Source: an optimization exercise on an open RTL-to-GDS flow (aim: small area). Production flows keep margins and buffers that such runs may drop. Where RTL was checked, it was by simulation tests only, not by an equivalence proof against the original. The series may have gaps, and a smaller design here may also do less where the tests do not look. For run 7, only the layout was checked, not whether the RTL still works. No activity file was given, so power comes from the tool's default toggle rates.

`flow/config.mk`:
```
export PLATFORM = sky130hd
export DESIGN_NAME = reservation_station
export DESIGN_NICKNAME = reservation_station
export VERILOG_FILES = /design/flow/design.v
export SDC_FILE = /design/flow/constraint.sdc
export NUM_CORES = 4
export LEC_CHECK = 0
export CAP_MARGIN = 20
export CORE_MARGIN = 4
export CORE_UTILIZATION = 35
export PLACE_DENSITY = 0.55
export SLEW_MARGIN = 20
```
`flow/constraint.sdc`:
```
create_clock -name core_clock -period 10.0 [get_ports {clk_i}]
set_input_delay 2.0000 -clock core_clock [delete_from_list [all_inputs] [get_ports {clk_i}]]
set_output_delay 2.0000 -clock core_clock [all_outputs]
set_load 0.01 [all_outputs]
```
`flow/design.v`:
```
`timescale 1ns / 1ns
    localparam int PREGS   = 128;
    localparam int PREG_W  = $clog2(PREGS);    
    localparam int ROB_DEPTH = 16;
    localparam int ROB_PTR_W = $clog2(ROB_DEPTH);
    typedef enum logic [3:0] {
        NA,
        ADD,
        SUB,
        ANDD,
        ORR,
        RSHIFT,
        SLTIU,
        LUI
    } ALUCTRL;
    typedef enum logic [3:0] {
        NOFUNC,
        ALU,
        MEM,
        BRANCH
    } FUNCU;
    typedef enum logic {
        BHW,
        WORD
    } MEMDATATYPE;
    typedef enum logic {
        STORE,
        LOAD
    } LOADSTORE;
    typedef struct packed {
        logic [31:0] instr;
        logic [31:0] pc;
    } fetch_t;
    typedef struct packed {
        logic [31:0] instr;
        logic [31:0] pc;         
        logic [6:0]  opcode;
        logic [4:0]  rs1;        
        logic        rs1Used;
        logic [4:0]  rs2;
        logic        rs2Used;
        logic [4:0]  rd;
        logic        rdUsed;
        logic [31:0] imm;
        logic        immUsed;
        logic        spec;
        logic        lsType;     
        logic        loadStore;  
        logic        branch;
        logic        jump;
        logic        speculative;
        logic [3:0]  aluop;
        logic [3:0]  funcU;
    } decode_t;
    typedef struct packed {
        logic [PREG_W-1:0] rs1;
        logic [PREG_W-1:0] rs2;
        logic [PREG_W-1:0] rd;
        logic [PREG_W-1:0] old_rd;
        logic [4:0] arch_rd;
        logic [31:0] pc;
        logic [6:0]  opcode;
        logic [31:0] imm;
        logic        imm_used;
        logic        rd_used;
        logic [3:0]  aluop;
        logic [3:0]  funcU;
        logic [1:0]  load_store_type;    
        logic        speculative;
        logic        jump;
        logic        branch;
    } rename_t;
    typedef struct packed {
        logic        valid;
        logic        ready;
        logic [PREG_W-1:0] rs1;
        logic [PREG_W-1:0] rs2;
        logic [PREG_W-1:0] rd;
        logic [PREG_W-1:0] old_rd;
        logic [ROB_PTR_W-1:0] ROB_tag;
        logic [ROB_PTR_W-1:0] ROB_tag_clone;  
        logic [31:0] pc;
        logic [6:0]  opcode;
        logic [31:0] imm;
        logic        imm_used;
        logic        rd_used;
        logic [3:0]  aluop;
        logic [3:0]  funcU;
        logic [1:0]  load_store_type;
        logic        speculative;
        logic        jump;
        logic        branch;
        logic [31:0] rs1_val;
        logic [31:0] rs2_val;
        logic        rs1_rdy;
        logic        rs2_rdy;
        logic [6:0]  rs1_tag;    
        logic [6:0]  rs2_tag;
    } rs_entry_t;
    typedef rs_entry_t dispatch_t;
    typedef struct packed {
        logic        valid;
        logic        completed;
        logic        has_dest;
        logic [4:0]        arch_rd;
        logic [PREG_W-1:0] dest_preg;
        logic [PREG_W-1:0] old_preg;
        logic        is_branch;
        logic [31:0] pc;
    } rob_entry_t;
    typedef struct packed {
        logic [PREG_W-1:0] rd_addr;
        logic [31:0] rs1_val;
        logic rs1_used;
        logic [31:0] rs2_val;
        logic rs2_used;
        logic [31:0] imm_val;
        logic imm_used;
        logic [3:0] aluop;
        logic [ROB_PTR_W-1:0] ROB_tag;
    } alu_entry_t;
    typedef struct packed {
        logic [PREG_W-1:0] rd_addr;
        logic [31:0] rd_val;
        logic completed;
        logic [ROB_PTR_W-1:0] ROB_tag;
    } alu_out_t;
    typedef struct packed {
        logic [PREG_W-1:0] rd_addr;
        logic [31:0] rs1_val;
        logic rs1_used;
        logic [31:0] rs2_val;
        logic rs2_used;
        logic [31:0] imm_val;
        logic imm_used;
        logic jump;
        logic branch;
        logic [31:0] pc;
        logic took_branch;
        logic [ROB_PTR_W-1:0] ROB_tag;
    } branch_entry_t;
    typedef struct packed {
        logic [PREG_W-1:0] rd_addr;
        logic [31:0] rd_val;
        logic [31:0] dest_addr;
        logic branch_taken;  
        logic completed;
        logic mispredict;
        logic [ROB_PTR_W-1:0] ROB_tag;
    } branch_out_t;
    typedef struct packed {
        logic [PREG_W-1:0] rd_addr;
        logic [31:0] rs1_val;
        logic rs1_used;
        logic [31:0] rs2_val;
        logic rs2_used;
        logic [31:0] imm_val;
        logic imm_used;
        logic lsType;  
        logic loadStore;  
        logic [31:0] pc;
        logic [ROB_PTR_W-1:0] ROB_tag;
    } lsu_entry_t;
    typedef struct packed {
        logic [PREG_W-1:0] rd_addr; 
        logic [31:0] rd_val;
        logic completed;
        logic [ROB_PTR_W-1:0] ROB_tag;
    } lsu_out_t;
    typedef struct packed {
        logic [PREG_W-1:0] rd_addr;      
        logic [31:0]       rd_val;       
        logic              completed;    
        logic              mispredict;   
        logic [ROB_PTR_W-1:0] ROB_tag;  
        logic              branch_taken;  
        logic [31:0]       dest_addr;     
        logic [1:0]        src_fu;        
    } wb_packet_t;
    localparam int RS_ENTRY_W     = 204;    
    localparam int FETCH_T_W      = 64;
    localparam int DECODE_T_W     = 136;
    localparam int RENAME_T_W     = 119;
    localparam int ALU_OUT_T_W    = 44;
    localparam int BRANCH_OUT_T_W = 78;
    localparam int LSU_OUT_T_W    = 44;
`timescale 1ns / 1ns
module prioritydecoder 
#(
    parameter WIDTH = 4
)(
    input logic [WIDTH-1:0] in,
    output logic [$clog2(WIDTH)-1:0] out,
    output logic valid
);
    always_comb begin
        valid = 1'b0;
        out   = '0;
        for (int i = WIDTH-1; i >= 0; i--) begin
            if (in[i] && !valid) begin
                valid = 1'b1;
                out   = i[$clog2(WIDTH)-1:0];  
            end
        end
    end
endmodule
`timescale 1ns / 1ns
 `timescale 1ns / 1ns
module reservation_station #(
    parameter int  RS_DEPTH   = 8
)(
    input  logic      clk_i,
    input  logic      rst_i,
    input  logic      recover_i,
    input  logic      disp_valid_i,
    output logic      disp_ready_o,
    input  logic [RS_ENTRY_W-1:0] disp_entry_i,    
    output logic      issue_valid_o,
    input  logic      issue_ready_i,
    output logic [RS_ENTRY_W-1:0] issue_entry_o,   
    input  logic       cdb_valid_i,
    input  logic [6:0] cdb_tag_i
);
    localparam int PW = RS_ENTRY_W - 3;             
    localparam int IW = $clog2(RS_DEPTH);
    logic [PW-1:0]       pay [RS_DEPTH];            
    logic [RS_DEPTH-1:0] val, rdy1, rdy2;
    logic                hold_valid;
    logic [IW-1:0]       hold_idx;
    wire [PW-1:0] din = {disp_entry_i[RS_ENTRY_W-2:16], disp_entry_i[13:0]};
    logic [RS_DEPTH-1:0] free_oh;
    logic                have_free;
    always_comb begin
        have_free = 1'b0;
        free_oh   = '0;
        for (int i = RS_DEPTH-1; i >= 0; i--) begin
            if (!val[i] && !have_free) begin
                have_free  = 1'b1;
                free_oh[i] = 1'b1;
            end
        end
    end
    assign disp_ready_o = have_free && !recover_i;
    wire do_insert = disp_valid_i && disp_ready_o;
    wire [RS_DEPTH-1:0] ins = do_insert ? free_oh : '0;
    wire [RS_DEPTH-1:0] ready_vec = val & rdy1 & rdy2;
    logic [IW-1:0] issue_idx;
    logic          have_issue;
    prioritydecoder #(.WIDTH(RS_DEPTH)) u_dec_issue (
        .in   (ready_vec),
        .out  (issue_idx),
        .valid(have_issue)
    );
    assign issue_valid_o = hold_valid && !recover_i;
    wire do_issue = issue_valid_o && issue_ready_i;
    logic [RS_DEPTH-1:0] hold_sel;
    always_comb begin
        for (int i = 0; i < RS_DEPTH; i++)
            hold_sel[i] = hold_valid && (hold_idx == IW'(i));
    end
    logic [PW-1:0] out_pay;
    always_comb begin
        out_pay = '0;
        for (int i = 0; i < RS_DEPTH; i++)
            out_pay = out_pay | (pay[i] & {PW{hold_sel[i]}});
    end
    assign issue_entry_o = {hold_valid, out_pay[PW-1:14], hold_valid, hold_valid, out_pay[13:0]};
    always_ff @(posedge clk_i or posedge rst_i) begin
        if (rst_i) begin
            val        <= '0;
            hold_valid <= 1'b0;
        end else if (recover_i) begin
            val        <= '0;
            hold_valid <= 1'b0;
        end else begin
            val <= (val & ~(do_issue ? hold_sel : '0)) | ins;
            if (hold_valid) hold_valid <= !issue_ready_i;
            else            hold_valid <= have_issue;
        end
    end
    always_ff @(posedge clk_i) begin
        if (!hold_valid) hold_idx <= issue_idx;
    end
    always_ff @(posedge clk_i) begin
        for (int i = 0; i < RS_DEPTH; i++) begin
            if (ins[i]) begin
                rdy1[i] <= disp_entry_i[15];
                rdy2[i] <= disp_entry_i[14];
            end else if (cdb_valid_i) begin
                if (pay[i][13:7] == cdb_tag_i) rdy1[i] <= 1'b1;
                if (pay[i][6:0]  == cdb_tag_i) rdy2[i] <= 1'b1;
            end
        end
    end
    always_ff @(posedge clk_i) begin
        for (int i = 0; i < RS_DEPTH; i++)
            if (ins[i]) pay[i] <= din;
    end
endmodule
```
`flow/run.sh`:
```
#!/bin/bash
# synth_recipe.tcl (not shown) runs the flow's synth.tcl, then flattens the netlist and writes it again
# the make line also repeats each setting of config.mk as NAME=value (left out here)
make -C /OpenROAD-flow-scripts/flow DESIGN_CONFIG=/design/flow/config.mk WORK_HOME=/design/flow/orfs CLKGATE_MAP_FILE= SYNTH_SCRIPT=/design/flow/synth_recipe.tcl finish
```
Fig. 1: run 1, placed cells, one colour a class
Scale: 1 px per µm. Fill, decap, tap and diode cells in grey.
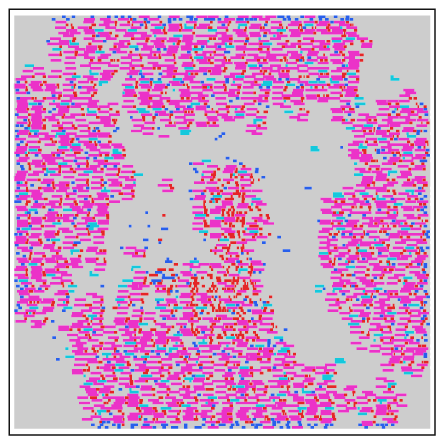
legend:
  clock drivers and dummy loads:
    colour: cyan
    cells: 305
  remaining logic cells:
    colour: red
    cells: 1383
  registers:
    colour: magenta
    cells: 1636
  remaining buffers and delay cells:
    colour: blue
    cells: 472
Core Box Area: 172000 µm²
Seq/total area: 67.5%

Fig. 2: run 1, routing congestion
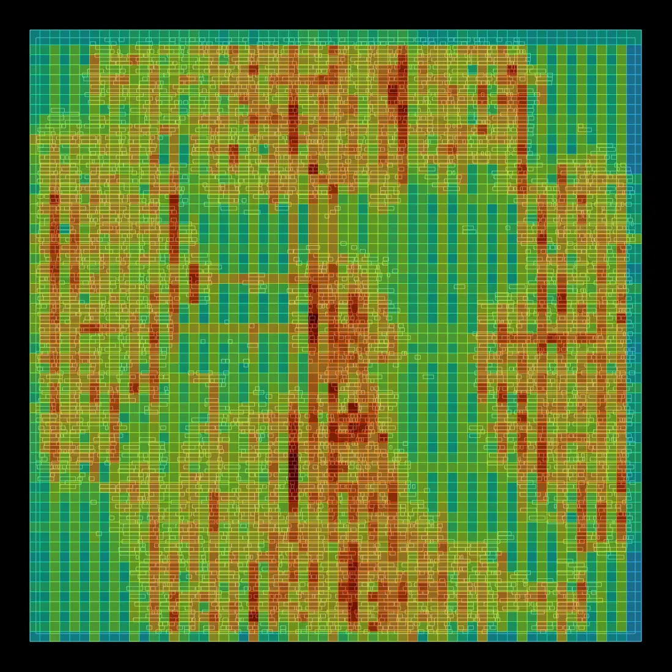
Overall Global Routing Usage: 18.7%
final core occ: 42.3%
met1 Track Usage GR: 23.6%
met2 usage: 32.2%

Fig. 3: run 1, signal routing as the flow saved it
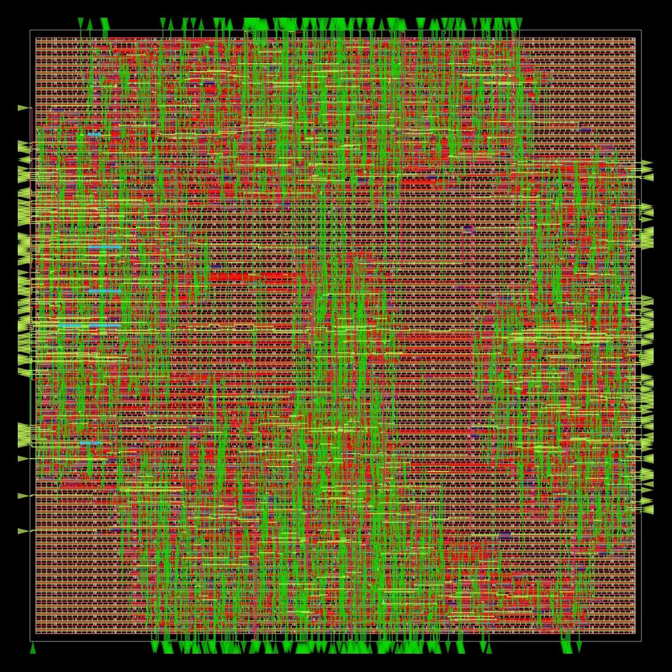
highest metal used: met5
Post-Route M1 WL: 70.6 mm
drt wl/cell: 28.3 µm

Fig. 4: run 1, where the registers sit
Scale: 1.5 px per µm.
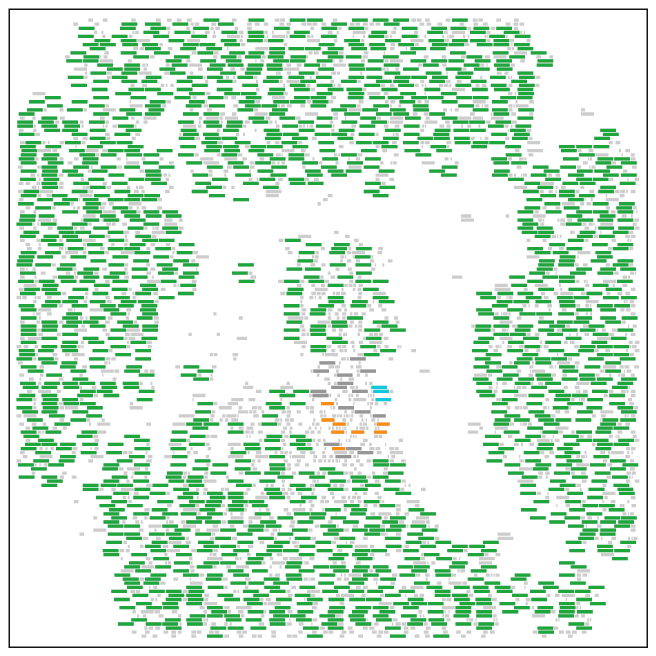
legend:
  val:
    colour: orange
    placed_flops: 8
  hold_idx:
    colour: cyan
    placed_flops: 3
  pay:
    colour: green
    placed_flops: 1608
    where: all over the die
Seq. cell area: 49100 µm²
Sequential Power: 7.63 mW

==> impl_metrics.toml, run 1 <==
[run_status]
status = "no timing/DRC/antenna violations"

[logic_synthesis]
synth_warnings = 3
syn_inst = 3244
netlist_area_um2 = 60700
synth_cell_type_count = 50

[sta]
slew_violations = 0
rsz0062_at_grt = "false"
fin_tns_setup_ns = 0
min_period_over_period_pct = 67.8
finalHoldViolCount = 0
hold_slack_ns = 0.573
fin_crit_ns = 6.78

[power]
combPwrFrac_pct = 4.6
p_sw_share_pct = 21.1
peakVddDrop_uv = 178
top_power_group = "sequential cells"
p_total_mw = 14.4

[hold_path]
worstHoldPathCells = 2
holdCritStartpoint = "val[0]$_DFF_PP0_"
min_path_type = "reg -> reg"

[critical_path]
r2r_end = "pay[2][124]$_DFFE_PP_"
reg2reg_from = "val[7]$_DFF_PP0_"
crit_top_cell = "buf_4"
required_ns = 8.00
path_cells = "buf_4 -> and4b_4 -> buf_4 -> a222oi_1 -> nand3_1 -> clkdlybuf4s50_1"

[floorplan]
start_util_pct = 35.3
rows = 152

[drt]
viasPerCell = 5.44
detail-route-antenna-nets = 0
wl_mm = 173
met2_wirelength_mm = 86.5

[grt]
grt_pass1_wl_mm = 245
grt_max_degree = 143

[final_layout]
stdcell_count = 6123
final_nets = 3881

[placed_design]
postPlaceCellArea_um2 = 67300
place_ws_ns = 3.95

[clock_network]
postCtsHoldBufs = 0
h-tree-depth = 4
[run 1: critical path: cells and delay by family, from the launching register on]
kind	cells	cell delay, ns
DFF	1	0.64
and+or+nand+nor	2	1.08
AOI/OAI and AO/OA	1	0.26
buffers and inverters	3	1.91
[run 1: cell usage in the layout (no fill, tap or decap), drive strengths merged, types with 74 or more instances in the layout]
cell,instances
clkinv,74
xnor2,112
edfxtp,1627
clkdlybuf4s50,420
a222oi,187
o21ai,96
a22o,326
nand3,126
clkbuf,209
a22oi,242
nor2,85
[run 1: kinds of logic after synthesis]
family | count (synthesis) | synth area share (%)
compound gates | 889 | 12.1
buf+inv | 236 | 1.80
flops | 1636 | 80.9
mux | 52 | 0.937
xor+xnor | 112 | 1.62
simple gates | 319 | 2.67
[run 1: cell type report]
| type | count | area (µm²) | area share [%] |
|---|---|---|---|
| clock buffer | 209 | 4500 | 6.18 |
| inverter | 11 | 103 | 0.141 |
| clock inverter | 96 | 886 | 1.22 |
| sequential | 1636 | 49100 | 67.5 |
| multi-input combinational | 1372 | 10600 | 14.5 |
| antenna | 17 | 42.5 | 0.0585 |
| tap | 2310 | 2890 | 3.97 |
| timing repair buffer | 472 | 4680 | 6.43 |
[run 1: Yosys cell counts (all sizes together), types with 25 or more instances]
| library cell | count | area share [%] |
|---|---|---|
| a22o | 326 | 4.7 |
| nor2 | 85 | 0.54 |
| edfxtp | 1627 | 81 |
| xnor2 | 112 | 1.6 |
| nand4 | 32 | 0.33 |
| o21ai | 96 | 0.79 |
| mux2 | 38 | 0.71 |
| a222oi | 187 | 3.1 |
| buf | 137 | 1.2 |
| a22oi | 242 | 3.0 |
| clkbuf | 88 | 0.54 |
| nand2 | 25 | 0.15 |
| nand3 | 126 | 1.0 |
[run 1: how the worst max path moves through the flow]
stage / from / to / cells past startpoint
4_1_cts: hold_idx[2]$_SDFFCE_PP0N_ / issue_entry_o[1] / 6
6_report: hold_idx[2]$_SDFFCE_PP0N_ / issue_entry_o[2] / 6
2_1_floorplan: recover_i / pay[2][0]$_DFFE_PP_ / 4
3_5_place_dp: hold_idx[2]$_SDFFCE_PP0N_ / issue_entry_o[1] / 6
5_1_grt: hold_idx[2]$_SDFFCE_PP0N_ / issue_entry_o[5] / 6
3_3_place_gp: hold_idx[2]$_SDFFCE_PP0N_ / issue_entry_o[1] / 6
==> run 2, diff against run 1 <==
==> flow/flow/run.sh (new file) <==
#!/bin/bash
# Standard layout, with two changes:
#  - port buffers are sky130_fd_sc_hd__buf_1 instead of the default choice;
#  - CTS uses small clock buffers, small sink clusters and no dummy loads.
# The make output goes to standard_flow.log; ORFS's per-step logs stay under orfs/logs.
set -euo pipefail
export BUFFER_PORTS_ARGS="-buffer_cell sky130_fd_sc_hd__buf_1"
export CTS_ARGS="-sink_clustering_enable -repair_clock_nets -dont_use_dummy_load -buf_list sky130_fd_sc_hd__clkbuf_4 -sink_clustering_size 8 -sink_clustering_max_diameter 50"
bash standard.sh > standard_flow.log 2>&1
==> flow/standard.sh (new file) <==
#!/bin/bash
# synth_recipe.tcl (not shown) runs the flow's synth.tcl, then flattens the netlist and writes it again
# the make line also repeats each setting of config.mk as NAME=value (left out here)
make -C /OpenROAD-flow-scripts/flow DESIGN_CONFIG=/design/flow/config.mk WORK_HOME=/design/flow/orfs CLKGATE_MAP_FILE= SYNTH_SCRIPT=/design/flow/synth_recipe.tcl "${@:-finish}"
removed: flow/run.sh
Fig. 5: run 2, port wiring
Scale: 1 px per µm.
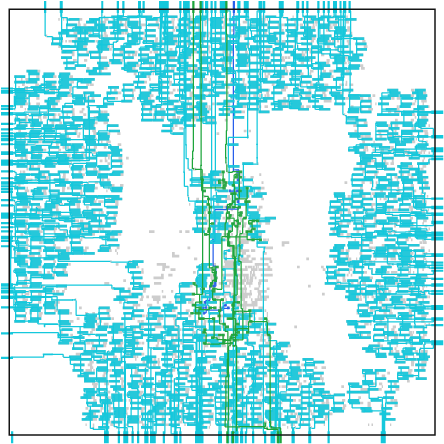
legend:
  cdb_valid_i:
    colour: blue
    bits: 1
    direction: input
    edge: top
    end_cells: 16
    buffers: 1
    wire: 399 µm
  disp_entry_i:
    colour: cyan
    bits: 204
    direction: input
    edge: 59 top, 54 bottom, 50 left, 41 right
    end_cells: 1624
    buffers: 203
    wire: 23.7 mm
  cdb_tag_i:
    colour: green
    bits: 7
    direction: input
    edge: 4 bottom, 3 top
    end_cells: 112
    buffers: 14
    wire: 2520 µm
IO Port Bufs: 421
I/O pins: 423

Fig. 6: run 2, placed cells, one colour a class
Scale: 1 px per µm. Fill, decap, tap and diode cells in grey.
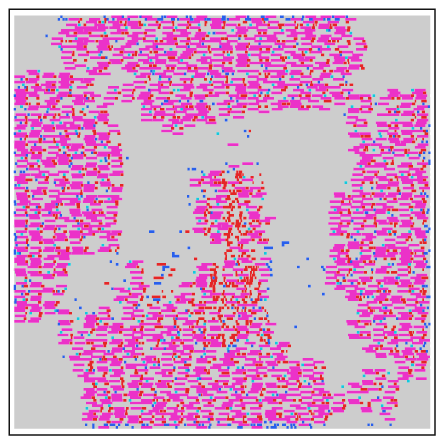
legend:
  clock-net drivers:
    colour: cyan
    cells: 233
  remaining logic cells:
    colour: red
    cells: 1383
  remaining buffers and delay cells:
    colour: blue
    cells: 479
  registers:
    colour: magenta
    cells: 1636
final core occ: 38.7%
Seq/total area: 73.7%

Fig. 7: run 2, signal routing as the flow saved it
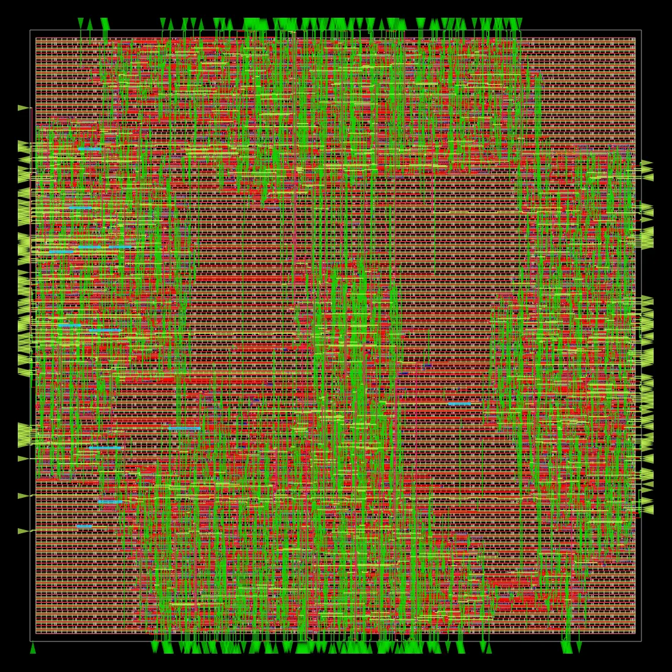
Post-Route M1 WL: 68.9 mm
Routed WL: 171 mm
drt wl/cell: 28.3 µm
met3 WL: 11.7 mm

Fig. 8: run 2, where the registers sit
Scale: 1.5 px per µm.
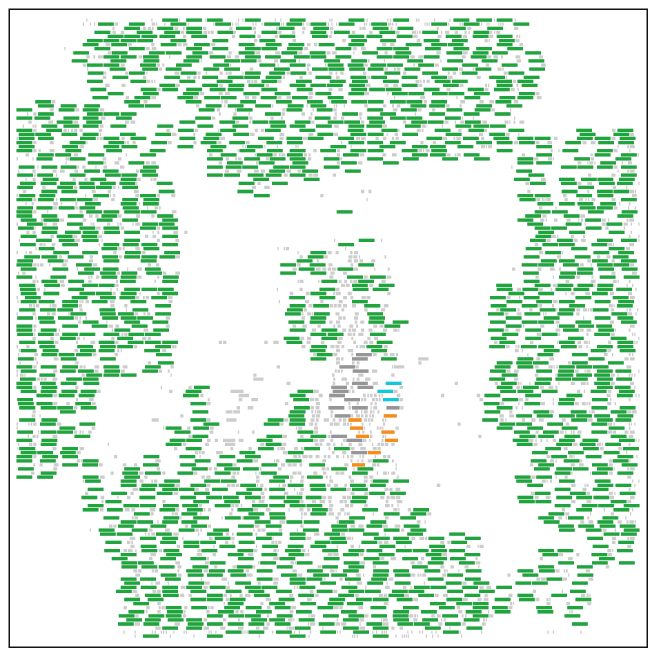
legend:
  val:
    colour: orange
    placed_flops: 8
  pay:
    colour: green
    placed_flops: 1608
    where: all over the die
  hold_idx:
    colour: cyan
    placed_flops: 3
Sequential Power: 7.61 mW

==> impl_metrics.toml, run 2 <==
[run_status]
status = "no timing/DRC/antenna violations"

[sta]
rsz0062_at_grt = "false"
fin_crit_ns = 7.00
fin_tns_setup_ns = 0
slew_violations = 0

[logic_synthesis]
syn_inst = 3244
synth_most_common_cell = "edfxtp_1"
synthTopCellsByCount = "1627 x edfxtp_1, 326 x a22o_1, 242 x a22oi_1"
post_synth_main_area_contributors = "edfxtp_1 81%, a22o_1 4.7%, a222oi_1 3.1%"
synth_warnings = 3
synth_area_leader_cell = "edfxtp_1"

[hold_path]
min_path_type = "reg -> reg"

[clock_network]
postCtsHoldBufs = 0
h-tree-depth = 4

[grt]
grtUsageTotal_pct = 18.6
use_met1_pct = 23.3
grt_max_degree = 145
grt_pass1_wl_mm = 243

[drt]
top_layer_used = "met5"
detail-route-antenna-nets = 0
viasPerCell = 5.49
met2_wirelength_mm = 85.2

[placed_design]
postPlaceCellArea_um2 = 64700

[final_layout]
final_nets = 3950
final_common_cell = "edfxtp_1"

[floorplan]
start_util_pct = 35.3

[power]
peakVddDrop_uv = 128
combPwrFrac_pct = 4.9
## run 2: cell counts after synthesis
No cell type changed its count.
## run 2: logic make-up (layout without fill, tap and decap cells)
family	Yosys count	after routing	synth area share (%)
simple gates	319	319	2.67
flops	1636	1636	80.9
buf+inv	236	723	1.80
mux	52	52	0.937
compound gates	889	889	12.1
other cells	0	25	0
xor+xnor	112	112	1.62
## run 2: worst paths after layout
path	depth (start not counted)	startpoint	to	slack (ns)
worst max-delay path	7	hold_idx[2]$_SDFFCE_PP0N_	issue_entry_o[6]	3.00
worst min-delay path	2	val[0]$_DFF_PP0_	val[0]$_DFF_PP0_	0.58
worst max register to register	5	val[7]$_DFF_PP0_	pay[1][25]$_DFFE_PP_	6.28
worst min register to register	2	val[0]$_DFF_PP0_	val[0]$_DFF_PP0_	0.58
max in group asynchronous	2	rst_i	val[0]$_DFF_PP0_	8.98
min in group asynchronous	2	rst_i	val[2]$_DFF_PP0_	0.72
## run 2: per-stage QoR
stage	utilization (%)	hold slack [ns]	cells	setup slack, ns
6_report	38.7	0.585	6066	3.00
5_1_grt	38.7	0.625	6057	2.68
4_1_cts	38.7	0.544	6041	2.68
3_5_place_dp	37.7	0.571	5808	4.06
3_3_place_gp	37.7	0.565	5808	4.07
2_1_floorplan	-	0.530	3244	2.60
## run 2: critical path, cell delays in order (launching register included)
cell	delay (ns)
edfxtp_1	0.34
buf_4	0.58
and2b_4	0.33
and2_4	0.53
buf_4	0.71
a222oi_1	0.24
o21ai_0	0.75
buf_1	0.22
## run 2: layout make-up
class                   count  area [µm²]  area share (%)
flip-flops and latches   1636       49100            73.7
diodes                     25        62.6          0.0940
repair buffers            479        2090            3.14
well taps                2310        2890            4.34
clock buffers             233        1750            2.63
multi-input cells        1372       10600            15.9
inverters                  11         103           0.154
## run 2: power groups by stage
stage | Sequential, mW | Clock (mW) | Combinational (mW)
2_1_floorplan | 7.78 | 0 | 0.278
3_3_place_gp | 7.77 | 0 | 0.562
3_5_place_dp | 7.77 | 0 | 0.569
4_1_cts | 7.61 | 3.31 | 0.570
5_1_grt | 7.62 | 3.60 | 0.608
6_report | 7.61 | 3.16 | 0.560
==> run 3, diff against run 2 <==
==> flow/flow/run.sh (replaced) <==
#!/bin/bash
# Standard layout (standard.sh, all steps), with three changes:
#  - synthesis is the standard one (same passes, same flip-flop mapping, same
#    flatten and renaming) except that abc maps the logic with an area-oriented
#    script (flow/area.abc) instead of the speed script; see flow/synth_area.tcl;
#  - port buffers are sky130_fd_sc_hd__buf_1 instead of the default choice;
#  - CTS uses small clock buffers, small sink clusters and no dummy loads.
# The make output goes to flow.log; ORFS's per-step logs stay under orfs/logs.
set -euo pipefail
W=$PWD
export AREA_ABC_SCRIPT=$W/flow/area.abc
export BUFFER_PORTS_ARGS="-buffer_cell sky130_fd_sc_hd__buf_1"
export CTS_ARGS="-sink_clustering_enable -repair_clock_nets -dont_use_dummy_load -buf_list sky130_fd_sc_hd__clkbuf_4 -sink_clustering_size 8 -sink_clustering_max_diameter 50"
sed "s#SYNTH_SCRIPT=[^ ]*#SYNTH_SCRIPT=$W/flow/synth_area.tcl#" standard.sh > own_standard.sh
grep -q "SYNTH_SCRIPT=$W/flow/synth_area.tcl" own_standard.sh
bash own_standard.sh > flow.log 2>&1
==> flow/flow/area.abc (new file) <==
strash
&get -n
&fraig -x
&put
scorr
dc2
strash
&get -n
&dch -f
&nf -R 1000
&put
topo
stime -c
==> flow/flow/synth_area.tcl (new file) <==
proc synth {args} { yosys synth -nofsm -noshare {*}$args }
# Same as the standard synthesis, but abc maps with an area-oriented script.
proc abc {args} {
  set i [lsearch -exact $args -script]
  if {$i >= 0} { set args [lreplace $args [expr {$i+1}] [expr {$i+1}] $::env(AREA_ABC_SCRIPT)] }
  yosys abc {*}$args
}
source $::env(SCRIPTS_DIR)/synth.tcl
# left out here: clear keep_hierarchy, flatten, clean up, hide names made inside functions, write 1_2_yosys.v
Fig. 9: run 3, routing congestion
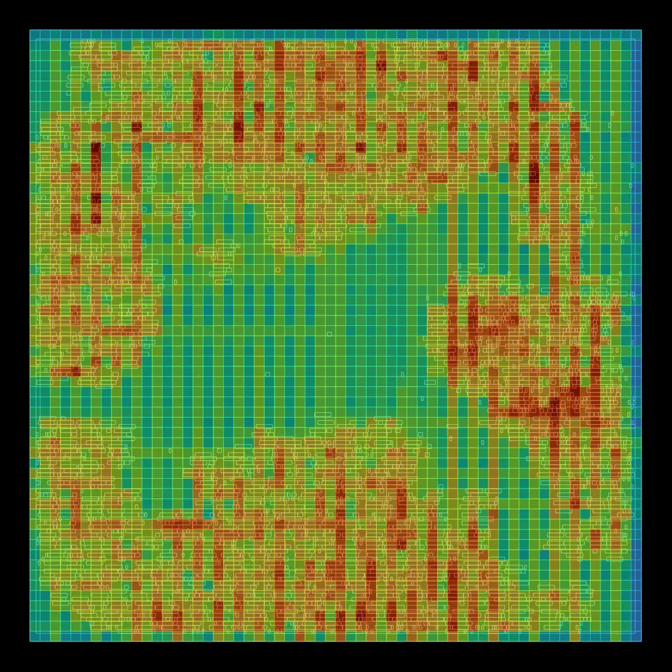
Overall Global Routing Usage: 18.2%
met1 Track Usage GR: 24.3%
drt wl/cell: 28.1 µm

Fig. 10: run 3, port wiring
Scale: 1 px per µm.
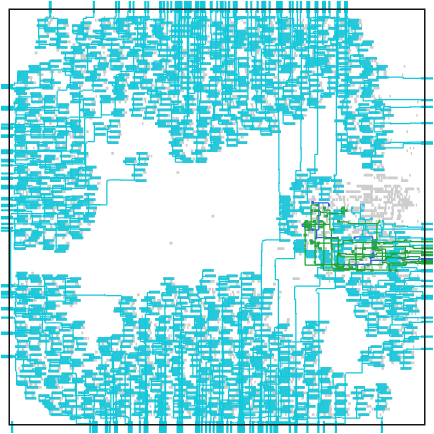
legend:
  cdb_valid_i:
    colour: blue
    bits: 1
    direction: input
    edge: right
    end_cells: 14
    buffers: 1
    wire: 270 µm
  cdb_tag_i:
    colour: green
    bits: 7
    direction: input
    edge: right
    end_cells: 67
    buffers: 11
    wire: 1380 µm
  disp_entry_i:
    colour: cyan
    bits: 204
    direction: input
    edge: 70 bottom, 67 top, 46 left, 21 right
    end_cells: 1624
    buffers: 203
    wire: 23.7 mm

Fig. 11: run 3, where the registers sit
Scale: 1.5 px per µm.
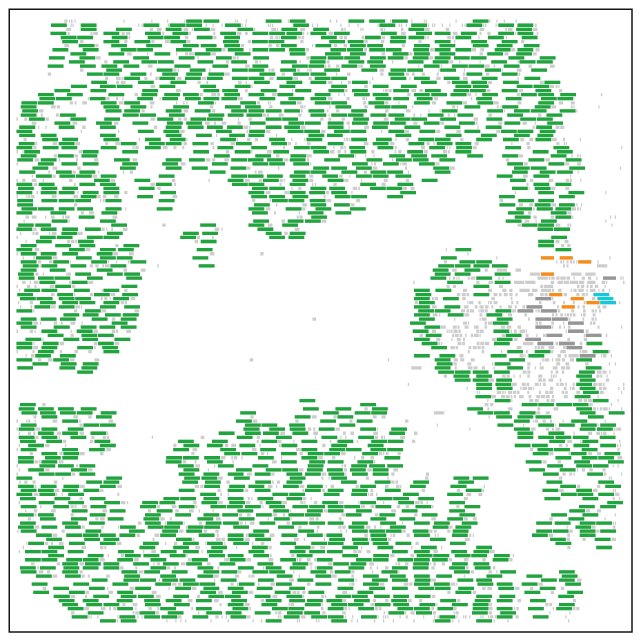
legend:
  hold_idx:
    colour: cyan
    placed_flops: 3
  val:
    colour: orange
    placed_flops: 8
    where: middle right
  pay:
    colour: green
    placed_flops: 1608
    where: all over the die
not coloured: 17

Fig. 12: run 3, signal routing as the flow saved it
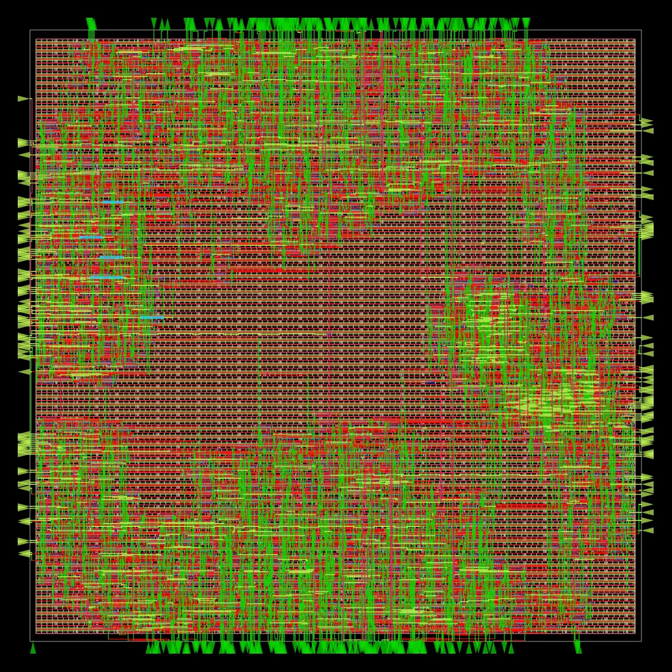
Routed WL: 161 mm
vias: 32.5k

==> impl_metrics.toml, run 3 <==
[sta]
min_period_over_period_pct = 65.7
rsz0062_at_grt = "false"
fin_crit_ns = 6.57
fin_tns_setup_ns = 0
worst_slack_ns = 3.43
slew_violations = 0
hold_slack_ns = 0.575

[placed_design]
dp_cells = 5465
place_ws_ns = 4.61
gp_congestion = 0.797
postPlaceCellArea_um2 = 62700
io_buffers = 421

[clock_network]
postCtsHoldBufs = 0
clockBufferDepth = 3

[logic_synthesis]
synthTopCellsByCount = "1627 x edfxtp_1, 315 x a222oi_1, 206 x a22oi_1"
synthAdderAreaFrac_pct = 0
yosys.area_share.simple_pct = 3.38
synth_most_common_cell = "edfxtp_1"
async_reset_ff_share_pct = 0.550
syn_inst = 2825
synth_warnings = 3
synth_compound_area_share_pct = 10.9
synth_mux_area_share_pct = 0
synth_area_leader_cell = "edfxtp_1"
avgSynthCellArea_um2 = 20.4
post_synth_main_area_contributors = "edfxtp_1 85%, a222oi_1 5.5%, a22oi_1 2.7%"
synth-xor-area-share_pct = 0.395

[floorplan]
io_pins = 423
start_util_pct = 35.3

[critical_path]
crit_start = "hold_idx[2]$_SDFFCE_PP0N_"
crit_arrival_ns = 4.57
r2r_slack_ns = 5.87
reg2reg_from = "val[6]$_DFF_PP0_"
crit_type = "reg -> out"

[drt]
detail-route-antenna-nets = 0
viasPerCell = 5.68

[grt]
grt_pass1_wl_mm = 231
grt_max_degree = 112

[hold_path]
holdCritStartpoint = "hold_valid$_DFF_PP0_"
min_path_type = "reg -> reg"

[final_layout]
final_nets = 3740
final_common_cell = "edfxtp_1"
fin_area_um2 = 64400
stdcell_count = 5717
largest_reg_flops = 1608

[run_status]
status = "no timing/DRC/antenna violations"

[power]
peakVddDrop_uv = 114
run 3: cell count changes after synthesis, moves of 47 or more:
cell	delta
buf_2	-112
nand3_1	+47
clkbuf_1	-88
xnor2_1	-102
a221oi_1	+60
nand2_1	+86
a222oi_1	+128
o21ai_1	-50
nor2_1	-69
a22o_1	-277
run 3: layout make-up:
class / count / area, µm²
diodes: 21 / 52.6
clock buffers: 231 / 1730
fillers: 14900 / 98900
inverters: 40 / 203
multi-input cells: 1146 / 8540
flip-flops and latches: 1636 / 49100
well taps: 2175 / 2720
repair buffers: 468 / 2110
run 3: layer usage:
layer  wire length [µm]  global-route usage, %  vias to the layer above
met5                 73                      0                        -
met4               4570                   6.44                       10
met3              11600                   3.96                      280
met2              77500                   29.4                     1335
met1              66900                   24.3                    16800
li1                   -                      -                    14100
run 3: path summary, 6_finish.rpt:
path / cells after the start / endpoint
worst min-delay path: 1 / hold_valid$_DFF_PP0_
worst min register to register: 1 / hold_valid$_DFF_PP0_
worst max-delay path: 7 / issue_entry_o[149]
min in group asynchronous: 2 / val[6]$_DFF_PP0_
worst max register to register: 8 / pay[6][80]$_DFFE_PP_
max in group asynchronous: 2 / val[4]$_DFF_PP0_
run 3: kinds of logic (layout without fill, tap and decap cells):
group,count (synthesis),count (layout)
xor+xnor,26,26
simple gates,395,395
flops,1636,1636
compound gates,725,725
buf+inv,43,739
other cells,0,21
run 3: where the power goes:
group	internal [mW]	leakage (nW)	switching [mW]
sequential	7.59	14.8	0.0176
clock	1.05	1.06	2.06
combinational	0.0838	3.35	0.263
run 3: worst max-delay path, stage by stage, from the launching register on:
cell	delay, ns
edfxtp_1	0.39
nand2b_1	0.39
nor3_4	0.29
buf_4	0.58
buf_4	0.88
a222oi_1	0.30
nand3_1	0.17
buf_1	0.23
run 3: per-stage QoR:
step | util, % | total power, mW
3_5_place_dp | 38.4 | 8.12
6_report | 39.5 | 11.1
2_1_floorplan | - | 7.91
3_3_place_gp | 38.4 | 8.11
5_1_grt | 39.5 | 11.5
4_1_cts | 39.4 | 11.2
==> run 4, diff against run 3 <==
--- a/flow/design.v
+++ b/flow/design.v
@@ -206,2 +206,14 @@
 endmodule
+module rs_slot_next
+#(
+    parameter W = 1
+)(
+    input  logic [W-1:0] wdata,
+    input  logic         we,
+    input  logic         we_n,
+    input  logic [W-1:0] q,
+    output logic [W-1:0] d
+);
+    assign d = (wdata & {W{we}}) | (q & {W{we_n}});
+endmodule
 `timescale 1ns / 1ns
@@ -294,5 +306,15 @@
     end
+    logic [PW-1:0] pay_d [RS_DEPTH];
+    for (genvar g = 0; g < RS_DEPTH; g++) begin : g_slot
+        rs_slot_next #(.W(PW)) u_next (
+            .wdata(din),
+            .we   (ins[g]),
+            .we_n (~ins[g]),
+            .q    (pay[g]),
+            .d    (pay_d[g])
+        );
+    end
     always_ff @(posedge clk_i) begin
         for (int i = 0; i < RS_DEPTH; i++)
-            if (ins[i]) pay[i] <= din;
+            pay[i] <= pay_d[i];
     end
--- a/flow/config.mk
+++ b/flow/config.mk
@@ -12 +12,2 @@
 export SLEW_MARGIN = 20
+export SYNTH_HIERARCHICAL = 1
Fig. 13: run 4, placed cells, one colour a class
Scale: 1 px per µm. Fill, decap, tap and diode cells in grey.
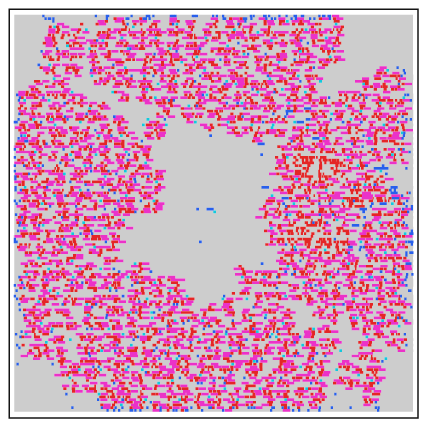
legend:
  registers:
    colour: magenta
    cells: 1636
  clock-net drivers:
    colour: cyan
    cells: 230
  remaining logic cells:
    colour: red
    cells: 2834
  remaining buffers and delay cells:
    colour: blue
    cells: 484

Fig. 14: run 4, where the registers sit
Scale: 1.5 px per µm.
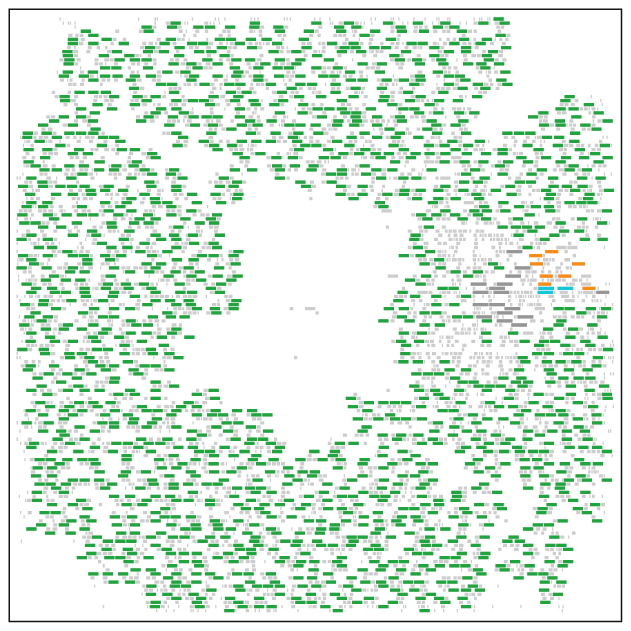
legend:
  val:
    colour: orange
    placed_flops: 8
    where: middle right
  hold_idx:
    colour: cyan
    placed_flops: 3
  pay:
    colour: green
    placed_flops: 1608
    where: all over the die
not coloured: 17
final core occ: 39.5%
Sequential Power: 7.36 mW
Seq. cell area: 33000 µm²

Fig. 15: run 4, routing congestion
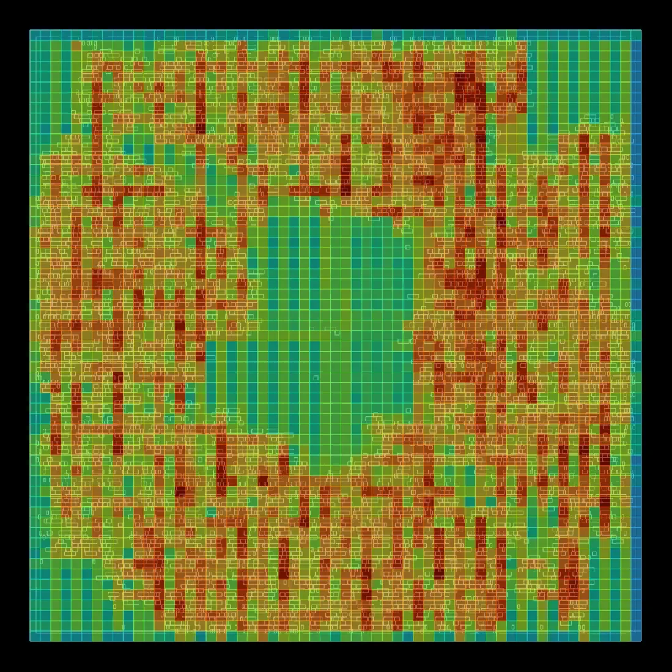
M3 GR Usage: 6.20%
drt wl/cell: 30.7 µm
grt peak-use layer: met2
met1 Track Usage GR: 35.3%
met2 usage: 38.9%

Fig. 16: run 4, signal routing as the flow saved it
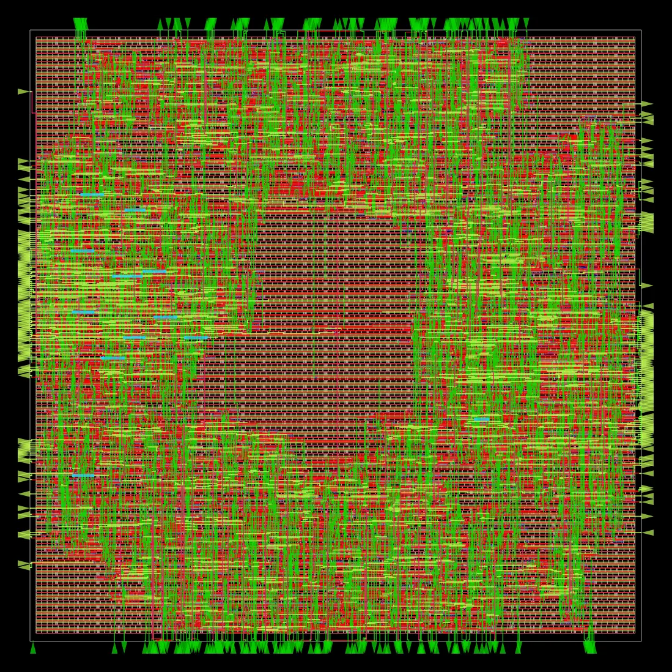
metal2 WL: 99.5 mm
vias: 48.3k

==> impl_metrics.toml, run 4 <==
[run_status]
status = "no timing/DRC/antenna violations"

[final_layout]
final_nets = 5403
final_common_cell = "a22o_1"
stdcell_count = 7294
fillCellCount = 15300
multi_input_area_um2 = 22700

[power]
peakVddDrop_uv = 108
combPwrFrac_pct = 6.7
p_sw_mw = 2.93
comb_cell_power_mw = 0.760
top_power_group = "sequential cells"
p_sw_share_pct = 25.7
p_clk_share_pct = 28.8

[sta]
min_period_over_period_pct = 68.8
slew_violations = 0
fin_crit_ns = 6.88
hold_slack_ns = 0.472
rsz0062_at_grt = "false"

[drt]
wl_mm = 224
viasPerCell = 6.62

[clock_network]
clockBufferDepth = 3
postCtsHoldBufs = 0

[grt]
grt_pass1_wl_mm = 328
grt_max_degree = 141
grtUsageTotal_pct = 25.6

[logic_synthesis]
syn_inst = 4473
synth_area_leader_cell = "dfxtp_1"
synthTopCellsByCount = "1617 x a22o_1, 1608 x dfxtp_1, 315 x a22oi_1"
synth_most_common_cell = "a22o_1"

[placed_design]
io_buffers = 421
dp_cells = 7026

[floorplan]
start_util_pct = 35.2
io_pins = 423

[critical_path]
crit_top_cell = "buf_4"
crit_arrival_ns = 4.88
max_stage_delay_ns = 0.81
crit_family = "buffers and inverters"
[run 4: cell count changes in the layout (fill, tap and decap cells not counted), moves of 17 or more]
cell	change
a221oi_1	-40
a22oi_1	+109
diode_2	+17
a222oi_1	-32
dfxtp_1	+1608
nand2_1	+31
a22o_1	+1568
nand4_1	+71
nand3_1	-79
edfxtp_1	-1608
[run 4: routing by layer]
layer	track usage, %	up-vias	share of wire [%]
met5	0	-	0.072
met2	38.9	2647	44
met1	35.3	24500	43
met4	9.07	24	2.8
met3	6.20	400	9.7
li1	-	20700	-
[run 4: cells by family (layout without fill, tap and decap cells)]
| kind of cell | count (synthesis) | in the layout | synth area share (%) |
|---|---|---|---|
| other cells | 0 | 38 | 0 |
| flops | 1636 | 1636 | 59.1 |
| xor+xnor | 31 | 31 | 0.487 |
| compound gates | 2333 | 2333 | 36.2 |
| buf+inv | 49 | 760 | 0.350 |
| simple gates | 424 | 424 | 3.85 |
[run 4: final cells by class]
type | instances | share of cell area, %
multi-input combinational | 2788 | 36.3
tap | 2072 | 4.14
timing repair buffer | 484 | 3.60
inverter | 46 | 0.372
sequential | 1636 | 52.7
antenna | 38 | 0.152
clock buffer | 230 | 2.76
[run 4: worst paths after layout]
path	from	end	slack, ns	depth (start not counted)
setup reg to reg	val[5]$_DFF_PP0_	pay[0][176]$_DFF_P_	5.34	8
hold / removal	pay[4][139]$_DFF_P_	pay[4][139]$_DFF_P_	0.47	1
hold reg to reg	pay[4][139]$_DFF_P_	pay[4][139]$_DFF_P_	0.47	1
setup / recovery	hold_valid$_DFF_PP0_	issue_entry_o[0]	3.12	7
min in group asynchronous	rst_i	val[4]$_DFF_PP0_	0.74	2
max in group asynchronous	rst_i	val[7]$_DFF_PP0_	9.01	2
[run 4: through the flow]
| stage | TNS, ns | cell area, µm² | worst slack (ns) | utilization [%] | power (mW) |
|---|---|---|---|---|---|
| 5_1_grt | 0 | 62600 | 2.94 | 39.5 | 11.9 |
| 2_1_floorplan | -335.45 | 55800 | -1.67 | - | 7.91 |
| 3_3_place_gp | 0 | 60800 | 4.10 | 38.4 | 8.20 |
| 3_5_place_dp | 0 | 60800 | 4.05 | 38.4 | 8.23 |
| 4_1_cts | 0 | 62500 | 3.05 | 39.5 | 11.5 |
| 6_report | 0 | 62600 | 3.12 | 39.5 | 11.4 |
==> run 5, diff against run 4 <==
--- a/flow/flow/run.sh
+++ b/flow/flow/run.sh
@@ -12,3 +12,3 @@
 export BUFFER_PORTS_ARGS="-buffer_cell sky130_fd_sc_hd__buf_1"
-export CTS_ARGS="-sink_clustering_enable -repair_clock_nets -dont_use_dummy_load -buf_list sky130_fd_sc_hd__clkbuf_4 -sink_clustering_size 8 -sink_clustering_max_diameter 50"
+export CTS_ARGS="-sink_clustering_enable -repair_clock_nets -dont_use_dummy_load -buf_list sky130_fd_sc_hd__clkbuf_4 -sink_clustering_size 9 -sink_clustering_max_diameter 50"
 sed "s#SYNTH_SCRIPT=[^ ]*#SYNTH_SCRIPT=$W/flow/synth_area.tcl#" standard.sh > own_standard.sh
--- a/flow/config.mk
+++ b/flow/config.mk
@@ -9,4 +9,4 @@
 export CORE_MARGIN = 4
-export CORE_UTILIZATION = 35
-export PLACE_DENSITY = 0.55
+export CORE_UTILIZATION = 70
+export PLACE_DENSITY = 0.85
 export SLEW_MARGIN = 20
Fig. 17: run 5, signal routing as the flow saved it
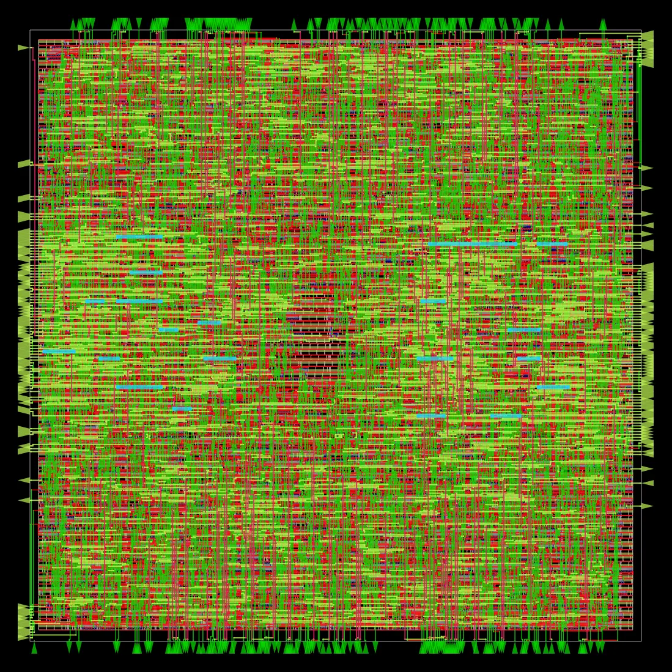
Overall Global Routing Usage: 42.7%
drt wl/cell: 30.7 µm
vias: 49.9k
Routed WL: 191 mm
met3 WL: 27.5 mm

Fig. 18: run 5, where the registers sit
Scale: 2 px per µm.
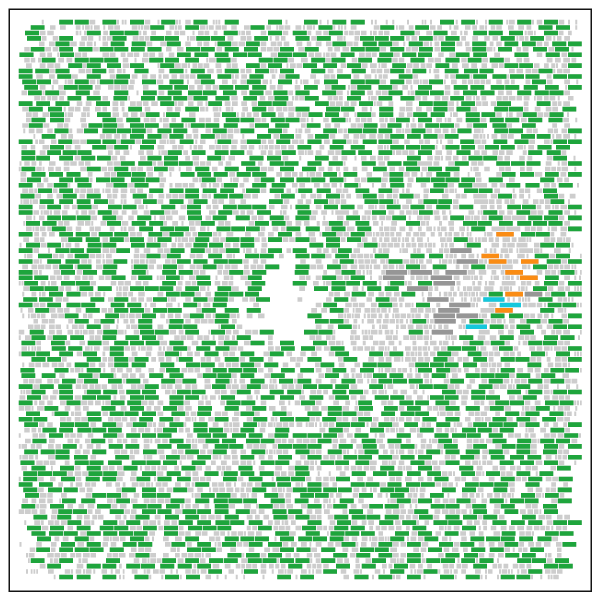
legend:
  pay:
    colour: green
    placed_flops: 1608
    where: all over the die
  hold_idx:
    colour: cyan
    placed_flops: 3
  val:
    colour: orange
    placed_flops: 8
    where: middle right
final core occ: 77.2%
Seq/total area: 54.1%
Sequential Power: 7.37 mW

Fig. 19: run 5, routing congestion
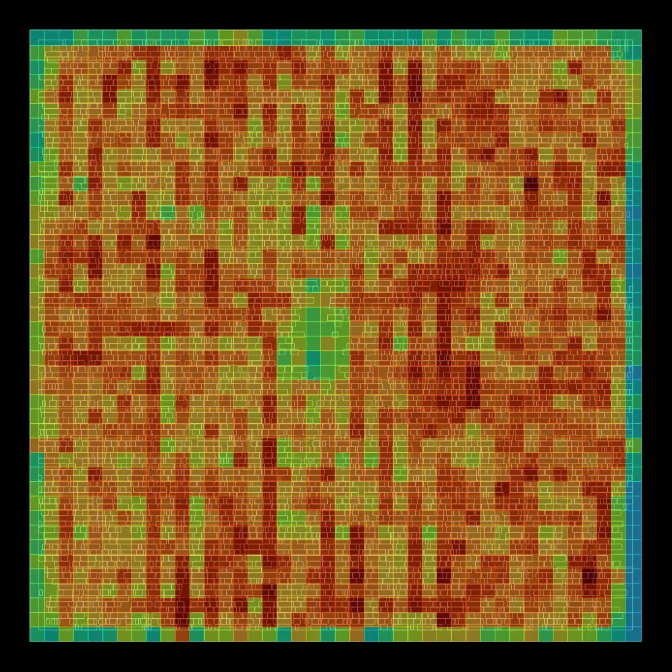
met1 Track Usage GR: 56.5%
M3 GR Usage: 13.0%
met2 usage: 63.5%

Fig. 20: run 5, placed cells, one colour a class
Scale: 1.5 px per µm. Fill, decap, tap and diode cells in grey.
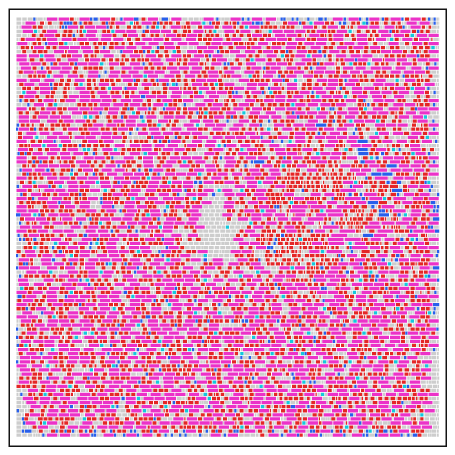
legend:
  registers:
    colour: magenta
    cells: 1636
  remaining logic cells:
    colour: red
    cells: 2834
  remaining buffers and delay cells:
    colour: blue
    cells: 470
  clock-net drivers:
    colour: cyan
    cells: 201
Core Box Area: 79000 µm²
post-route cell area: 61000 µm²
row cnt: 103

==> impl_metrics.toml, run 5 <==
[run_status]
status = "no timing/DRC/antenna violations"

[power]
peakVddDrop_uv = 118

[grt]
grt_max_degree = 170
grt_pass1_wl_mm = 289

[sta]
hold_slack_ns = 0.478
min_period_over_period_pct = 70.2
fin_crit_ns = 7.02
slew_violations = 0
rsz0062_at_grt = "false"

[final_layout]
stdcell_count = 6237
final_nets = 5360
final_common_cell = "a22o_1"

[drt]
viasPerCell = 8.00

[hold_path]
worstHoldPathCells = 1

[logic_synthesis]
synth_most_common_cell = "a22o_1"
syn_inst = 4473
synth_area_leader_cell = "dfxtp_1"

[critical_path]
crit_arrival_ns = 5.02
worst-r2r-cell-count = 9

[clock_network]
h-tree-depth = 4
clockBufferDepth = 3
postCtsHoldBufs = 0

[placed_design]
dp_cells = 5989
postPlaceCellArea_um2 = 59300
io_buffers = 421

[floorplan]
start_util_pct = 70.6
[run 5: cell types whose count changed in the layout (fill, tap and decap cells not counted), sizes merged]
cell and delta:
inv -1, diode +8, buf -14, clkbuf -29, clkinv +1
[run 5: power breakdown]
part	total (mW)	internal, mW	switching [mW]	leakage [nW]
sequential	7.37	7.05	0.321	13.6
clock	2.98	0.920	2.06	0.925
combinational	0.759	0.387	0.372	9.50
total	11.1	8.36	2.76	24.0
[run 5: metrics by stage]
step	setup TNS, ns	util [%]	total power [mW]	setup slack, ns
after floorplan	-335.45	-	7.91	-1.67
after global placement	0	75.1	8.17	3.85
after detailed placement	0	75.1	8.22	3.81
after CTS	0	77.0	11.1	3.15
after global routing	0	77.1	11.4	2.91
final	0	77.2	11.1	2.98
[run 5: cell families after synthesis]
kind of cell | after synthesis | synth area share (%)
xor gates and xnor gates | 31 | 0.487
and+or+nand+nor | 424 | 3.85
DFF | 1636 | 59.1
AOI/OAI and AO/OA | 2333 | 36.2
buffers and inverters | 49 | 0.350
[run 5: cell type report]
| class | instances | area [µm²] |
|---|---|---|
| fill | 5246 | 18000 |
| sequential | 1636 | 33000 |
| multi-input combinational | 2788 | 22700 |
| tap | 1050 | 1310 |
| antenna | 46 | 115 |
| inverter | 46 | 238 |
| timing repair buffer | 470 | 2100 |
| clock buffer | 201 | 1510 |
[run 5: final timing paths]
kind	endpoint	slack, ns	from
max	issue_entry_o[2]	2.98	hold_valid$_DFF_PP0_
min	pay[6][191]$_DFF_P_	0.48	pay[6][191]$_DFF_P_
max reg2reg	pay[2][55]$_DFF_P_	5.06	val[7]$_DFF_PP0_
min reg2reg	pay[6][191]$_DFF_P_	0.48	pay[6][191]$_DFF_P_
max in group asynchronous	val[6]$_DFF_PP0_	8.91	rst_i
min in group asynchronous	val[0]$_DFF_PP0_	0.82	rst_i
[run 5: worst max-delay path, stage by stage (launching register included)]
cell	delay, ns
dfrtp_1	0.45
nand2_1	0.31
nor3_4	0.67
buf_4	0.73
buf_4	0.90
a222oi_1	0.26
nand4_1	0.18
buf_1	0.39
[run 5: per-layer routing]
metal | routed length [µm] | GRT usage [%] | vias up
met2 | 83600 | 63.5 | 4291
met5 | 282 | 0 | -
met1 | 71300 | 56.5 | 24400
met4 | 8600 | 22.0 | 40
met3 | 27500 | 13.0 | 651
li1 | - | - | 20500
==> run 6, diff against run 5 <==
--- a/flow/design.v
+++ b/flow/design.v
@@ -218,2 +218,20 @@
 endmodule
+module rs_issue_mux
+#(
+    parameter W = 1
+)(
+    input  logic [8*W-1:0] d,        
+    input  logic [7:0]     sel,      
+    output logic [W-1:0]   q
+);
+    logic [W-1:0] t [8];
+    always_comb begin
+        for (int i = 0; i < 8; i++)
+            t[i] = d[i*W +: W] & {W{sel[i]}};
+    end
+    wire [W-1:0] g0 = t[0] | t[1] | t[2];
+    wire [W-1:0] g1 = t[3] | t[4] | t[5];
+    wire [W-1:0] g2 = t[6] | t[7];
+    assign q = g0 | g1 | g2;
+endmodule
 `timescale 1ns / 1ns
@@ -273,7 +291,7 @@
     logic [PW-1:0] out_pay;
-    always_comb begin
-        out_pay = '0;
-        for (int i = 0; i < RS_DEPTH; i++)
-            out_pay = out_pay | (pay[i] & {PW{hold_sel[i]}});
-    end
+    rs_issue_mux #(.W(PW)) u_issue_mux (
+        .d  ({pay[7], pay[6], pay[5], pay[4], pay[3], pay[2], pay[1], pay[0]}),
+        .sel(hold_sel),
+        .q  (out_pay)
+    );
     assign issue_entry_o = {hold_valid, out_pay[PW-1:14], hold_valid, hold_valid, out_pay[13:0]};
--- a/flow/flow/run.sh
+++ b/flow/flow/run.sh
@@ -3,4 +3,6 @@
 #  - synthesis is the standard one (same passes, same flip-flop mapping, same
-#    flatten and renaming) except that abc maps the logic with an area-oriented
-#    script (flow/area.abc) instead of the speed script; see flow/synth_area.tcl;
+#    flatten and renaming) except for the abc step: the issue mux module is
+#    mapped with flow/mux.abc (keeps its grouped AND-OR structure), all other
+#    logic with the area-oriented flow/area.abc, instead of the speed script;
+#    see flow/synth_area.tcl;
 #  - port buffers are sky130_fd_sc_hd__buf_1 instead of the default choice;
@@ -11,2 +13,3 @@
 export AREA_ABC_SCRIPT=$W/flow/area.abc
+export MUX_ABC_SCRIPT=$W/flow/mux.abc
 export BUFFER_PORTS_ARGS="-buffer_cell sky130_fd_sc_hd__buf_1"
==> flow/flow/mux.abc (new file) <==
strash
&get -n
&nf -R 1000
&put
topo
stime -c
==> flow/flow/synth_area.tcl (replaced) <==
proc synth {args} { yosys synth -nofsm -noshare {*}$args }
# Same as the standard synthesis, except the abc step: the issue mux module
# (rs_issue_mux) is mapped with a script that keeps its grouped structure
# (MUX_ABC_SCRIPT), every other module with an area-oriented script
# (AREA_ABC_SCRIPT).
proc abc {args} {
  set i [lsearch -exact $args -script]
  set mux_args [lreplace $args [expr {$i+1}] [expr {$i+1}] $::env(MUX_ABC_SCRIPT)]
  set area_args [lreplace $args [expr {$i+1}] [expr {$i+1}] $::env(AREA_ABC_SCRIPT)]
  yosys abc {*}$mux_args {*rs_issue_mux*}
  yosys abc {*}$area_args {*rs_issue_mux*} %n
}
source $::env(SCRIPTS_DIR)/synth.tcl
# left out here: clear keep_hierarchy, flatten, clean up, hide names made inside functions, write 1_2_yosys.v
Fig. 21: run 6, signal routing as the flow saved it
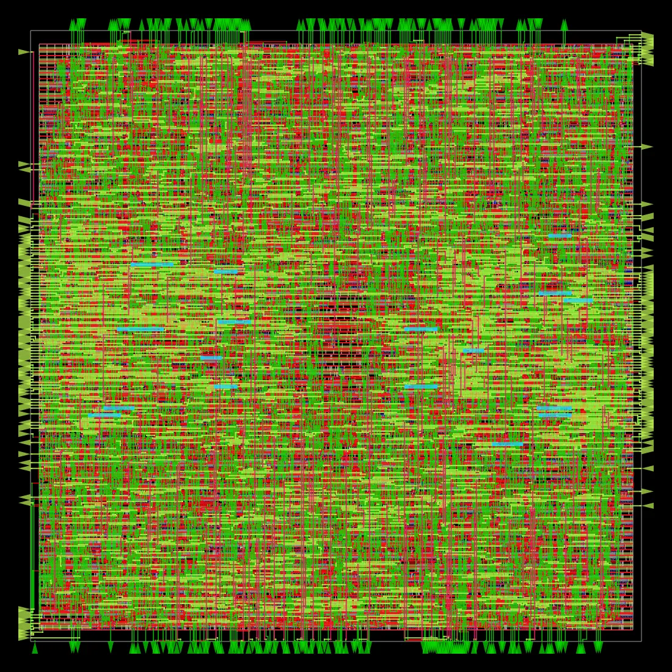
drt wl/cell: 31.2 µm
vias: 49.2k

Fig. 22: run 6, where the registers sit
Scale: 2 px per µm.
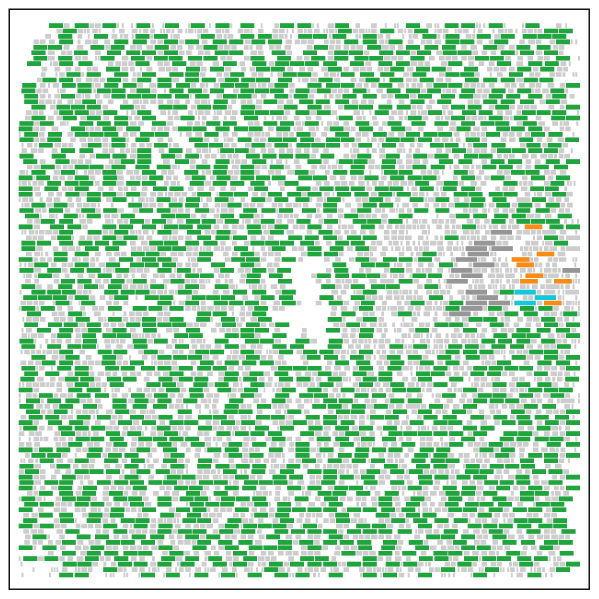
legend:
  hold_idx:
    colour: cyan
    placed_flops: 3
  pay:
    colour: green
    placed_flops: 1608
    where: all over the die
  val:
    colour: orange
    placed_flops: 8
    where: middle right
not coloured: 17
final core occ: 77.6%
Sequential Power: 7.38 mW
Seq/total area: 54.5%

Fig. 23: run 6, port wiring
Scale: 1.5 px per µm.
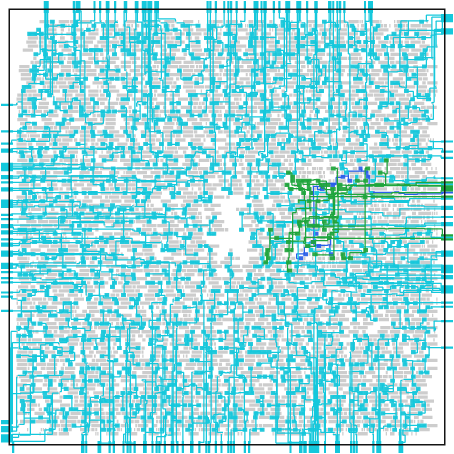
legend:
  disp_entry_i:
    colour: cyan
    bits: 204
    direction: input
    edge: 60 top, 60 bottom, 48 left, 36 right
    end_cells: 1624
    buffers: 203
    wire: 21.4 mm
  cdb_valid_i:
    colour: blue
    bits: 1
    direction: input
    edge: right
    end_cells: 16
    buffers: 1
    wire: 220 µm
  cdb_tag_i:
    colour: green
    bits: 7
    direction: input
    edge: right
    end_cells: 71
    buffers: 8
    wire: 1310 µm

Fig. 24: run 6, routing congestion
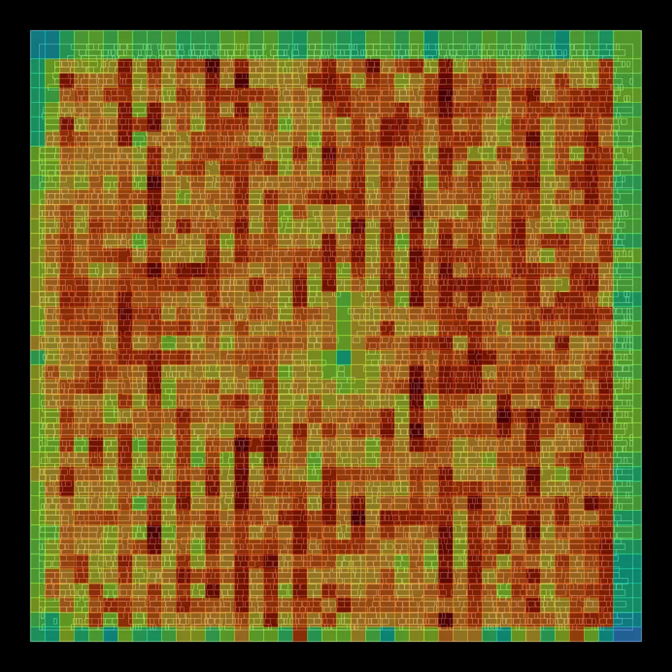
met1 Track Usage GR: 57.1%
M3 GR Usage: 14.0%
Overall Global Routing Usage: 42.8%
met2 usage: 62.9%

==> impl_metrics.toml, run 6 <==
[grt]
grt_pass1_wl_mm = 282
grt_max_degree = 175

[hold_path]
holdCritStartpoint = "pay[5][60]$_DFF_P_"
worstHoldPathCells = 1
hold_path_end = "pay[5][60]$_DFF_P_"

[sta]
hold_slack_ns = 0.477
fin_crit_ns = 6.71
rsz0062_at_grt = "false"
slew_violations = 0

[power]
p_total_mw = 11.1
peakVddDrop_uv = 140
p_clk_share_pct = 26.7
p_sw_share_pct = 24.7
combPwrFrac_pct = 6.8
pwr-share-seq_pct = 66.5
internal_power_mw = 8.35

[logic_synthesis]
syn_inst = 4325
synth_most_common_cell = "a22o_1"
synth_area_leader_cell = "dfxtp_1"

[placed_design]
io_buffers = 421

[critical_path]
crit_family = "buffers and inverters"
r2r_end = "pay[0][198]$_DFF_P_"
max_stage_delay_ns = 1.06
crit_arrival_ns = 4.71
path_cells = "nand2_1 -> nor3_4 -> buf_12 -> buf_4 -> a222oi_1 -> nand3_1 -> buf_1"
reg2reg_from = "val[7]$_DFF_PP0_"
critPathBufInv = 3
worst-r2r-cell-count = 8
r2r_slack_ns = 5.32

[final_layout]
final_common_cell = "a22o_1"
final_cell_mix = "1611 x a22o_1, 1608 x dfxtp_1, 421 x buf_1, 413 x a222oi_1, 210 x nand3_1"
area_growth_pct = 9.25

[clock_network]
postCtsHoldBufs = 0
clockBufferDepth = 3
h-tree-depth = 4

[drt]
viasPerCell = 8.11
wl_mm = 190

[floorplan]
rows = 102
start_util_pct = 71.0

[run_status]
status = "no timing/DRC/antenna violations"
==> run 6: layout make-up <==
type	count	area, µm²	share of cell area [%]
antenna	38	95.1	0.157
clock buffer	199	1490	2.47
inverter	40	210	0.347
multi-input combinational	2646	22300	36.9
sequential	1636	33000	54.5
tap	1040	1300	2.15
timing repair buffer	475	2100	3.47
==> run 6: logic make-up (layout without fill, tap and decap cells) <==
family          after synthesis  in the layout  synth area share [%]
xor+xnor                     37             37                 0.585
compound gates             2328           2328                  37.0
flops                      1636           1636                  59.6
other cells                   0             38                     0
buf+inv                      43            714                 0.312
simple gates                281            281                  2.58
==> run 6: worst max path at each step <==
stage | cells after the start | to | startpoint | slack [ns]
6_report | 7 | issue_entry_o[81] | hold_valid$_DFF_PP0_ | 3.29
5_1_grt | 7 | issue_entry_o[5] | hold_idx[1]$_DFFE_PN_ | 3.26
4_1_cts | 7 | issue_entry_o[81] | hold_valid$_DFF_PP0_ | 3.45
3_5_place_dp | 7 | pay[0][16]$_DFF_P_ | recover_i | 4.02
3_3_place_gp | 7 | pay[0][163]$_DFF_P_ | recover_i | 4.08
2_1_floorplan | 3 | pay[6][0]$_DFF_P_ | disp_valid_i | -1.66
==> run 6: worst register-to-register path: stages (launching register included) <==
cell	delay, ns
dfrtp_1	0.50
and3_1	0.25
and3_1	0.20
a41oi_1	0.31
nand2_1	0.26
or4b_4	0.93
inv_8	0.82
buf_4	1.00
a22o_1	0.35
==> run 6: power by group through the flow <==
stage                     combinational [mW]  clock, mW  sequential, mW
final                                  0.755       2.96            7.38
after CTS                              0.727       2.95            7.35
after global placement                 0.687          0            7.48
after detailed placement               0.729          0            7.49
after global routing                   0.802       3.21            7.42
after floorplan                        0.494          0            7.41
==> run 6: layer usage <==
metal	track usage, %	routed length [µm]	vias up
met1	57.1	70600	24200
li1	-	-	20300
met3	14.0	28200	570
met4	20.8	8030	34
met5	0	218	-
met2	62.9	82600	4176
==> run 6: metrics by stage <==
step                instance area (µm²)  setup WS (ns)  std cells  setup TNS (ns)
detailed placement                58900           4.02       5836               0
finish                            60500           3.29       6074               0
global route                      60500           3.26       6060               0
floorplan                         55400          -1.66       4325         -333.87
global placement                  58900           4.08       5835               0
CTS                               60400           3.45       6035               0
## Run 7: files that changed since run 6, shown whole
removed: flow/flow/run.sh
removed: flow/flow/area.abc
removed: flow/flow/mux.abc
removed: flow/flow/synth_area.tcl
removed: flow/standard.sh
==> flow/design.v <==
`timescale 1ns / 1ns
    localparam int PREGS   = 128;
    localparam int PREG_W  = $clog2(PREGS);    
    localparam int ROB_DEPTH = 16;
    localparam int ROB_PTR_W = $clog2(ROB_DEPTH);
    typedef enum logic [3:0] {
        NA,
        ADD,
        SUB,
        ANDD,
        ORR,
        RSHIFT,
        SLTIU,
        LUI
    } ALUCTRL;
    typedef enum logic [3:0] {
        NOFUNC,
        ALU,
        MEM,
        BRANCH
    } FUNCU;
    typedef enum logic {
        BHW,
        WORD
    } MEMDATATYPE;
    typedef enum logic {
        STORE,
        LOAD
    } LOADSTORE;
    typedef struct packed {
        logic [31:0] instr;
        logic [31:0] pc;
    } fetch_t;
    typedef struct packed {
        logic [31:0] instr;
        logic [31:0] pc;         
        logic [6:0]  opcode;
        logic [4:0]  rs1;        
        logic        rs1Used;
        logic [4:0]  rs2;
        logic        rs2Used;
        logic [4:0]  rd;
        logic        rdUsed;
        logic [31:0] imm;
        logic        immUsed;
        logic        spec;
        logic        lsType;     
        logic        loadStore;  
        logic        branch;
        logic        jump;
        logic        speculative;
        logic [3:0]  aluop;
        logic [3:0]  funcU;
    } decode_t;
    typedef struct packed {
        logic [PREG_W-1:0] rs1;
        logic [PREG_W-1:0] rs2;
        logic [PREG_W-1:0] rd;
        logic [PREG_W-1:0] old_rd;
        logic [4:0] arch_rd;
        logic [31:0] pc;
        logic [6:0]  opcode;
        logic [31:0] imm;
        logic        imm_used;
        logic        rd_used;
        logic [3:0]  aluop;
        logic [3:0]  funcU;
        logic [1:0]  load_store_type;    
        logic        speculative;
        logic        jump;
        logic        branch;
    } rename_t;
    typedef struct packed {
        logic        valid;
        logic        ready;
        logic [PREG_W-1:0] rs1;
        logic [PREG_W-1:0] rs2;
        logic [PREG_W-1:0] rd;
        logic [PREG_W-1:0] old_rd;
        logic [ROB_PTR_W-1:0] ROB_tag;
        logic [ROB_PTR_W-1:0] ROB_tag_clone;  
        logic [31:0] pc;
        logic [6:0]  opcode;
        logic [31:0] imm;
        logic        imm_used;
        logic        rd_used;
        logic [3:0]  aluop;
        logic [3:0]  funcU;
        logic [1:0]  load_store_type;
        logic        speculative;
        logic        jump;
        logic        branch;
        logic [31:0] rs1_val;
        logic [31:0] rs2_val;
        logic        rs1_rdy;
        logic        rs2_rdy;
        logic [6:0]  rs1_tag;    
        logic [6:0]  rs2_tag;
    } rs_entry_t;
    typedef rs_entry_t dispatch_t;
    typedef struct packed {
        logic        valid;
        logic        completed;
        logic        has_dest;
        logic [4:0]        arch_rd;
        logic [PREG_W-1:0] dest_preg;
        logic [PREG_W-1:0] old_preg;
        logic        is_branch;
        logic [31:0] pc;
    } rob_entry_t;
    typedef struct packed {
        logic [PREG_W-1:0] rd_addr;
        logic [31:0] rs1_val;
        logic rs1_used;
        logic [31:0] rs2_val;
        logic rs2_used;
        logic [31:0] imm_val;
        logic imm_used;
        logic [3:0] aluop;
        logic [ROB_PTR_W-1:0] ROB_tag;
    } alu_entry_t;
    typedef struct packed {
        logic [PREG_W-1:0] rd_addr;
        logic [31:0] rd_val;
        logic completed;
        logic [ROB_PTR_W-1:0] ROB_tag;
    } alu_out_t;
    typedef struct packed {
        logic [PREG_W-1:0] rd_addr;
        logic [31:0] rs1_val;
        logic rs1_used;
        logic [31:0] rs2_val;
        logic rs2_used;
        logic [31:0] imm_val;
        logic imm_used;
        logic jump;
        logic branch;
        logic [31:0] pc;
        logic took_branch;
        logic [ROB_PTR_W-1:0] ROB_tag;
    } branch_entry_t;
    typedef struct packed {
        logic [PREG_W-1:0] rd_addr;
        logic [31:0] rd_val;
        logic [31:0] dest_addr;
        logic branch_taken;  
        logic completed;
        logic mispredict;
        logic [ROB_PTR_W-1:0] ROB_tag;
    } branch_out_t;
    typedef struct packed {
        logic [PREG_W-1:0] rd_addr;
        logic [31:0] rs1_val;
        logic rs1_used;
        logic [31:0] rs2_val;
        logic rs2_used;
        logic [31:0] imm_val;
        logic imm_used;
        logic lsType;  
        logic loadStore;  
        logic [31:0] pc;
        logic [ROB_PTR_W-1:0] ROB_tag;
    } lsu_entry_t;
    typedef struct packed {
        logic [PREG_W-1:0] rd_addr; 
        logic [31:0] rd_val;
        logic completed;
        logic [ROB_PTR_W-1:0] ROB_tag;
    } lsu_out_t;
    typedef struct packed {
        logic [PREG_W-1:0] rd_addr;      
        logic [31:0]       rd_val;       
        logic              completed;    
        logic              mispredict;   
        logic [ROB_PTR_W-1:0] ROB_tag;  
        logic              branch_taken;  
        logic [31:0]       dest_addr;     
        logic [1:0]        src_fu;        
    } wb_packet_t;
    localparam int RS_ENTRY_W     = 204;    
    localparam int FETCH_T_W      = 64;
    localparam int DECODE_T_W     = 136;
    localparam int RENAME_T_W     = 119;
    localparam int ALU_OUT_T_W    = 44;
    localparam int BRANCH_OUT_T_W = 78;
    localparam int LSU_OUT_T_W    = 44;
`timescale 1ns / 1ns
module prioritydecoder 
#(
    parameter WIDTH = 4
)(
    input logic [WIDTH-1:0] in,
    output logic [$clog2(WIDTH)-1:0] out,
    output logic valid
);
    always_comb begin
        valid = 1'b0;
        out   = '0;
        for (int i = WIDTH-1; i >= 0; i--) begin
            if (in[i] && !valid) begin
                valid = 1'b1;
                out   = i[$clog2(WIDTH)-1:0];  
            end
        end
    end
endmodule
`timescale 1ns / 1ns
 `timescale 1ns / 1ns
module reservation_station #(
    parameter int  RS_DEPTH   = 8
)(
    input  logic      clk_i,
    input  logic      rst_i,
    input  logic      recover_i,
    input  logic      disp_valid_i,
    output logic      disp_ready_o,
    input  logic [RS_ENTRY_W-1:0] disp_entry_i,    
    output logic      issue_valid_o,
    input  logic      issue_ready_i,
    output logic [RS_ENTRY_W-1:0] issue_entry_o,   
    input  logic       cdb_valid_i,
    input  logic [6:0] cdb_tag_i
);
    logic [RS_ENTRY_W-1:0] entries [RS_DEPTH];      
    rs_entry_t rd_tmp;                  
    rs_entry_t nx_tmp;                  
    logic [RS_ENTRY_W-1:0] entries_n [RS_DEPTH];
    logic [RS_DEPTH-1:0] valid_vec;
    logic [RS_DEPTH-1:0] ready_vec;
    always_comb begin
        for (int i = 0; i < RS_DEPTH; i++) begin
            rd_tmp       = entries[i];
            valid_vec[i] = rd_tmp.valid;
            ready_vec[i] = rd_tmp.rs1_rdy & rd_tmp.rs2_rdy;  
        end
    end
    logic [RS_DEPTH-1:0] free_mask; 
    assign free_mask = ~valid_vec;
    logic [$clog2(RS_DEPTH)-1:0] free_idx;
    logic have_free;
    prioritydecoder #(.WIDTH(RS_DEPTH)) u_dec_free (
        .in   (free_mask),
        .out  (free_idx),
        .valid(have_free)
    );
    assign disp_ready_o = have_free && !recover_i;
    wire do_insert = disp_valid_i && disp_ready_o;
    logic [RS_DEPTH-1:0] issue_mask;
    assign issue_mask = valid_vec & ready_vec;
    logic [$clog2(RS_DEPTH)-1:0] issue_idx;
    logic have_issue;
    prioritydecoder #(.WIDTH(RS_DEPTH)) u_dec_issue (
        .in   (issue_mask),
        .out  (issue_idx),
        .valid(have_issue)
    );
    logic                          hold_valid;      
    rs_entry_t                      hold_entry;      
    logic [$clog2(RS_DEPTH)-1:0]    hold_idx;        
    wire cand_valid = have_issue && !recover_i;      
    wire do_issue   = issue_valid_o && issue_ready_i;  
    always_ff @(posedge clk_i or posedge rst_i) begin
        if (rst_i) begin
            hold_valid <= 1'b0;                     
            hold_entry <= '0;                       
            hold_idx   <= '0;                       
        end else if (recover_i) begin
            hold_valid <= 1'b0;
            hold_entry <= '0;
            hold_idx   <= '0;
        end else begin
            if (!hold_valid && cand_valid) begin    
                hold_valid <= 1'b1;                 
                hold_entry <= entries[issue_idx];   
                hold_idx   <= issue_idx;            
            end
            if (hold_valid && issue_ready_i) begin  
                hold_valid <= 1'b0;                 
            end
        end
    end
    assign issue_valid_o = hold_valid && !recover_i;       
    assign issue_entry_o = hold_valid ? hold_entry : '0;   
    always_comb begin
        for (int i = 0; i < RS_DEPTH; i++) begin
            nx_tmp = entries[i];
            if (cdb_valid_i && nx_tmp.valid) begin
                if (!nx_tmp.rs1_rdy && (nx_tmp.rs1_tag == cdb_tag_i))
                    nx_tmp.rs1_rdy = 1'b1;
                if (!nx_tmp.rs2_rdy && (nx_tmp.rs2_tag == cdb_tag_i))
                    nx_tmp.rs2_rdy = 1'b1;
            end
            if (do_insert && (free_idx == i)) begin
                nx_tmp       = disp_entry_i;
                nx_tmp.valid = 1'b1;
            end
            if (do_issue && !(do_insert && (hold_idx == free_idx)) && (hold_idx == i)) begin
                nx_tmp.valid   = 1'b0;
                nx_tmp.rs1_rdy = 1'b0;
                nx_tmp.rs2_rdy = 1'b0;
            end
            entries_n[i] = nx_tmp;
        end
    end
    always_ff @(posedge clk_i or posedge rst_i) begin
        if (rst_i) begin
            for (int i = 0; i < RS_DEPTH; i++) begin
                entries[i] <= '0;
            end
        end else if (recover_i) begin
            for (int i = 0; i < RS_DEPTH; i++) begin
                entries[i] <= '0;
            end
        end else begin
            for (int i = 0; i < RS_DEPTH; i++) begin
                entries[i] <= entries_n[i];
            end
        end
    end
endmodule
==> flow/run.sh <==
#!/bin/bash
# synth_recipe.tcl (not shown) runs the flow's synth.tcl, then flattens the netlist and writes it again
# the make line also repeats each setting of config.mk as NAME=value (left out here)
make -C /OpenROAD-flow-scripts/flow DESIGN_CONFIG=/design/flow/config.mk WORK_HOME=/design/flow/orfs CLKGATE_MAP_FILE= SYNTH_SCRIPT=/design/flow/synth_recipe.tcl finish
==> flow/config.mk <==
export PLATFORM = sky130hd
export DESIGN_NAME = reservation_station
export DESIGN_NICKNAME = reservation_station
export VERILOG_FILES = /design/flow/design.v
export SDC_FILE = /design/flow/constraint.sdc
export NUM_CORES = 4
export LEC_CHECK = 0
export CAP_MARGIN = 20
export CORE_MARGIN = 4
export CORE_UTILIZATION = 35
export PLACE_DENSITY = 0.55
export SLEW_MARGIN = 20
Fig. 25: run 7, port wiring
Scale: 1 px per µm.
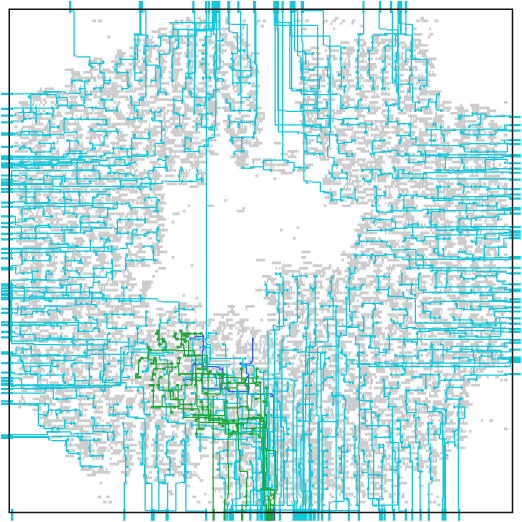
legend:
  disp_entry_i:
    colour: cyan
    bits: 204
    direction: input
    edge: 62 left, 57 bottom, 45 right, 40 top
    end_cells: 1624
    buffers: 203
    wire: 31.6 mm
  cdb_valid_i:
    colour: blue
    bits: 1
    direction: input
    edge: bottom
    end_cells: 11
    buffers: 1
    wire: 397 µm
  cdb_tag_i:
    colour: green
    bits: 7
    direction: input
    edge: bottom
    end_cells: 112
    buffers: 12
    wire: 2540 µm

Fig. 26: run 7, routing congestion
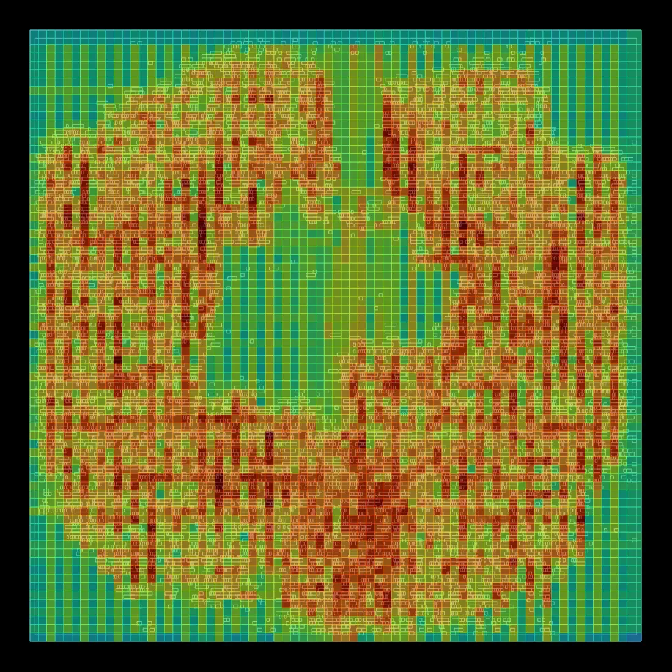
met2 usage: 42.4%
Overall Global Routing Usage: 26.1%
drt wl/cell: 26.1 µm
met1 Track Usage GR: 34.4%
M3 GR Usage: 5.62%

Fig. 27: run 7, placed cells, one colour a class
Scale: 1 px per µm. Fill, decap, tap and diode cells in grey.
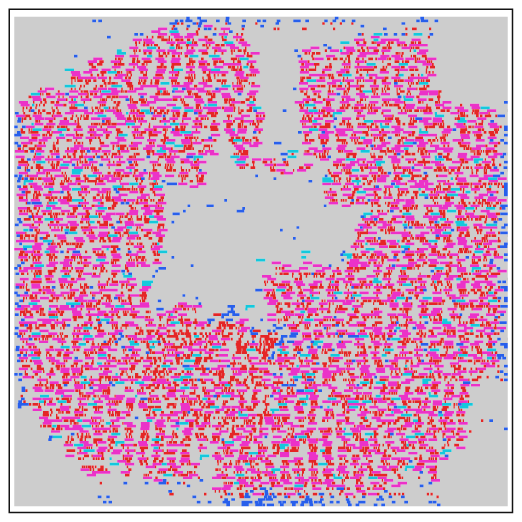
legend:
  remaining buffers and delay cells:
    colour: blue
    cells: 549
  clock drivers and dummy loads:
    colour: cyan
    cells: 380
  registers:
    colour: magenta
    cells: 1840
  remaining logic cells:
    colour: red
    cells: 6959
post-route cell area: 97800 µm²
final core occ: 40.5%
row cnt: 180
Seq/total area: 47.1%

Fig. 28: run 7, signal routing as the flow saved it
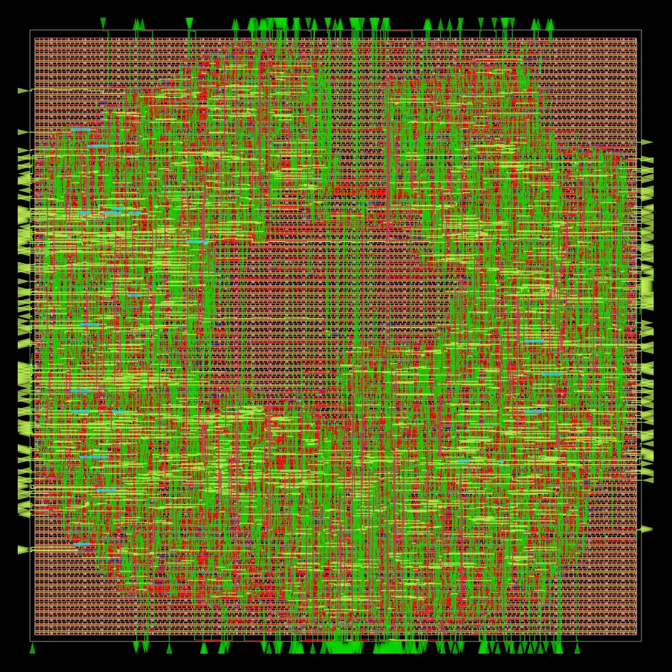
vias: 75.3k
met3 WL: 30.1 mm
Post-Route M1 WL: 136 mm

==> impl_metrics.toml, run 7 <==
[grt]
grt_pass1_wl_mm = 501
grt_max_degree = 215

[run_status]
status = "no timing/DRC/antenna violations"

[critical_path]
critPathBufInv = 2
crit_family = "buffers and inverters"
path_cells = "buf_4 -> and2_1 -> clkdlybuf4s50_1"
crit_arrival_ns = 3.83
max_stage_delay_ns = 0.98

[final_layout]
final_cell_mix = "3432 x nand2_1, 1839 x dfrtp_1, 1810 x a21oi_1, 419 x clkdlybuf4s50_1, 402 x o221ai_1"
final_common_cell = "nand2_1"
stdcell_count = 12900
area_growth_pct = 14.6

[sta]
hold_slack_ns = 0.494
slew_violations = 0
fin_tns_setup_ns = 0
worst_slew_pin_slew_ns = 1.20
fin_crit_ns = 5.83
rsz0062_at_grt = "false"
worst_slack_ns = 4.17

[floorplan]
start_util_pct = 35.3

[drt]
wl_mm = 338

[clock_network]
clockBufferDepth = 3
h-tree-depth = 4
postCtsHoldBufs = 0

[logic_synthesis]
syn_inst = 9901
synth_area_leader_cell = "dfrtp_1"
synth_most_common_cell = "nand2_1"
synth_flop_cell = "dfrtp_1"

[placed_design]
dp_cells = 12500
place_ws_ns = 3.88
postPlaceCellArea_um2 = 90500

[power]
p_clk_share_pct = 48.8
p_sw_mw = 3.92
peakVddDrop_uv = 127
pwr-share-seq_pct = 46.5
p_total_mw = 16.2
internal_power_mw = 12.3
p_sw_share_pct = 24.2
combPwrFrac_pct = 4.7
run 7: cell families (layout without fill, tap and decap cells):
kind of cell / after synthesis / in the layout / share of synthesized area, %
AOI/OAI and AO/OA: 3052 / 3052 / 21.8
xor gates and xnor gates: 114 / 114 / 1.17
buffers and inverters: 1104 / 931 / 5.41
DFF: 1840 / 1840 / 54.0
muxes: 2 / 2 / 0.0235
other: 0 / 33 / 0
and+or+nand+nor: 3789 / 3789 / 17.6
run 7: worst reg2reg max path, stage by stage (launching register included):
cell and delay, ns:
dfrtp_1 0.70, nand3_4 0.74, nand4_1 0.52, buf_12 0.74, buf_4 0.83, buf_4 0.75, a21o_1 0.20, a31oi_1 0.09
run 7: layout make-up:
class	count	area [µm²]	share of cell area (%)
antenna	33	82.6	0.0845
sequential	1840	46000	47.1
timing repair buffer	549	5640	5.76
clock buffer	315	6200	6.35
inverter	2	18.8	0.0192
tap	3185	3990	4.08
clock inverter	65	937	0.959
multi-input combinational	6957	34900	35.7
run 7: worst paths after layout:
check	from	endpoint	slack (ns)	depth (start not counted)
worst min-delay path	hold_entry[14]$_DFFE_PP0P_	hold_entry[14]$_DFFE_PP0P_	0.49	2
worst min register to register	hold_entry[14]$_DFFE_PP0P_	hold_entry[14]$_DFFE_PP0P_	0.49	2
min in group asynchronous	rst_i	hold_entry[169]$_DFFE_PP0P_	1.56	2
max in group asynchronous	rst_i	entries[1][22]$_DFFE_PP0P_	6.21	4
worst max-delay path	hold_valid$_DFFE_PP0P_	issue_entry_o[108]	4.17	3
worst max register to register	entries[7][203]$_DFFE_PP0P_	hold_entry[141]$_DFFE_PP0P_	5.26	7
run 7: routing by layer:
metal  routed length, µm  vias to the layer above  part of all wire, %  GRT usage, %
met5                 229                        -                0.068             0
met4               11600                       40                  3.4          9.54
met3               30100                      713                  8.9          5.62
met2              160000                     3634                   47          42.4
met1              136000                    37900                   40          34.4
li1                    -                    33000                    -             -
run 7: power groups by stage:
| stage | logic, mW | registers, mW | clock network [mW] |
|---|---|---|---|
| final | 0.763 | 7.55 | 7.92 |
| after global routing | 0.829 | 7.55 | 8.37 |
| after CTS | 0.762 | 7.55 | 8.06 |
| after detailed placement | 0.760 | 7.68 | 0 |
| after global placement | 0.747 | 7.68 | 0 |
| after floorplan | 0.477 | 7.70 | 0 |

==> separate check: timing with driven ports <==
Ports are ideal in the flow. The routed layouts listed here were re-timed in OpenROAD.
Step 1 assumes that a clkbuf_16 drives the clock port and a buf_2 every other input.
Step 2, shift: input delay + t, output delay - t, t = (earliest + latest rising clock arrival at the registers) / 2. This alone moves slack from input paths to output paths.
Three values: no drivers, after step 1, after step 2; two values: the first two.
run | shift t [ns] | slack for setup (ns) | hold slack, ns | worst register clock-pin slew, ns | worst slew at a driven data input, ns
run 1 | 0.853 | 3.221 / 3.147 / 3.982 | 0.573 / 0.573 / 0.573 | 0.06 / 0.06 | 0.15
run 2 | 1.269 | 3.003 / 2.933 / 4.202 | 0.585 / 0.585 / 0.585 | 0.10 / 0.10 | 0.17
run 3 | 1.276 | 3.428 / 3.361 / 4.638 | 0.575 / 0.575 / 0.575 | 0.10 / 0.10 | 0.13
run 4 | 1.298 | 3.119 / 3.046 / 3.841 | 0.472 / 0.472 / 0.472 | 0.10 / 0.10 | 0.15
run 5 | 1.139 | 2.979 / 2.916 / 3.528 | 0.478 / 0.478 / 0.478 | 0.11 / 0.11 | 0.16
run 6 | 1.122 | 3.289 / 3.224 / 3.953 | 0.477 / 0.477 / 0.477 | 0.12 / 0.12 | 0.15
run 7 | 0.941 | 4.167 / 4.076 / 3.675 | 0.494 / 0.494 / 0.494 | 0.06 / 0.06 | 0.28
After both steps every run listed still meets setup and hold. The setup slack of run 7, which loses most, moves by -0.091 ns with the drivers and by -0.492 ns with both steps.
